Source: an optimization exercise on an open RTL-to-GDS flow (aim: small area and a short achievable clock period). Production flows keep margins and buffers that such runs may drop.
Function was checked by simulation only, so behaviour that the tests miss may differ from the original.
Not every run is shown, and edits may drop behaviour that the tests do not exercise.
Power is estimated from default activity; no workload was simulated.

$ cat flow/run.sh
#!/bin/bash
# synth_recipe.tcl (not shown) runs the flow's synth.tcl, then flattens the netlist and writes it again
# the make line also repeats each setting of config.mk as NAME=value (left out here)
make -C /OpenROAD-flow-scripts/flow DESIGN_CONFIG=/design/flow/config.mk WORK_HOME=/design/flow/orfs CLKGATE_MAP_FILE= SYNTH_SCRIPT=/design/flow/synth_recipe.tcl finish
$ cat flow/config.mk
export PLATFORM = sky130hd
export DESIGN_NAME = apb_mux_top
export DESIGN_NICKNAME = apb_mux_top
export VERILOG_FILES = /design/flow/design.v
export SDC_FILE = /design/flow/constraint.sdc
export NUM_CORES = 4
export LEC_CHECK = 0
export CAP_MARGIN = 20
export CORE_AREA = 10 10 550 550
export DIE_AREA = 0 0 560 560
export SLEW_MARGIN = 20
$ cat flow/constraint.sdc
create_clock -name core_clock -period 7.0 [get_ports {PCLK}]
set_input_delay 1.4000 -clock core_clock [delete_from_list [all_inputs] [get_ports {PCLK}]]
set_output_delay 1.4000 -clock core_clock [all_outputs]
set_load 0.01 [all_outputs]
$ cat flow/design.v
module apb_mux_top #(
    parameter NUM_APB_MASTERS = 16,
    parameter APB_ADDR_WIDTH  = 32,
    parameter APB_DATA_WIDTH  = 32,
    parameter APB_STRB_WIDTH  = APB_DATA_WIDTH/4
)(
    input                       PRESETn,
    input                       PCLK,
    input      [NUM_APB_MASTERS-1:0]                  PSEL_s,
    input      [NUM_APB_MASTERS*APB_ADDR_WIDTH-1:0]   PADDR_s,
    input      [NUM_APB_MASTERS-1:0]                  PWRITE_s,
    input      [NUM_APB_MASTERS*APB_DATA_WIDTH-1:0]   PWDATA_s,
    input      [NUM_APB_MASTERS-1:0]                  PENABLE_s,
    input      [NUM_APB_MASTERS*APB_STRB_WIDTH-1:0]   PSTRB_s,
    input      [NUM_APB_MASTERS*3-1:0]                PPROT_s,
    output reg [NUM_APB_MASTERS*APB_DATA_WIDTH-1:0]   PRDATA_s,
    output reg [NUM_APB_MASTERS-1:0]                  PREADY_s,
    output reg [NUM_APB_MASTERS-1:0]                  PSLVERR_s,
    output reg                      PSEL_m,
    output reg [APB_ADDR_WIDTH-1:0] PADDR_m,
    output reg                      PWRITE_m,
    output reg [APB_DATA_WIDTH-1:0] PWDATA_m,
    output reg                      PENABLE_m,
    output reg [APB_STRB_WIDTH-1:0] PSTRB_m,      
    output reg [2:0]                PPROT_m,      
    input      [APB_DATA_WIDTH-1:0] PRDATA_m,
    input                           PREADY_m,
    input                           PSLVERR_m
);
    localparam PTR_WIDTH = $clog2(NUM_APB_MASTERS);
    logic [PTR_WIDTH-1:0]              ptr;             
    logic [NUM_APB_MASTERS-1:0]        current_master; 
    logic [NUM_APB_MASTERS-1:0]        gnt;            
    logic [NUM_APB_MASTERS-1:0]        shift_req;
    logic [NUM_APB_MASTERS-1:0]        shift_gnt;
    logic [2*NUM_APB_MASTERS-1:0]      double_req, double_gnt;
    logic found;
    logic [NUM_APB_MASTERS-1:0] PSEL_packed;
    always_comb begin
        for (int i = 0; i < NUM_APB_MASTERS; i++) begin
            PSEL_packed[i] = PSEL_s[i];
        end
        double_req = {PSEL_packed, PSEL_packed} >> ptr;
        shift_req  = double_req[NUM_APB_MASTERS-1:0];
        shift_gnt = '0;
        found = 1'b0;
        for (int i = 0; i < NUM_APB_MASTERS; i++) begin
            if (shift_req[i] && !found) begin
                shift_gnt[i] = 1'b1;
                found = 1'b1;
            end else begin
                shift_gnt[i] = 1'b0;
            end
        end
        double_gnt = {shift_gnt, shift_gnt} << ptr;
        gnt        = double_gnt[2*NUM_APB_MASTERS-1:NUM_APB_MASTERS];
    end
    always_ff @(posedge PCLK or negedge PRESETn) begin
        if (!PRESETn)
            ptr <= '0;
        else if (|gnt) begin
            for (int i = 0; i < NUM_APB_MASTERS; i++) begin
                if (gnt[i]) begin
                    ptr <= (i == NUM_APB_MASTERS-1) ? '0 : i + 1;
                end
            end
        end
    end
    typedef enum logic [1:0] {
        IDLE   = 2'b00,
        SETUP  = 2'b01,
        ACCESS = 2'b10
    } state_t;
    state_t current_state, next_state;
    always_comb begin
        next_state = current_state;
        case (current_state)
            IDLE: begin
                if (|gnt)
                    next_state = SETUP;
            end
            SETUP: begin
                next_state = ACCESS;
            end
            ACCESS: begin
                if (PREADY_m)
                    next_state = IDLE;
            end
        endcase
    end
    always_ff @(posedge PCLK or negedge PRESETn) begin
        if (!PRESETn) begin
            current_state  <= IDLE;
            current_master <= '0;
        end else begin
            current_state <= next_state;
            if (current_state == IDLE && next_state == SETUP)
                current_master <= gnt;
            else if (current_state == ACCESS && PREADY_m)
                current_master <= '0;
        end
    end
    always_comb begin
        PSEL_m    = 1'b0;
        PADDR_m   = '0;
        PWRITE_m  = 1'b0;
        PWDATA_m  = '0;
        PENABLE_m = 1'b0;
        PSTRB_m   = 1'b0;
        PPROT_m   = 1'b0;
        if (current_state != IDLE) begin
            for (int i = 0; i < NUM_APB_MASTERS; i++) begin
                if (current_master[i]) begin
                    PSEL_m    = PSEL_s[i];
                    PADDR_m   = PADDR_s[i*APB_ADDR_WIDTH +: APB_ADDR_WIDTH];
                    PWRITE_m  = PWRITE_s[i];
                    PWDATA_m  = PWDATA_s[i*APB_DATA_WIDTH +: APB_DATA_WIDTH];
                    PENABLE_m = (current_state == ACCESS) ? PENABLE_s[i] : 1'b0;
                    PSTRB_m   = PSTRB_s[i*APB_STRB_WIDTH +: APB_STRB_WIDTH];
                    PPROT_m   = PPROT_s[i*3 +: 3];
                end
            end
        end
    end
    generate
        for (genvar i = 0; i < NUM_APB_MASTERS; i++) begin : master_resp_gen
            always_comb begin
                PRDATA_s[i*APB_DATA_WIDTH +: APB_DATA_WIDTH] = '0;
                PREADY_s[i]  = 1'b0;
                PSLVERR_s[i] = 1'b0;
                if (current_master[i] && current_state == ACCESS) begin
                    PRDATA_s[i*APB_DATA_WIDTH +: APB_DATA_WIDTH] = PRDATA_m;
                    PREADY_s[i]  = PREADY_m;
                    PSLVERR_s[i] = PSLVERR_m;
                end
            end
        end
    endgenerate
endmodule
Fig. 1: run 1, cell classes on the final placement
Scale: 1 px per um.
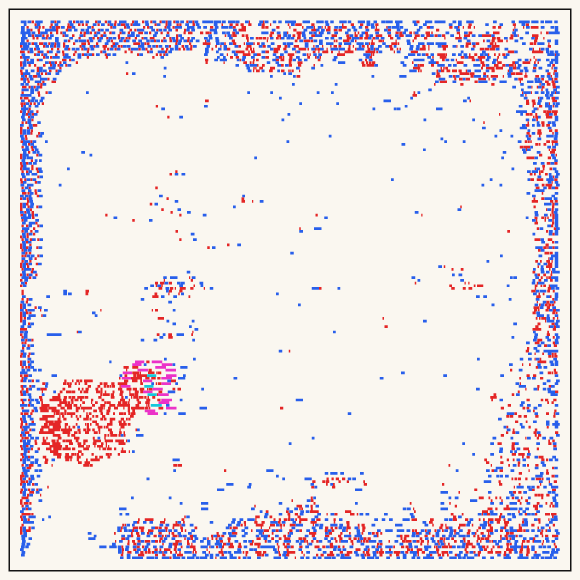
clock drivers and dummy loads: marked cyan, cells 4. sequential cells: marked magenta, cells 22. remaining logic cells: marked red, cells 2,567. remaining buffers and delay cells: marked blue, cells 2,139.

Fig. 2: run 1, signal wires on met3
Scale: 1 px per um. Cells faint in the background.
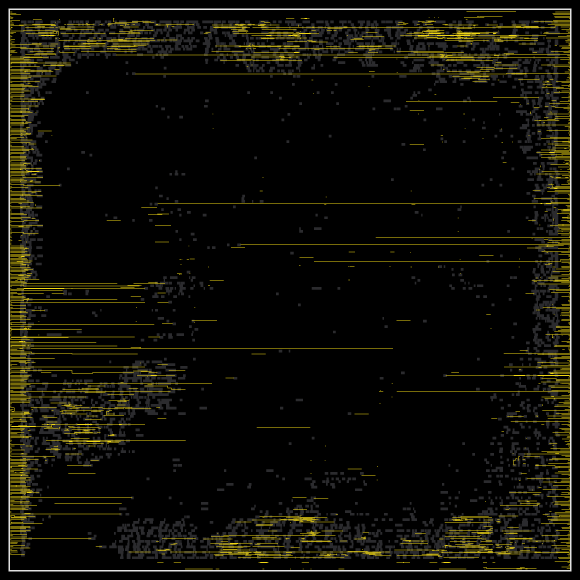
The longest straight run is 412 um. 1,337 nets have wire on it. The layer holds 8.1% of the routed length. The layer carries 25.1 mm of wire.

Fig. 3: run 1, clock network drawn from the DEF
Scale: 1 px per um.
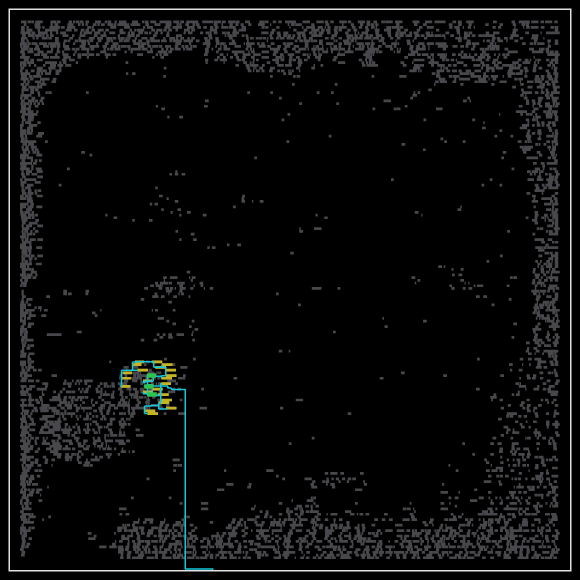
flip-flops: marked yellow, count 22. clock-net drivers: marked green, count 3. clock wires: marked cyan, length 489 um.
There are 4 routed clock nets.

Fig. 4: run 1, critical path on the layout
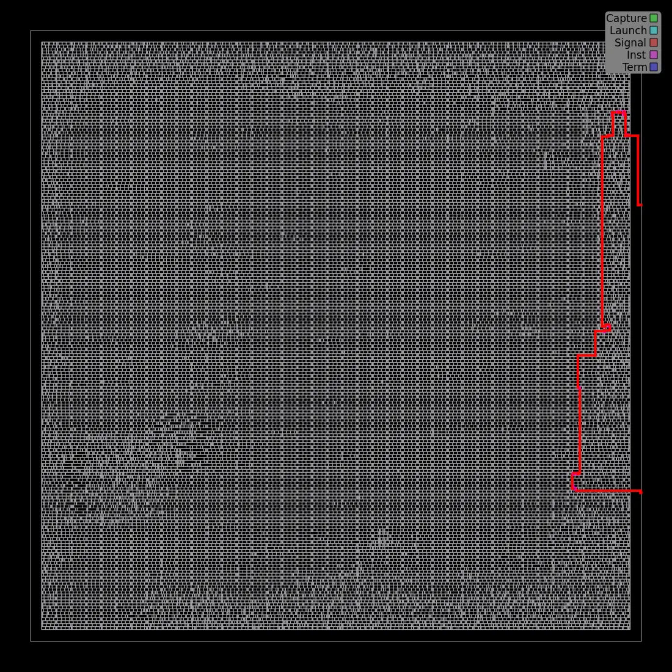
final total negative setup slack: 0 ps
post-layout utilization of the core: 15.20%
final period demand of the worst path: 6780 ps
smallest setup slack after layout: 219.7 ps

==> notes.md, run 1 <==
The power attributed to sequential cells came out at 694 uW. The number of distinct library cells after synthesis came out at 75. The flow ran to the end and the layout has no timing, DRC or antenna violations.

In this run, post-CTS hold repair placed 0 buffers. The share of cell area taken by muxes after synthesis is 5.984%. The first-pass iteration count of the detailed router is 6. The top-level port count came out at 1,906. Counting every instance in the synthesized netlist gives 3,056. Headroom to the max-slew limit came out at 24.92%.

The adder-cell share of the synthesized area came out at 0%. The footprint of the multi-input gates is 0.01685 mm2. There are 22 flip-flops and latches. The clock tree from TritonCTS is yes. The area fraction in compound gates after synthesis is 44.15%.

The total non-filler cell area in the finished layout came out at 0.04416 mm2. The total instance count after detailed placement is 8,628. The arrival time of the worst setup path came out at 5380 ps. The H-tree depth is 1. The combinational cell power is 18,000 uW. Measured in cells, the most critical reg-to-reg path has a length of 12.

The worst setup path is of the primary input to output pin kind. The number of synthesized flops with an enable pin came out at 0. The layer carrying the most global-route usage is met2. Of the total synthesized cell area, the portion taken by XOR and XNOR cells is 0%. The synthesized design contains 22 register bits. In this run the horizontal extent of the chip is 560 um. The period utilization came out at 96.86%.
==> inputs of run 2 (changes only) <==
==> flow/design.v (replaced) <==
module apb_mux_top #(
    parameter NUM_APB_MASTERS = 16,
    parameter APB_ADDR_WIDTH  = 32,
    parameter APB_DATA_WIDTH  = 32,
    parameter APB_STRB_WIDTH  = APB_DATA_WIDTH/4
)(
    input                       PRESETn,
    input                       PCLK,
    input      [NUM_APB_MASTERS-1:0]                  PSEL_s,
    input      [NUM_APB_MASTERS*APB_ADDR_WIDTH-1:0]   PADDR_s,
    input      [NUM_APB_MASTERS-1:0]                  PWRITE_s,
    input      [NUM_APB_MASTERS*APB_DATA_WIDTH-1:0]   PWDATA_s,
    input      [NUM_APB_MASTERS-1:0]                  PENABLE_s,
    input      [NUM_APB_MASTERS*APB_STRB_WIDTH-1:0]   PSTRB_s,
    input      [NUM_APB_MASTERS*3-1:0]                PPROT_s,
    output reg [NUM_APB_MASTERS*APB_DATA_WIDTH-1:0]   PRDATA_s,
    output reg [NUM_APB_MASTERS-1:0]                  PREADY_s,
    output reg [NUM_APB_MASTERS-1:0]                  PSLVERR_s,
    output reg                      PSEL_m,
    output reg [APB_ADDR_WIDTH-1:0] PADDR_m,
    output reg                      PWRITE_m,
    output reg [APB_DATA_WIDTH-1:0] PWDATA_m,
    output reg                      PENABLE_m,
    output reg [APB_STRB_WIDTH-1:0] PSTRB_m,
    output reg [2:0]                PPROT_m,
    input      [APB_DATA_WIDTH-1:0] PRDATA_m,
    input                           PREADY_m,
    input                           PSLVERR_m
);
    localparam N  = NUM_APB_MASTERS;
    localparam PW = $clog2(N);
    localparam BW = 1 + APB_ADDR_WIDTH + 1 + APB_DATA_WIDTH + APB_STRB_WIDTH + 3 + 1;
    logic [PW-1:0] ptr;
    logic          busy, acc;
    logic [N-1:0]  sel;
    logic [N-1:0]   mask, hi;
    logic [2*N-1:0] cat, pre;
    logic [N-1:0]   gnt, nxt;
    logic           any;
    always_comb begin
        for (int i = 0; i < N; i++)
            mask[i] = (i >= ptr);
        hi  = PSEL_s & mask;
        cat = {PSEL_s, hi};
        pre[0] = 1'b0;
        for (int i = 1; i < 2*N; i++)
            pre[i] = pre[i-1] | cat[i-1];
        for (int i = 0; i < N; i++)
            gnt[i] = (cat[i] & ~pre[i]) | (cat[N+i] & ~pre[N+i]);
        any = |PSEL_s;
        nxt = {gnt[N-2:0], gnt[N-1]};
    end
    logic [PW-1:0] ptr_n;
    always_comb begin
        ptr_n = '0;
        for (int i = 0; i < N; i++)
            if (nxt[i]) ptr_n = ptr_n | i[PW-1:0];
    end
    always_ff @(posedge PCLK or negedge PRESETn) begin
        if (!PRESETn)
            ptr <= '0;
        else if (any)
            ptr <= ptr_n;
    end
    wire done = acc & PREADY_m;
    always_ff @(posedge PCLK or negedge PRESETn) begin
        if (!PRESETn) begin
            busy <= 1'b0;
            acc  <= 1'b0;
            sel  <= '0;
        end else begin
            if (!busy) begin
                busy <= any;
                sel  <= gnt;
            end else if (!acc) begin
                acc  <= 1'b1;
            end else if (PREADY_m) begin
                busy <= 1'b0;
                acc  <= 1'b0;
                sel  <= '0;
            end
        end
    end
    logic [BW-1:0] bundle [N];
    logic [BW-1:0] req_m;
    always_comb begin
        for (int i = 0; i < N; i++)
            bundle[i] = {PSEL_s[i],
                         PADDR_s[i*APB_ADDR_WIDTH +: APB_ADDR_WIDTH],
                         PWRITE_s[i],
                         PWDATA_s[i*APB_DATA_WIDTH +: APB_DATA_WIDTH],
                         PSTRB_s[i*APB_STRB_WIDTH +: APB_STRB_WIDTH],
                         PPROT_s[i*3 +: 3],
                         PENABLE_s[i]};
        req_m = '0;
        for (int i = 0; i < N; i++)
            req_m = req_m | (bundle[i] & {BW{sel[i]}});
        {PSEL_m, PADDR_m, PWRITE_m, PWDATA_m, PSTRB_m, PPROT_m} = req_m[BW-1:1];
        PENABLE_m = req_m[0] & acc;
    end
    always_comb begin
        for (int i = 0; i < N; i++) begin
            PRDATA_s[i*APB_DATA_WIDTH +: APB_DATA_WIDTH] = PRDATA_m & {APB_DATA_WIDTH{sel[i] & acc}};
            PREADY_s[i]  = PREADY_m  & sel[i] & acc;
            PSLVERR_s[i] = PSLVERR_m & sel[i] & acc;
        end
    end
endmodule
==> flow/flow/run.sh (new file) <==
#!/bin/bash
# Standard ORFS layout, with plain buf_1 cells as the input/output port buffers.
set -euo pipefail
export BUFFER_PORTS_ARGS="-buffer_cell sky130_fd_sc_hd__buf_1"
bash standard.sh finish > standard_flow.log 2>&1
==> flow/standard.sh (new file) <==
#!/bin/bash
# synth_recipe.tcl (not shown) runs the flow's synth.tcl, then flattens the netlist and writes it again
# the make line also repeats each setting of config.mk as NAME=value (left out here)
make -C /OpenROAD-flow-scripts/flow DESIGN_CONFIG=/design/flow/config.mk WORK_HOME=/design/flow/orfs CLKGATE_MAP_FILE= SYNTH_SCRIPT=/design/flow/synth_recipe.tcl "${@:-finish}"
removed: flow/run.sh
Fig. 5: run 2, clock network drawn from the DEF
Scale: 1 px per um.
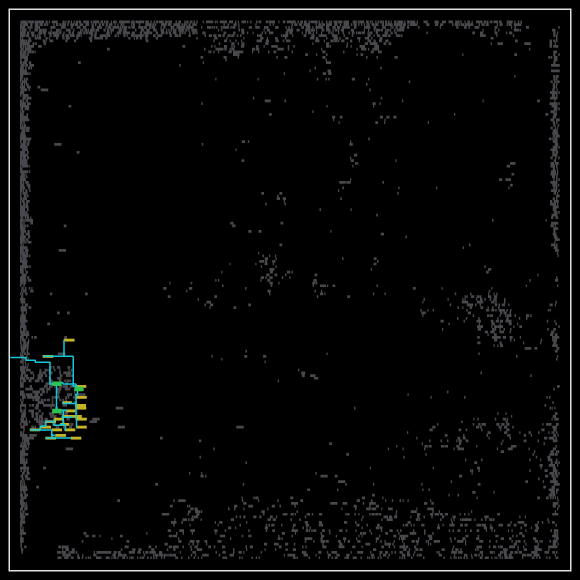
Skew-Pair Late Insertion Delay: 270 ps
power dissipated in the clock network: 167 uW
fraction of power consumed by the clock network: 2.4%

Fig. 6: run 2, cell classes on the final placement
Scale: 1 px per um.
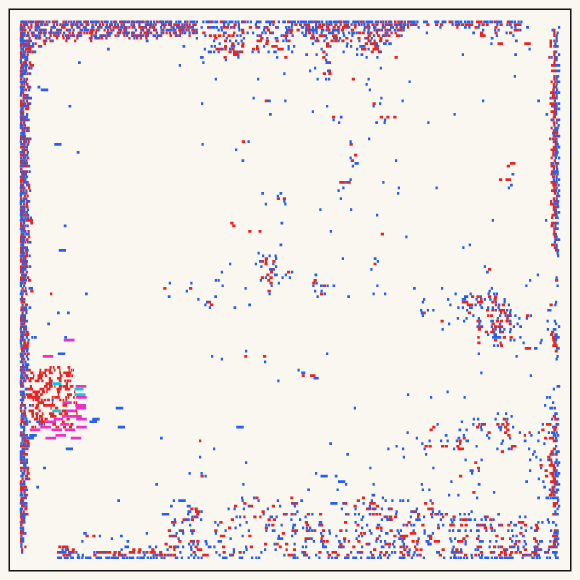
clock drivers and dummy loads: marked cyan, cells 4. remaining buffers and delay cells: marked blue, cells 2,017. remaining logic cells: marked red, cells 1,402. sequential cells: marked magenta, cells 22.

==> notes.md, run 2 <==
For the final routed database, the setup TNS stands at 0 ps. The reasons given for failing layout checks are antenna violations. The post-synthesis sequential element count came out at 22. Sequential cells placed in the final layout were counted as 22. The startpoint identified for the worst register-to-register timing path is ptr[3]. The H-tree depth came out at 1. The worst slew slack as a fraction of its limit is 14.33%. The synthesized netlist devotes 0% of its cell area to adder and majority cells.

The net switching power figure came out at 4935 uW. The first detailed-routing pass took 6 iterations. The layer carrying the most global-route usage is met2. The die is 560 um wide. The share of cell area taken by muxes after synthesis came out at 0.08276%.

The number of synthesized flops with an enable pin is 0. The clock tree from TritonCTS is yes. The congestion estimate from routability-driven global placement came to 1.065. The number of buffers added on ports came out at 1,905. The final antenna-violating net count is 1. The routed design uses 178,000 um of met2 wire. The area fraction in compound gates after synthesis came out at 48.96%. In this run, post-CTS hold repair placed 0 buffers. In the post-synthesis netlist, the cell with the most instances is and3_1. The internal power came out at 2014 uW. After Yosys synthesis, XOR and XNOR cells account for 0% of the synthesized area. Counting tap cells, the placed design contains a total of 7,341 instances.

The number of distinct library cells after synthesis came out at 61. The share of the core filled with cells came out at 8.646%. The count of routing violations after the opening detailed-route iteration came out at 4,714. The flow ran to the end, but the layout failed its checks. The number of non-clock buffers is 2,017.

With fillers left out, the area of the finished cells amounts to 0.02513 mm2. Summing all multi-input logic gate instances after layout gives 0.01043 mm2. The top-level port count is 1,906. The total chip power is 6949 uW. The routed length on met1 is 122,000 um. The critical path class is flip-flop to output pin. The combinational cell power is 6180 uW.

After layout, the worst path uses 79.04% of the clock period. The largest individual stage delay along the critical path comes from the cell a221oi_1. The arrival time of the worst setup path is 4130 ps. The most instantiated flip-flop cell in the synthesis netlist is dfrtp_1. The post-synthesis cell count came out at 1,736. The depth of the most critical reg-to-reg path came out at 7. The start point of the worst min-delay path is busy.
Fig. 7: run 2, critical path on the layout
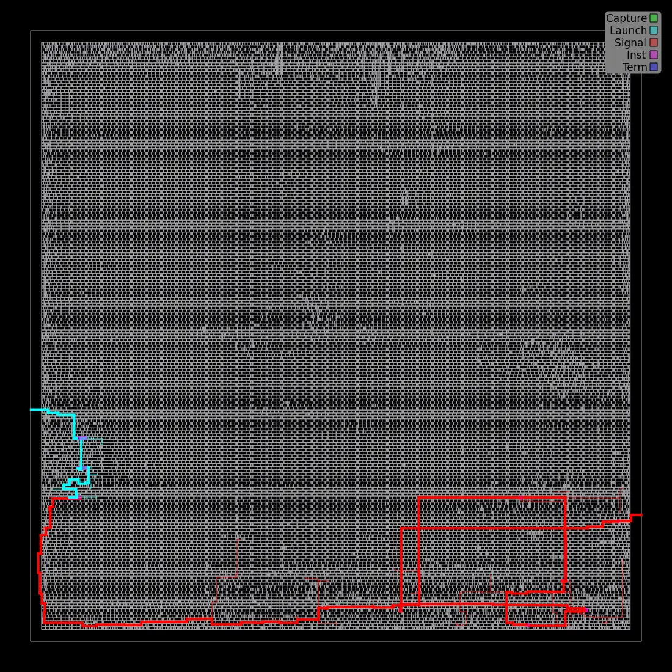
final period demand of the worst path: 5533 ps
smallest setup slack after layout: 1467 ps
non-filler cells in the finished layout: 7,674

==> inputs of run 3 (changes only) <==
--- a/flow/config.mk
+++ b/flow/config.mk
@@ -8,4 +8,5 @@
 export CAP_MARGIN = 20
 export CORE_AREA = 10 10 550 550
 export DIE_AREA = 0 0 560 560
+export SETUP_SLACK_MARGIN = 2.5
 export SLEW_MARGIN = 20
Fig. 8: run 3, critical path on the layout
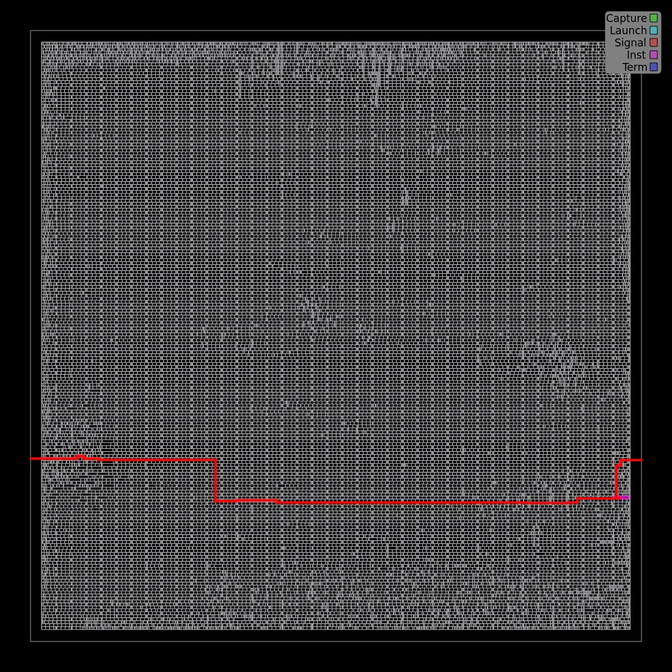
smallest setup slack after layout: 2371 ps
non-filler cells in the finished layout: 7,685

Fig. 9: run 3, signal wires on met3
Scale: 1 px per um. Cells faint in the background.
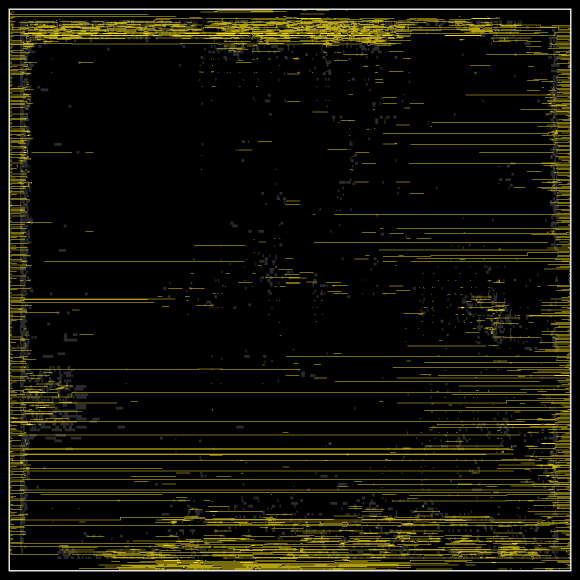
Routed Wire Length: 362,800 um
vias post-DR: 30,032
Global Route met3 Usage: 9.990%

==> notes.md, run 3 <==
The flow ran to the end and the layout has no timing, DRC or antenna violations. Counting every instance in the synthesized netlist gives 1,736. Among all stages on the critical path, the largest delay is contributed by a221oi_4.

The post-synthesis sequential element count came out at 22. The top-level port count came out at 1,906. The routability-driven placement congestion ratio came out at 1.065. The critical path class is primary input to output pin. The depth of the most critical reg-to-reg path came out at 7. The clock insertion delay at the later pin of the skew report came out at 260 ps. The startpoint of the lowest-slack register-to-register path is ptr[3]. Summed over all nets, the switching power comes to 4954 uW. The clock tree from TritonCTS is yes. CTS built an H-tree with a depth of 1.

The clock network fraction of design power came out at 2.4%. The setup TNS is 0 ps. After routing the design area is 0.02534 mm2. Counting I/O delays and the setup requirement, the final critical path takes 4629 ps.

The worst slew slack as a fraction of its limit is 13.64%. The synthesized netlist devotes 0% of its cell area to adder and majority cells. The routed length on met1 came out at 121,000 um. The arrival time of the worst setup path is 3230 ps. In this run, power in combinational logic comes to 6320 uW.

The number of synthesized flops with an enable pin came out at 0. In this run the most critical hold path is launched from busy. Summing all multi-input logic gate instances after layout gives 0.01055 mm2. For this run, the leading register cell type out of synthesis is dfrtp_1.

Before antenna repair, the detailed router went through 6 iterations. The wire length on met2 came out at 180,400 um. The xor/xnor share of the synthesized area is 0%.

The period utilization is 66.13%. The design has 22 sequential cells. The share of cell area taken by muxes after synthesis came out at 0.08276%. In this run the most used layer during global routing was met2. The power attributed to sequential cells came out at 528 uW. The total chip power is 7017 uW. The number of distinct library cells after synthesis came out at 61. The area fraction in compound gates after synthesis is 48.96%.
Fig. 10: run 3, clock network drawn from the DEF
Scale: 1 px per um.
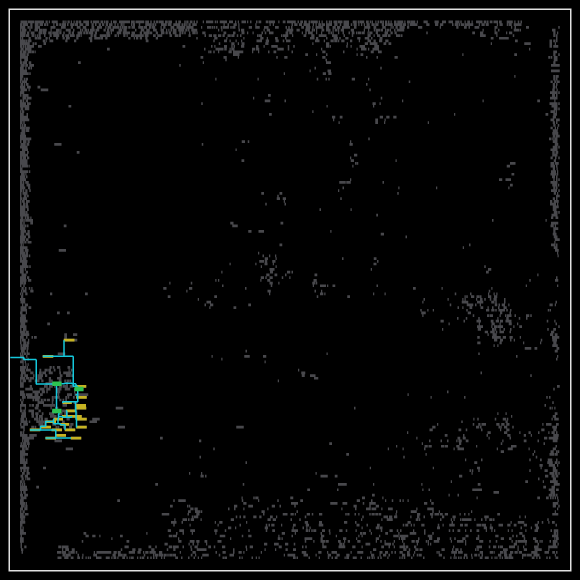
clock wires: marked cyan, length 412 um. clock-net drivers: marked green, count 3. flip-flops: marked yellow, count 22.
There are 4 routed clock nets.

==> inputs of run 4 (changes only) <==
--- a/flow/config.mk
+++ b/flow/config.mk
@@ -6,7 +6,6 @@
 export NUM_CORES = 4
 export LEC_CHECK = 0
 export CAP_MARGIN = 20
-export CORE_AREA = 10 10 550 550
-export DIE_AREA = 0 0 560 560
-export SETUP_SLACK_MARGIN = 2.5
+export CORE_AREA = 10 10 370 370
+export DIE_AREA = 0 0 380 380
 export SLEW_MARGIN = 20
==> notes.md, run 4 <==
The xor/xnor share of the synthesized area is 0%. The most instantiated flip-flop cell in the synthesis netlist is dfrtp_1. By area, the combinational part of the netlist is dominated by compound AO/OA/AOI/OAI gates. Yosys instantiated no cell more often than and3_1. The number of distinct library cells after synthesis is 61. The first error in the log reads "[ERROR PPL-0024] Number of IO pins (1906) exceeds maximum number of available positions (1374). Increase the die perimeter from 1520.00um to 2592.16um". The fraction of registers with async set/reset came out at 100.0%.

The number of synthesized flops with an enable pin came out at 0. After synthesis, flip-flops and latches occupy 4.552% of the total area. The stage where the flow stopped is I/O pin placement (3_2_place_iop).

When the netlist entered floorplanning its net count stood at 3,020. Ranked by instance count, the synthesized netlist is headed by and3_1 (546), a22o_1 (312), a221oi_1 (309). The x dimension of the die is 380 um. The area share of the largest cell type after synthesis came out at 28.24%. In the post-synthesis netlist, the biggest area contributors are and3_1 (28%), a22o_1 (23%), a221oi_1 (22%). The initial cell density of the core is 9.365%.

The mean instance size in the synthesized netlist came out at 6.967 um2. The area fraction in compound gates after synthesis is 48.96%. The synthesized netlist devotes 0% of its cell area to adder and majority cells. The number of rows in the core area is 132. After synthesis, the share of cell area in mux cells is 0.08276%. The post-synthesis sequential element count is 22. The simple-gate share of the synthesized area came out at 36.43%. The post-synthesis cell count came out at 1,736. The run stopped with a tool error.
==> inputs of run 5 (changes only) <==
==> flow/flow/run.sh (replaced) <==
#!/bin/bash
# Standard ORFS layout, with plain buf_1 cells as the input/output port buffers
# and I/O pins packed one routing track apart so the die can be small.
set -euo pipefail
export BUFFER_PORTS_ARGS="-buffer_cell sky130_fd_sc_hd__buf_1"
export PLACE_PINS_ARGS="-min_distance 1 -min_distance_in_tracks"
bash standard.sh finish > standard_flow.log 2>&1
--- a/flow/config.mk
+++ b/flow/config.mk
@@ -6,6 +6,7 @@
 export NUM_CORES = 4
 export LEC_CHECK = 0
 export CAP_MARGIN = 20
-export CORE_AREA = 10 10 370 370
-export DIE_AREA = 0 0 380 380
+export CORE_AREA = 10 10 320 320
+export DIE_AREA = 0 0 330 330
+export SETUP_SLACK_MARGIN = 2.5
 export SLEW_MARGIN = 20
==> notes.md, run 5 <==
Clock tree synthesis inserted a total of 3 buffers. The floorplan step set the die width to 330 um. The placement-stage cell area is 0.02014 mm2. The area fraction in compound gates after synthesis is 48.96%. The first error in the log reads "[ERROR GRT-0116] Global routing finished with congestion. Check the congestion regions in the DRC Viewer". The detailed placement HPWL is 172,900 um. The number of clock sinks came out at 22. The die span in y came out at 330 um.

The global routing stage identified its most utilized layer as met2. The count of warnings emitted by yosys came out at 2. Of the total synthesized cell area, the portion taken by XOR and XNOR cells is 0%. After synthesis the netlist holds a flip-flop and latch count of 22.

The total instance count after detailed placement came out at 4,639. The dominant combinational cell family by area after synthesis is compound AO/OA/AOI/OAI gates. The top-level port count is 1,906. The congestion estimate from routability-driven global placement came to 1.241. The number of buffers inserted for hold repair after clock tree synthesis is 0. The tree is rooted in a clkbuf_16. The most instantiated flip-flop cell in the synthesis netlist is dfrtp_1.

For this configuration, the core starts out at a cell density of 12.71%. The area share of the largest cell type after synthesis is 28.24%. The post-synthesis cell count is 1,736. The fraction of registers with async set/reset came out at 100.0%. The via count of the first global-routing pass is 28,131. The global-route met3 utilization is 25.17%.

The adder-cell share of the synthesized area is 0%. The initialized floorplan defines 113 standard-cell rows. After synthesis, the most frequently instantiated cells are and3_1 (546), a22o_1 (312), a221oi_1 (309). In the post-synthesis netlist, the cell with the most instances is and3_1. The synthesized netlist occupies a cell area of 0.01210 mm2. The mean instance size in the synthesized netlist is 6.967 um2. The share of cell area taken by muxes after synthesis came out at 0.08276%. The met2 layer usage reported by global route is 53.88%. The flow did not finish. During placement, the flow inserted port buffers numbering 1,905. The number of synthesized flops with an enable pin came out at 0. The stage where the flow stopped is global routing (5_1_grt). The maximum number of pins on one net before global-route repair is 293. For this run, the total global-route usage over all layers was measured as 39.50%.

The setup slack after placement is 2434 ps. The number of setup buffers added after CTS is 0. The met1 usage in global routing is 41.14%.

The H-tree depth came out at 1. Counting along the longest clock path gives a buffer depth of 2. The synthesized netlist devotes 36.43% of its cell area to simple gates.

The number of nets in the synthesized netlist came out at 3,020. The residual overflow from global routing came out at 5. By area the synthesized netlist is led by and3_1 (28%), a22o_1 (23%), a221oi_1 (22%). and3_1 takes more of the synthesized area than any other cell. The first global-routing pass estimated 286,600 um of wire. The number of distinct library cells after synthesis came out at 61. The portion of the post-synthesis area used by sequential elements came out at 4.552%.

Post-CTS repair changed the size of 3 cells.
## Run 6: large edit since run 5, in outline
flow/design.v: 108 -> 110 lines; modules unchanged: 0
  apb_mux_top: edited, 108 -> 110 lines
==> module apb_mux_top as of run 6 <==
module apb_mux_top #(
    parameter NUM_APB_MASTERS = 16,
    parameter APB_ADDR_WIDTH  = 32,
    parameter APB_DATA_WIDTH  = 32,
    parameter APB_STRB_WIDTH  = APB_DATA_WIDTH/4
)(
    input                       PRESETn,
    input                       PCLK,
    input      [NUM_APB_MASTERS-1:0]                  PSEL_s,
    input      [NUM_APB_MASTERS*APB_ADDR_WIDTH-1:0]   PADDR_s,
    input      [NUM_APB_MASTERS-1:0]                  PWRITE_s,
    input      [NUM_APB_MASTERS*APB_DATA_WIDTH-1:0]   PWDATA_s,
    input      [NUM_APB_MASTERS-1:0]                  PENABLE_s,
    input      [NUM_APB_MASTERS*APB_STRB_WIDTH-1:0]   PSTRB_s,
    input      [NUM_APB_MASTERS*3-1:0]                PPROT_s,
    output reg [NUM_APB_MASTERS*APB_DATA_WIDTH-1:0]   PRDATA_s,
    output reg [NUM_APB_MASTERS-1:0]                  PREADY_s,
    output reg [NUM_APB_MASTERS-1:0]                  PSLVERR_s,
    output reg                      PSEL_m,
    output reg [APB_ADDR_WIDTH-1:0] PADDR_m,
    output reg                      PWRITE_m,
    output reg [APB_DATA_WIDTH-1:0] PWDATA_m,
    output reg                      PENABLE_m,
    output reg [APB_STRB_WIDTH-1:0] PSTRB_m,
    output reg [2:0]                PPROT_m,
    input      [APB_DATA_WIDTH-1:0] PRDATA_m,
    input                           PREADY_m,
    input                           PSLVERR_m
);
    localparam N  = NUM_APB_MASTERS;
    localparam PW = $clog2(N);
    localparam BW = 1 + APB_ADDR_WIDTH + 1 + APB_DATA_WIDTH + APB_STRB_WIDTH + 3 + 1;
    logic [PW-1:0] ptr;
    logic          busy, acc;
    logic [N-1:0]  sel, asel;
    logic [N-1:0]   mask, hi;
    logic [2*N-1:0] cat, pre;
    logic [N-1:0]   gnt, nxt;
    logic           any;
    always_comb begin
        for (int i = 0; i < N; i++)
            mask[i] = (i >= ptr);
        hi  = PSEL_s & mask;
        cat = {PSEL_s, hi};
        pre[0] = 1'b0;
        for (int i = 1; i < 2*N; i++)
            pre[i] = pre[i-1] | cat[i-1];
        for (int i = 0; i < N; i++)
            gnt[i] = (cat[i] & ~pre[i]) | (cat[N+i] & ~pre[N+i]);
        any = |PSEL_s;
        nxt = {gnt[N-2:0], gnt[N-1]};
    end
    logic [PW-1:0] ptr_n;
    always_comb begin
        ptr_n = '0;
        for (int i = 0; i < N; i++)
            if (nxt[i]) ptr_n = ptr_n | i[PW-1:0];
    end
    always_ff @(posedge PCLK or negedge PRESETn) begin
        if (!PRESETn)
            ptr <= '0;
        else if (any)
            ptr <= ptr_n;
    end
    wire done = acc & PREADY_m;
    always_ff @(posedge PCLK or negedge PRESETn) begin
        if (!PRESETn) begin
            busy <= 1'b0;
            acc  <= 1'b0;
            sel  <= '0;
            asel <= '0;
        end else begin
            if (!busy) begin
                busy <= any;
                sel  <= gnt;
            end else if (!acc) begin
                acc  <= 1'b1;
                asel <= sel;
            end else if (PREADY_m) begin
                busy <= 1'b0;
                acc  <= 1'b0;
                sel  <= '0;
                asel <= '0;
            end
        end
    end
    logic [BW-1:0] bundle [N];
    logic [BW-1:0] req_m;
    always_comb begin
        for (int i = 0; i < N; i++)
            bundle[i] = {PSEL_s[i],
                         PADDR_s[i*APB_ADDR_WIDTH +: APB_ADDR_WIDTH],
                         PWRITE_s[i],
                         PWDATA_s[i*APB_DATA_WIDTH +: APB_DATA_WIDTH],
                         PSTRB_s[i*APB_STRB_WIDTH +: APB_STRB_WIDTH],
                         PPROT_s[i*3 +: 3],
                         PENABLE_s[i]};
        req_m = '0;
        for (int i = 0; i < N; i++)
            req_m = req_m | (bundle[i] & {{(BW-1){sel[i]}}, asel[i]});
        {PSEL_m, PADDR_m, PWRITE_m, PWDATA_m, PSTRB_m, PPROT_m, PENABLE_m} = req_m;
    end
    always_comb begin
        for (int i = 0; i < N; i++) begin
            PRDATA_s[i*APB_DATA_WIDTH +: APB_DATA_WIDTH] = PRDATA_m & {APB_DATA_WIDTH{asel[i]}};
            PREADY_s[i]  = PREADY_m  & asel[i];
            PSLVERR_s[i] = PSLVERR_m & asel[i];
        end
    end
endmodule
changed, not shown: flow/flow/run.sh
new, not shown: flow/flow/pins.tcl
--- a/flow/config.mk
+++ b/flow/config.mk
@@ -7,6 +7,6 @@
 export LEC_CHECK = 0
 export CAP_MARGIN = 20
-export CORE_AREA = 10 10 320 320
-export DIE_AREA = 0 0 330 330
-export SETUP_SLACK_MARGIN = 2.5
+export CORE_AREA = 10 10 390 390
+export DIE_AREA = 0 0 400 400
+export SETUP_SLACK_MARGIN = 3.2
 export SLEW_MARGIN = 20
Fig. 11: run 6, the clock network
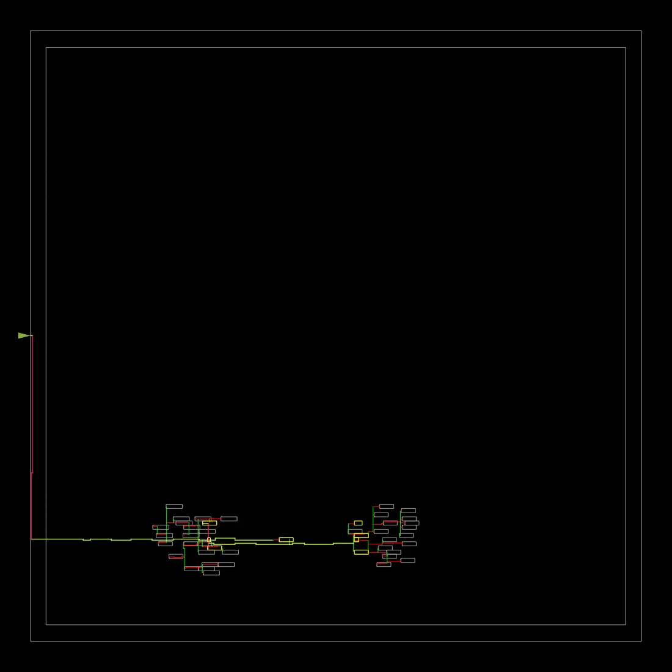
Fin Clk Skew: 6.014 ps
Seq cells: 38

Fig. 12: run 6, critical path on the layout
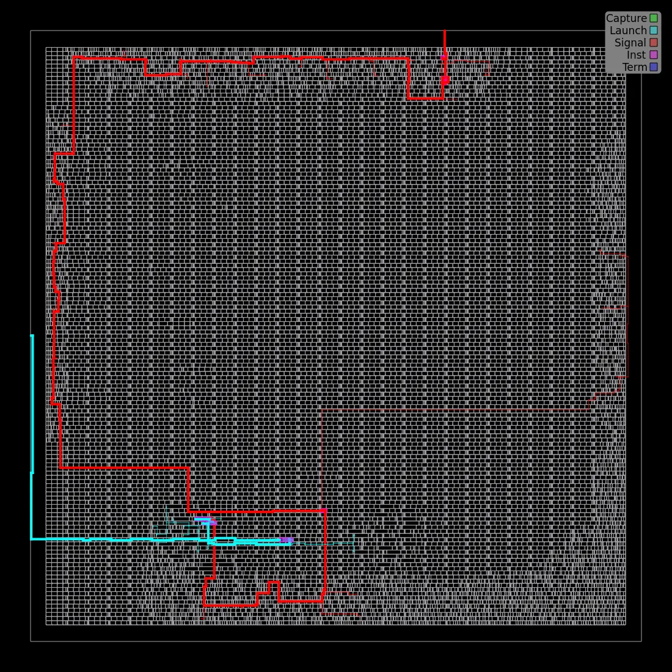
post-layout utilization of the core: 15.20%
smallest setup slack after layout: 3247 ps

==> notes.md, run 6 <==
The run finished with no timing, DRC or antenna violations. The worst pin sits at a relative slew slack of 33.52%. The post-synthesis sequential element count is 38. After synthesis the cells add up to 0.01229 mm2. The footprint of the multi-input gates is 0.01041 mm2.

Summed over all combinational cells, the power is 4160 uW. The placement-stage cell area is 0.02124 mm2. The initial cell density of the core is 8.567%.

Dividing the synthesized area by the synthesized cell count gives 7.213 um2. The number of buffers inserted for hold repair after clock tree synthesis came out at 0. The top-level port count is 1,905. The first-pass iteration count of the detailed router is 7. The number of setup buffers added after CTS is 3. The clock insertion delay at the later pin of the skew report is 290 ps.

Counting plain and timing-repair buffers in the layout gives 1,959. The biggest area contributor in the post-synthesis netlist is and2_1. The final antenna-violating net count is 0.

The clock drives 38 sinks. The number of synthesized flops with an enable pin is 0. In the global route stage, met2 resource usage came out at 20.36%. The fraction of registers with async set/reset came out at 100.0%. The number of distinct library cells after synthesis came out at 46. In the post-synthesis netlist, the cell with the most instances is and2_1. In this run the most used layer during global routing was met2. The via count of the first global-routing pass came out at 25,236.

In this run the most critical hold path is launched from acc. Global routing consumed, on the met1 layer, 13.17% of the routing resources. The first global-routing pass estimated 159,100 um of wire. The routability-driven placement congestion ratio is 0.9712. Of the post-synthesis cell area, the dominant cell type holds 27.79%. The detailed placement HPWL is 88,560 um. The count of routing violations after the opening detailed-route iteration is 3,688. The longest clock path from root to sink contains 2 buffers. The total via count after detailed routing is 25,228.

The setup TNS is 0 ps. The clock network fraction of design power is 4.7%. The die is 400 um wide. Of the total synthesized cell area, the portion taken by XOR and XNOR cells is 0%.

In the synthesized netlist the dominant register cell turns out to be dfrtp_1. Summing the areas of all compound-gate instances in the mapped netlist gives 49.27% of the synthesized area. The post-synthesis cell count is 1,704. The time the worst path needs with I/O delays and setup is 3753 ps. The period utilization is 53.61%. During synthesis, Yosys emitted a total of 2 warnings.
Fig. 13: run 6, cell classes on the final placement
Scale: 1 px per um.
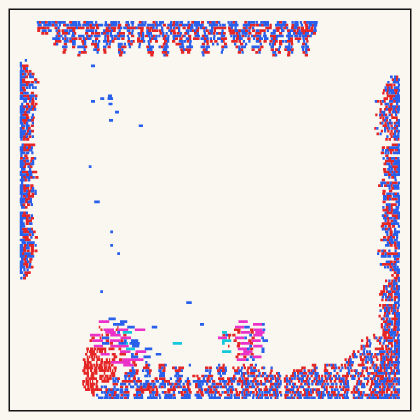
remaining buffers and delay cells: marked blue, cells 1,959. clock drivers and dummy loads: marked cyan, cells 8. remaining logic cells: marked red, cells 1,426. sequential cells: marked magenta, cells 38.

==> inputs of run 7 (changes only) <==
==> flow/flow/run.sh (replaced) <==
#!/bin/bash
# Standard ORFS layout with three changes:
#  - plain buf_1 cells as the input/output port buffers,
#  - I/O pins packed one routing track apart so the die can be small,
#  - I/O pins grouped per multiplexed bit (flow/pins.tcl, from gen/pins.py),
#    so each bit's mux/demux sits beside its own pins; the clock and
#    reset pins are placed apart from the rest.
set -euo pipefail
export BUFFER_PORTS_ARGS="-buffer_cell sky130_fd_sc_hd__buf_1"
export PLACE_PINS_ARGS="-min_distance 1 -min_distance_in_tracks -exclude left:180-210"
export PRE_IO_PLACEMENT_TCL="$PWD/flow/pins.tcl"
bash standard.sh finish > standard_flow.log 2>&1
--- a/flow/flow/pins.tcl
+++ b/flow/flow/pins.tcl
@@ -112,3 +112,4 @@
 set_io_pin_constraint -group -order -pin_names {PREADY_s[0] PREADY_s[1] PREADY_s[2] PREADY_s[3] PREADY_s[4] PREADY_s[5] PREADY_s[6] PREADY_s[7] PREADY_m PREADY_s[8] PREADY_s[9] PREADY_s[10] PREADY_s[11] PREADY_s[12] PREADY_s[13] PREADY_s[14] PREADY_s[15]}
 set_io_pin_constraint -group -order -pin_names {PSLVERR_s[0] PSLVERR_s[1] PSLVERR_s[2] PSLVERR_s[3] PSLVERR_s[4] PSLVERR_s[5] PSLVERR_s[6] PSLVERR_s[7] PSLVERR_m PSLVERR_s[8] PSLVERR_s[9] PSLVERR_s[10] PSLVERR_s[11] PSLVERR_s[12] PSLVERR_s[13] PSLVERR_s[14] PSLVERR_s[15]}
 place_pin -pin_name PCLK -layer met3 -location {0.4 200} -pin_size {0.8 0.3} -force_to_die_boundary
+place_pin -pin_name PRESETn -layer met3 -location {0.4 190} -pin_size {0.8 0.3} -force_to_die_boundary
==> notes.md, run 7 <==
In the post-synthesis netlist, the biggest area contributors are and2_1 (28%), a22o_1 (23%), a221oi_1 (22%). The tool reported: "[ERROR PPL-0086] Pin group of size 17 was not assigned". The die span in y is 400 um.

The post-synthesis sequential element count came out at 38. The share of cell area taken by muxes after synthesis came out at 0%. The most common cell in the synthesized netlist is and2_1.

Among all flip-flop cells after synthesis, the most frequent one is dfrtp_1. The stage where the flow stopped is I/O pin placement (3_2_place_iop). The flow did not finish. Summing the areas of all and, or, nand and nor instances in the mapped netlist gives 35.33% of the synthesized area. The number of nets in the synthesized netlist came out at 2,988. The synthesized netlist occupies a cell area of 0.01229 mm2. The initial cell density of the core is 8.567%. The number of synthesized flops with an enable pin is 0. and2_1 takes more of the synthesized area than any other cell. The xor/xnor share of the synthesized area is 0%. The adder-cell share of the synthesized area came out at 0%. The number of rows in the core area came out at 139. The synthesized netlist contains 46 unique library cells. The x dimension of the die is 400 um. The mean instance size in the synthesized netlist is 7.213 um2.

The portion of the post-synthesis area used by sequential elements came out at 7.736%. The fraction of registers with async set/reset came out at 100.0%. The dominant combinational cell family by area after synthesis is compound AO/OA/AOI/OAI gates. The count of warnings emitted by yosys came out at 2. Counting every instance in the synthesized netlist gives 1,704. The area share of the largest cell type after synthesis came out at 27.79%.

The area fraction in compound gates after synthesis came out at 49.27%. Ranked by instance count, the synthesized netlist is headed by and2_1 (546), a22o_1 (329), a221oi_1 (314).
==> inputs of run 8 (changes only) <==
--- a/flow/config.mk
+++ b/flow/config.mk
@@ -6,7 +6,9 @@
 export NUM_CORES = 4
 export LEC_CHECK = 0
 export CAP_MARGIN = 20
+export CELL_PAD_IN_SITES_DETAIL_PLACEMENT = 1
+export CELL_PAD_IN_SITES_GLOBAL_PLACEMENT = 2
 export CORE_AREA = 10 10 390 390
 export DIE_AREA = 0 0 400 400
-export SETUP_SLACK_MARGIN = 3.2
+export SETUP_SLACK_MARGIN = 3.6
 export SLEW_MARGIN = 20
==> notes.md, run 8 <==
The flow did not finish. It got as far as I/O pin placement (3_2_place_iop) and failed there. The tool reported: "[ERROR PPL-0086] Pin group of size 17 was not assigned".

The synthesized netlist devotes 49.27% of its cell area to compound gates. The adder-cell share of the synthesized area came out at 0%. From left edge to right edge, the die measures 400 um. The simple-gate share of the synthesized area came out at 35.33%. The portion of the post-synthesis area used by sequential elements came out at 7.736%. The number of synthesized flops with an enable pin is 0. The number of nets in the synthesized netlist came out at 2,988. By area, the combinational part of the netlist is dominated by compound AO/OA/AOI/OAI gates.

The Yosys step of the flow raised 2 warnings. The share of cell area taken by muxes after synthesis came out at 0%. The post-synthesis sequential element count came out at 38.

Summed over all instances, the cell type with the most area after synthesis is and2_1. In the post-synthesis netlist, the biggest area contributors are and2_1 (28%), a22o_1 (23%), a221oi_1 (22%). The most common cell in the synthesized netlist is and2_1. The mean instance size in the synthesized netlist is 7.213 um2. The post-synthesis cell count came out at 1,704. The post-synthesis cell area came out at 0.01229 mm2. The fraction of registers with async set/reset is 100.0%.

The die is 400 um tall. The xor/xnor share of the synthesized area came out at 0%. The number of rows in the core area came out at 139.

The number of distinct library cells after synthesis is 46. The area share of the largest cell type after synthesis is 27.79%. The initial cell density of the core is 8.567%.

For this run, the leading register cell type out of synthesis is dfrtp_1. The commonest cells after synthesis are and2_1 (546), a22o_1 (329), a221oi_1 (314).
==> inputs of run 9 (changes only) <==
--- a/flow/design.v
+++ b/flow/design.v
@@ -13,16 +13,16 @@
     input      [NUM_APB_MASTERS-1:0]                  PENABLE_s,
     input      [NUM_APB_MASTERS*APB_STRB_WIDTH-1:0]   PSTRB_s,
     input      [NUM_APB_MASTERS*3-1:0]                PPROT_s,
-    output reg [NUM_APB_MASTERS*APB_DATA_WIDTH-1:0]   PRDATA_s,
-    output reg [NUM_APB_MASTERS-1:0]                  PREADY_s,
-    output reg [NUM_APB_MASTERS-1:0]                  PSLVERR_s,
-    output reg                      PSEL_m,
-    output reg [APB_ADDR_WIDTH-1:0] PADDR_m,
-    output reg                      PWRITE_m,
-    output reg [APB_DATA_WIDTH-1:0] PWDATA_m,
-    output reg                      PENABLE_m,
-    output reg [APB_STRB_WIDTH-1:0] PSTRB_m,
-    output reg [2:0]                PPROT_m,
+    output [NUM_APB_MASTERS*APB_DATA_WIDTH-1:0]   PRDATA_s,
+    output [NUM_APB_MASTERS-1:0]                  PREADY_s,
+    output [NUM_APB_MASTERS-1:0]                  PSLVERR_s,
+    output                      PSEL_m,
+    output [APB_ADDR_WIDTH-1:0] PADDR_m,
+    output                      PWRITE_m,
+    output [APB_DATA_WIDTH-1:0] PWDATA_m,
+    output                      PENABLE_m,
+    output [APB_STRB_WIDTH-1:0] PSTRB_m,
+    output [2:0]                PPROT_m,
     input      [APB_DATA_WIDTH-1:0] PRDATA_m,
     input                           PREADY_m,
     input                           PSLVERR_m
@@ -32,7 +32,7 @@
     localparam BW = 1 + APB_ADDR_WIDTH + 1 + APB_DATA_WIDTH + APB_STRB_WIDTH + 3 + 1;
     logic [PW-1:0] ptr;
     logic          busy, acc;
-    logic [N-1:0]  sel, asel;
+    logic [N-1:0]  sel;
     logic [N-1:0]   mask, hi;
     logic [2*N-1:0] cat, pre;
     logic [N-1:0]   gnt, nxt;
@@ -68,26 +68,26 @@
             busy <= 1'b0;
             acc  <= 1'b0;
             sel  <= '0;
-            asel <= '0;
         end else begin
             if (!busy) begin
                 busy <= any;
                 sel  <= gnt;
             end else if (!acc) begin
                 acc  <= 1'b1;
-                asel <= sel;
             end else if (PREADY_m) begin
                 busy <= 1'b0;
                 acc  <= 1'b0;
                 sel  <= '0;
-                asel <= '0;
             end
         end
     end
     logic [BW-1:0] bundle [N];
-    logic [BW-1:0] req_m;
+    logic [BW-1:0] bsel   [N];
+    logic [BW-1:0] t0, t1, t2, t3, t4, t5, u, req_m;
+    logic [N-1:0]  asel;     
+    assign asel = sel & {N{acc}};
     always_comb begin
-        for (int i = 0; i < N; i++)
+        for (int i = 0; i < N; i++) begin
             bundle[i] = {PSEL_s[i],
                          PADDR_s[i*APB_ADDR_WIDTH +: APB_ADDR_WIDTH],
                          PWRITE_s[i],
@@ -95,16 +95,58 @@
                          PSTRB_s[i*APB_STRB_WIDTH +: APB_STRB_WIDTH],
                          PPROT_s[i*3 +: 3],
                          PENABLE_s[i]};
-        req_m = '0;
-        for (int i = 0; i < N; i++)
-            req_m = req_m | (bundle[i] & {{(BW-1){sel[i]}}, asel[i]});
-        {PSEL_m, PADDR_m, PWRITE_m, PWDATA_m, PSTRB_m, PPROT_m, PENABLE_m} = req_m;
-    end
-    always_comb begin
-        for (int i = 0; i < N; i++) begin
-            PRDATA_s[i*APB_DATA_WIDTH +: APB_DATA_WIDTH] = PRDATA_m & {APB_DATA_WIDTH{asel[i]}};
-            PREADY_s[i]  = PREADY_m  & asel[i];
-            PSLVERR_s[i] = PSLVERR_m & asel[i];
+            bsel[i]   = {{(BW-1){sel[i]}}, asel[i]};
         end
     end
+    apb_mux_aoi222 #(BW) m0 (.a0(bundle[0]),  .s0(bsel[0]),  .a1(bundle[1]),  .s1(bsel[1]),  .a2(bundle[2]),  .s2(bsel[2]),  .y(t0));
+    apb_mux_aoi222 #(BW) m1 (.a0(bundle[3]),  .s0(bsel[3]),  .a1(bundle[4]),  .s1(bsel[4]),  .a2(bundle[5]),  .s2(bsel[5]),  .y(t1));
+    apb_mux_aoi222 #(BW) m2 (.a0(bundle[6]),  .s0(bsel[6]),  .a1(bundle[7]),  .s1(bsel[7]),  .a2(bundle[8]),  .s2(bsel[8]),  .y(t2));
+    apb_mux_aoi222 #(BW) m3 (.a0(bundle[9]),  .s0(bsel[9]),  .a1(bundle[10]), .s1(bsel[10]), .a2(bundle[11]), .s2(bsel[11]), .y(t3));
+    apb_mux_aoi222 #(BW) m4 (.a0(bundle[12]), .s0(bsel[12]), .a1(bundle[13]), .s1(bsel[13]), .a2(bundle[14]), .s2(bsel[14]), .y(t4));
+    apb_mux_nand2  #(BW) m5 (.a(bundle[15]), .b(bsel[15]), .y(t5));
+    apb_mux_and3   #(BW) m6 (.a(t0), .b(t1), .c(t2), .y(u));
+    apb_mux_nand4  #(BW) m7 (.a(u), .b(t3), .c(t4), .d(t5), .y(req_m));
+    assign {PSEL_m, PADDR_m, PWRITE_m, PWDATA_m, PSTRB_m, PPROT_m, PENABLE_m} = req_m;
+    localparam RW = APB_DATA_WIDTH + 2;
+    logic [RW-1:0] rsp_n;
+    logic [N-1:0]  asel_n;
+    logic [RW-1:0] rsp_s [N];
+    assign rsp_n  = ~{PRDATA_m, PREADY_m, PSLVERR_m};
+    assign asel_n = ~asel;
+    generate
+        for (genvar i = 0; i < N; i++) begin : g_rsp
+            apb_mux_nor2 #(RW) d (.a(rsp_n), .b({RW{asel_n[i]}}), .y(rsp_s[i]));
+            assign {PRDATA_s[i*APB_DATA_WIDTH +: APB_DATA_WIDTH], PREADY_s[i], PSLVERR_s[i]} = rsp_s[i];
+        end
+    endgenerate
 endmodule
+module apb_mux_aoi222 #(parameter W = 1) (
+    input  [W-1:0] a0, s0, a1, s1, a2, s2,
+    output [W-1:0] y
+);
+    assign y = ~((a0 & s0) | (a1 & s1) | (a2 & s2));
+endmodule
+module apb_mux_nand2 #(parameter W = 1) (
+    input  [W-1:0] a, b,
+    output [W-1:0] y
+);
+    assign y = ~(a & b);
+endmodule
+module apb_mux_and3 #(parameter W = 1) (
+    input  [W-1:0] a, b, c,
+    output [W-1:0] y
+);
+    assign y = a & b & c;
+endmodule
+module apb_mux_nand4 #(parameter W = 1) (
+    input  [W-1:0] a, b, c, d,
+    output [W-1:0] y
+);
+    assign y = ~(a & b & c & d);
+endmodule
+module apb_mux_nor2 #(parameter W = 1) (
+    input  [W-1:0] a, b,
+    output [W-1:0] y
+);
+    assign y = ~(a | b);
+endmodule
==> flow/flow/run.sh (replaced) <==
#!/bin/bash
# Standard ORFS layout with three changes:
#  - plain buf_1 cells as the input/output port buffers,
#  - I/O pins packed one routing track apart so the die can be small,
#  - I/O pins grouped per multiplexed bit (flow/pins.tcl, from gen/pins.py),
#    so each bit's mux/demux sits beside its own pins; the clock pin
#    is placed apart from the rest.
set -euo pipefail
export BUFFER_PORTS_ARGS="-buffer_cell sky130_fd_sc_hd__buf_1"
export PLACE_PINS_ARGS="-min_distance 1 -min_distance_in_tracks -exclude left:195-205"
export PRE_IO_PLACEMENT_TCL="$PWD/flow/pins.tcl"
bash standard.sh finish > standard_flow.log 2>&1
--- a/flow/flow/pins.tcl
+++ b/flow/flow/pins.tcl
@@ -112,4 +112,3 @@
 set_io_pin_constraint -group -order -pin_names {PREADY_s[0] PREADY_s[1] PREADY_s[2] PREADY_s[3] PREADY_s[4] PREADY_s[5] PREADY_s[6] PREADY_s[7] PREADY_m PREADY_s[8] PREADY_s[9] PREADY_s[10] PREADY_s[11] PREADY_s[12] PREADY_s[13] PREADY_s[14] PREADY_s[15]}
 set_io_pin_constraint -group -order -pin_names {PSLVERR_s[0] PSLVERR_s[1] PSLVERR_s[2] PSLVERR_s[3] PSLVERR_s[4] PSLVERR_s[5] PSLVERR_s[6] PSLVERR_s[7] PSLVERR_m PSLVERR_s[8] PSLVERR_s[9] PSLVERR_s[10] PSLVERR_s[11] PSLVERR_s[12] PSLVERR_s[13] PSLVERR_s[14] PSLVERR_s[15]}
 place_pin -pin_name PCLK -layer met3 -location {0.4 200} -pin_size {0.8 0.3} -force_to_die_boundary
-place_pin -pin_name PRESETn -layer met3 -location {0.4 190} -pin_size {0.8 0.3} -force_to_die_boundary
--- a/flow/config.mk
+++ b/flow/config.mk
@@ -10,5 +10,6 @@
 export CELL_PAD_IN_SITES_GLOBAL_PLACEMENT = 2
 export CORE_AREA = 10 10 390 390
 export DIE_AREA = 0 0 400 400
-export SETUP_SLACK_MARGIN = 3.6
+export SETUP_SLACK_MARGIN = 3.2
 export SLEW_MARGIN = 20
+export SYNTH_HIERARCHICAL = 1
Fig. 14: run 9, the clock network
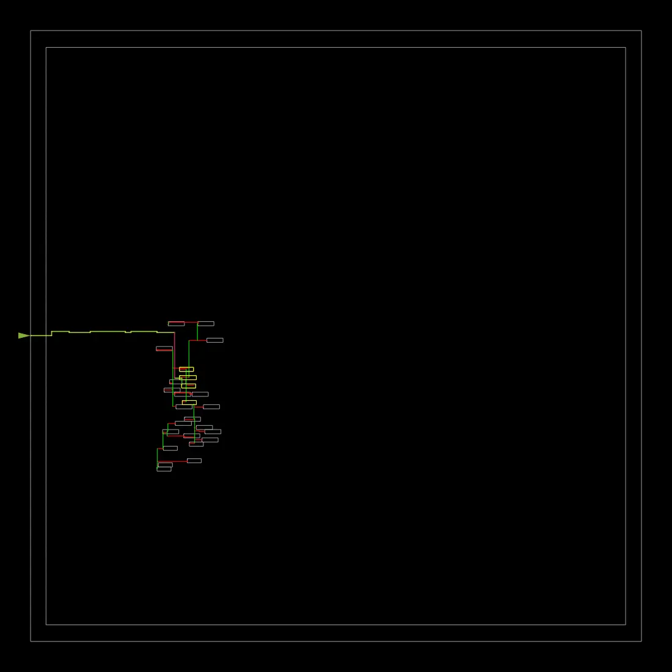
cts bufs inserted: 3
clock sinks: 22
Clock buffer cells: 3
Seq cells: 22
Fin Clk Skew: 3.688 ps

Fig. 15: run 9, clock network drawn from the DEF
Scale: 1 px per um.
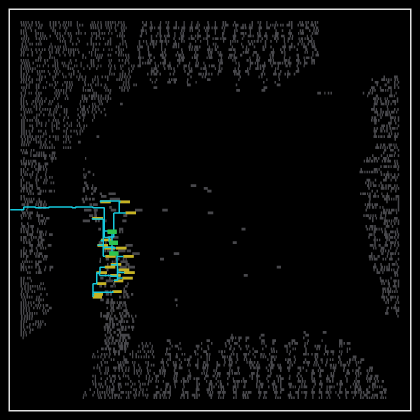
clock-net drivers: marked green, count 3. flip-flops: marked yellow, count 22. clock wires: marked cyan, length 471 um.
There are 4 routed clock nets.

==> notes.md, run 9 <==
In the final timing run, aggregate negative setup slack is 0 ps. The final antenna-violating net count came out at 0. The number of non-clock buffers came out at 1,949. The x dimension of the die came out at 400 um. The total chip power came out at 4817 uW. The first-pass iteration count of the detailed router came out at 13. The met1 usage in global routing came out at 14.96%. The setup slack after placement is 3109 ps.

Summing the areas of all compound-gate instances in the mapped netlist gives 48.20% of the synthesized area. The maximum number of pins on one net before global-route repair came out at 57. The biggest area contributor in the post-synthesis netlist is a222oi_1.

After synthesis, the mean cell area works out to 6.359 um2. The run finished with no timing, DRC or antenna violations. The area share of the largest cell type after synthesis is 43.42%. The most repeated cell in the gate-level netlist after synthesis is nor2_1. The global-route met3 utilization is 6.193%. After layout, the worst path uses 54.54% of the clock period. Summing the areas of all and, or, nand and nor instances in the mapped netlist gives 42.71% of the synthesized area. The overall routed net length came out at 154,900 um. The routability-driven placement congestion ratio came out at 1.018. The placement-stage cell area is 0.01882 mm2.

Clock tree synthesis selected as its root buffer the cell clkbuf_16. The count of routing violations after the opening detailed-route iteration came out at 3,299. The footprint of the multi-input gates came out at 0.008260 mm2.

The detailed router put a total of 46,290 um of wire on met1. The share of the core filled with cells is 13.65%. For this run, the leading register cell type out of synthesis is dfrtp_1.

The net switching power figure is 3037 uW. The number of rows in the core area is 139.
Fig. 16: run 9, cell classes on the final placement
Scale: 1 px per um.
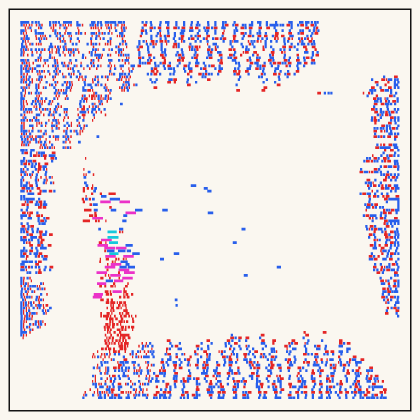
remaining buffers and delay cells: marked blue, cells 1,949. remaining logic cells: marked red, cells 1,384. sequential cells: marked magenta, cells 22. clock drivers and dummy loads: marked cyan, cells 4.

==> inputs of run 10 (changes only) <==
--- a/flow/config.mk
+++ b/flow/config.mk
@@ -6,8 +6,6 @@
 export NUM_CORES = 4
 export LEC_CHECK = 0
 export CAP_MARGIN = 20
-export CELL_PAD_IN_SITES_DETAIL_PLACEMENT = 1
-export CELL_PAD_IN_SITES_GLOBAL_PLACEMENT = 2
 export CORE_AREA = 10 10 390 390
 export DIE_AREA = 0 0 400 400
 export SETUP_SLACK_MARGIN = 3.2
Fig. 17: run 10, clock network drawn from the DEF
Scale: 1 px per um.
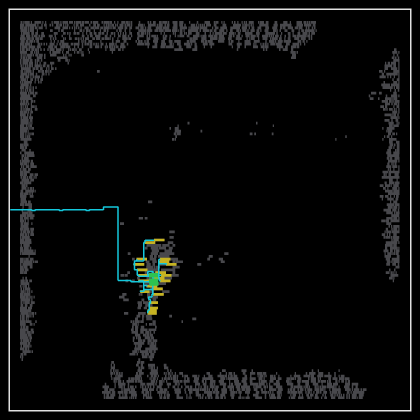
clock-net drivers: marked green, count 3. flip-flops: marked yellow, count 22. clock wires: marked cyan, length 455 um.
There are 4 routed clock nets.

Fig. 18: run 10, critical path on the layout
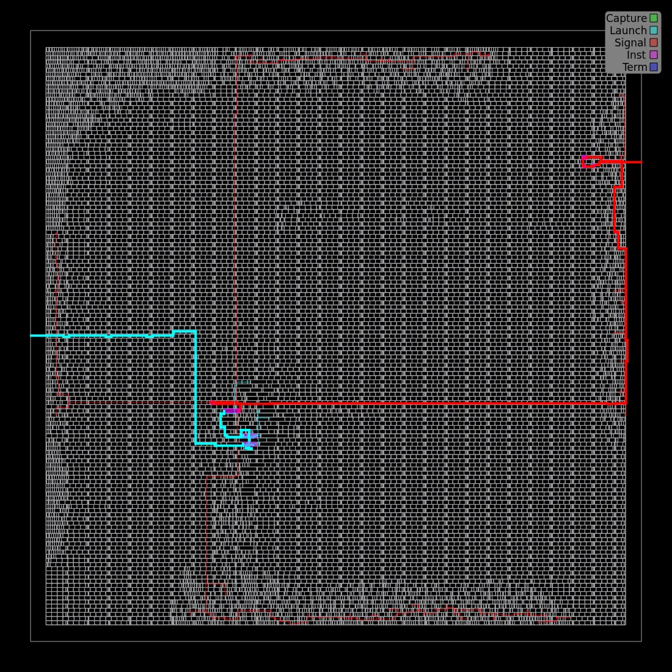
smallest setup slack after layout: 3115 ps
post-layout utilization of the core: 13.63%

==> notes.md, run 10 <==
The total chip power came out at 4560 uW. TritonCTS built the clock tree. The top cell type by area accounts for 43.42% of the synthesized area. The internal power came out at 1790 uW. From bottom edge to top edge, the die measures 400 um. The most repeated cell in the gate-level netlist after synthesis is nor2_1. For this run, the number of Yosys warnings is 12. The cell sitting at the root of the clock tree is a clkbuf_16. The residual overflow from global routing came out at 0. The initial cell density of the core is 6.266%. The top-level port count came out at 1,905. Before antenna repair, the detailed router went through 28 iterations. In the global route stage, met3 resource usage came out at 5.339%. The flow ran to the end and the layout has no timing, DRC or antenna violations. The power attributed to sequential cells is 462 uW. Ranked by total cell area, the synthesized netlist is headed by a222oi_1 (43%), nor2_1 (23%), dfrtp_1 (6.1%).

The met2 layer usage reported by global route came out at 21.07%. The x dimension of the die is 400 um. The overall track demand over capacity in global routing is 13.12%. The maximum number of pins on one net before global-route repair is 47.

Of the synthesized area, sequential elements account for 6.123%. The final antenna-violating net count is 0. The number of buffers inserted for hold repair after clock tree synthesis is 0. The clock buffers instantiated in the layout total 3. The startpoint of the lowest-slack register-to-register path is ptr[3]. Summing all multi-input logic gate instances after layout gives 0.008419 mm2.

The post-cts repair resize count came out at 59. The H-tree depth is 1.
Fig. 19: run 10, the clock network
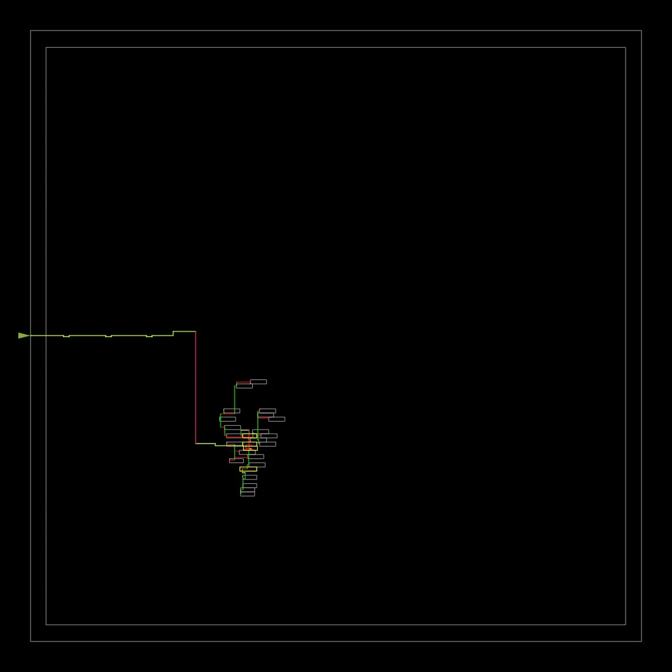
Skew-Pair Late Insertion Delay: 260 ps
power dissipated in the clock network: 161 uW
Fin Clk Skew: 8.259 ps


==> notes/layouts.md <==
Pictures saved along the way, in no particular order.

The clock network.
image #1
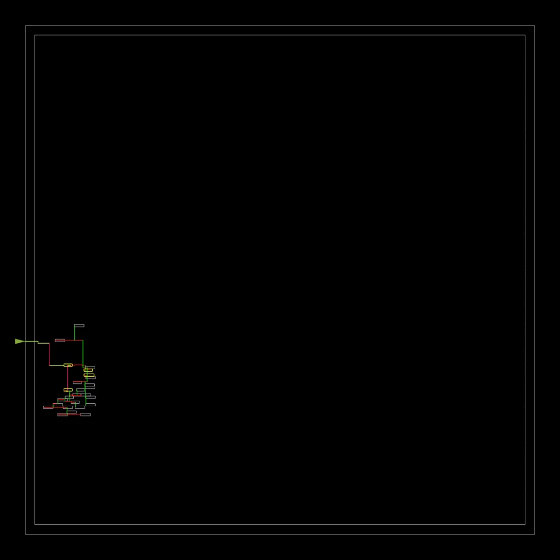
image #2
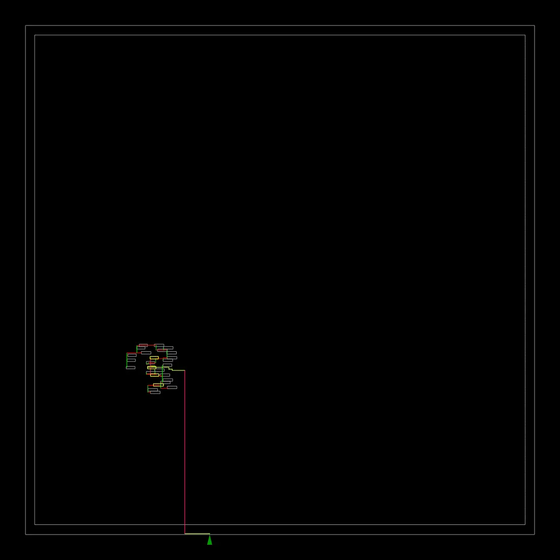
| from | picture |
|---|---|
| run 1 | image #2 |
| run 3 | image #1 |


## Gallery

Signal wires on met3.
picture 1
Scale: 1.5 px per um. Cells faint in the background.
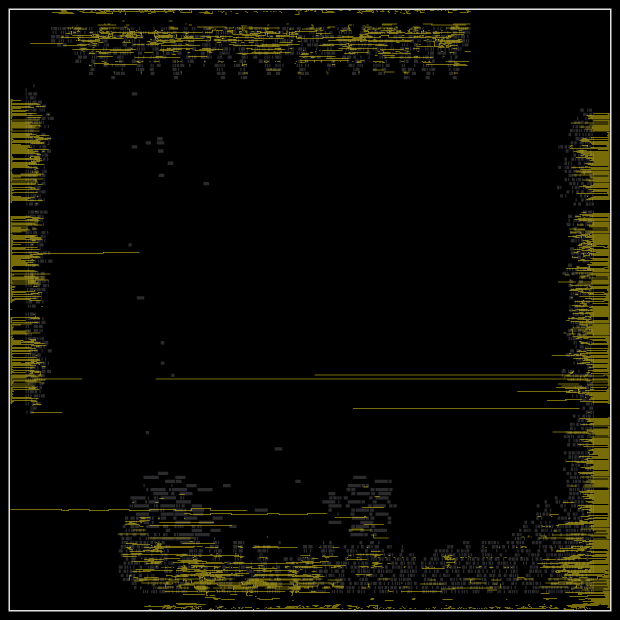
picture 2
Scale: 1.5 px per um. Cells faint in the background.
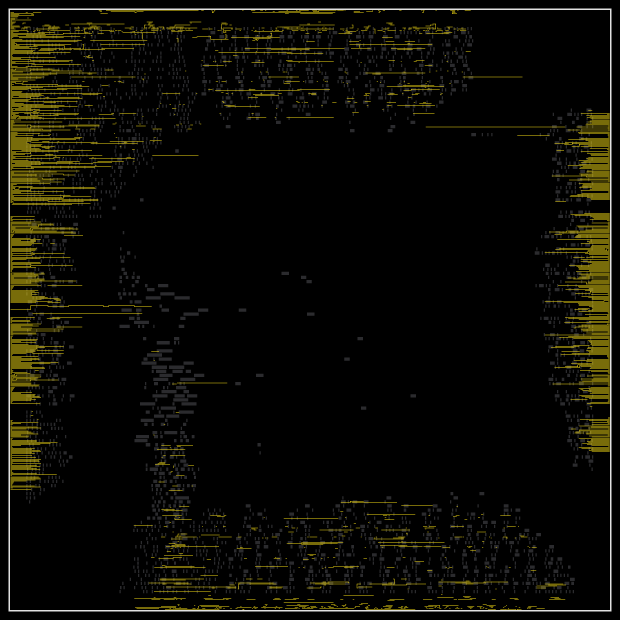
picture 3
Scale: 1 px per um. Cells faint in the background.
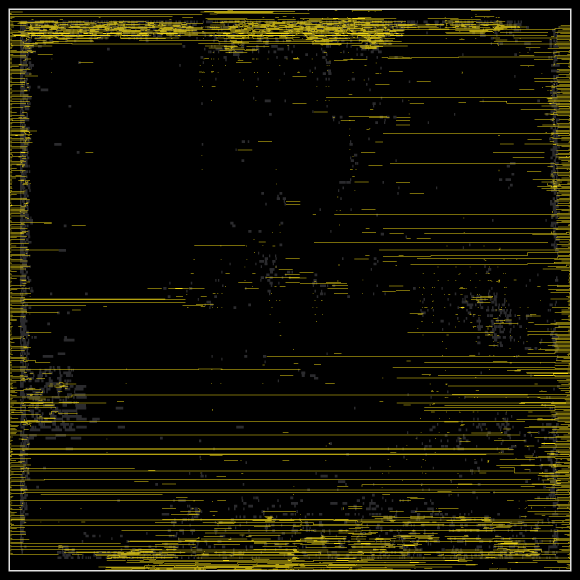
The one with the largest die is picture 3.
- picture 2 = run 9
- picture 1 = run 6
- picture 3 = run 2

[what the ideal ports hide]
The results above use ideal ports. As a check the final layouts listed here were re-extracted and re-timed, cells and wires unchanged.
Step 1 sets driving cells, clkbuf_16 on the clock port and buf_2 on the other inputs (assumed; they add their load-dependent delay and slew).
Step 2 adds t to the input delays and takes it off the output delays; t is the mean of the earliest and latest rising clock arrival at the registers after step 1. Input paths then give back, and output paths get back, about the clock's delay inside the block.
Slacks: no drivers / after step 1 / after step 2; pairs: no drivers / after step 1.
run | t, ns | setup WS [ns] | worst setup path after step 2 | clock arrival spread, ns | worst data-port slew with drivers (ns)
run 1 | 0.320 | 0.220 / 0.136 / 0.136 | input to output | 0.006 / 0.006 | 0.49
run 2 | 0.299 | 1.467 / 1.433 / 1.709 | input to output | 0.003 / 0.004 | 0.57
run 3 | 0.297 | 2.371 / 2.184 / 2.184 | input to output | 0.002 / 0.002 | 0.61
run 6 | 0.352 | 3.247 / 3.184 / 3.129 | input to register | 0.006 / 0.006 | 0.17
run 9 | 0.302 | 3.182 / 3.149 / 3.149 | input to output | 0.005 / 0.005 | 0.17
run 10 | 0.313 | 3.115 / 3.058 / 3.112 | input to output | 0.008 / 0.008 | 0.16
The setup slack of run 3, which loses most, moves by -0.187 ns with the drivers and by -0.187 ns with both steps.
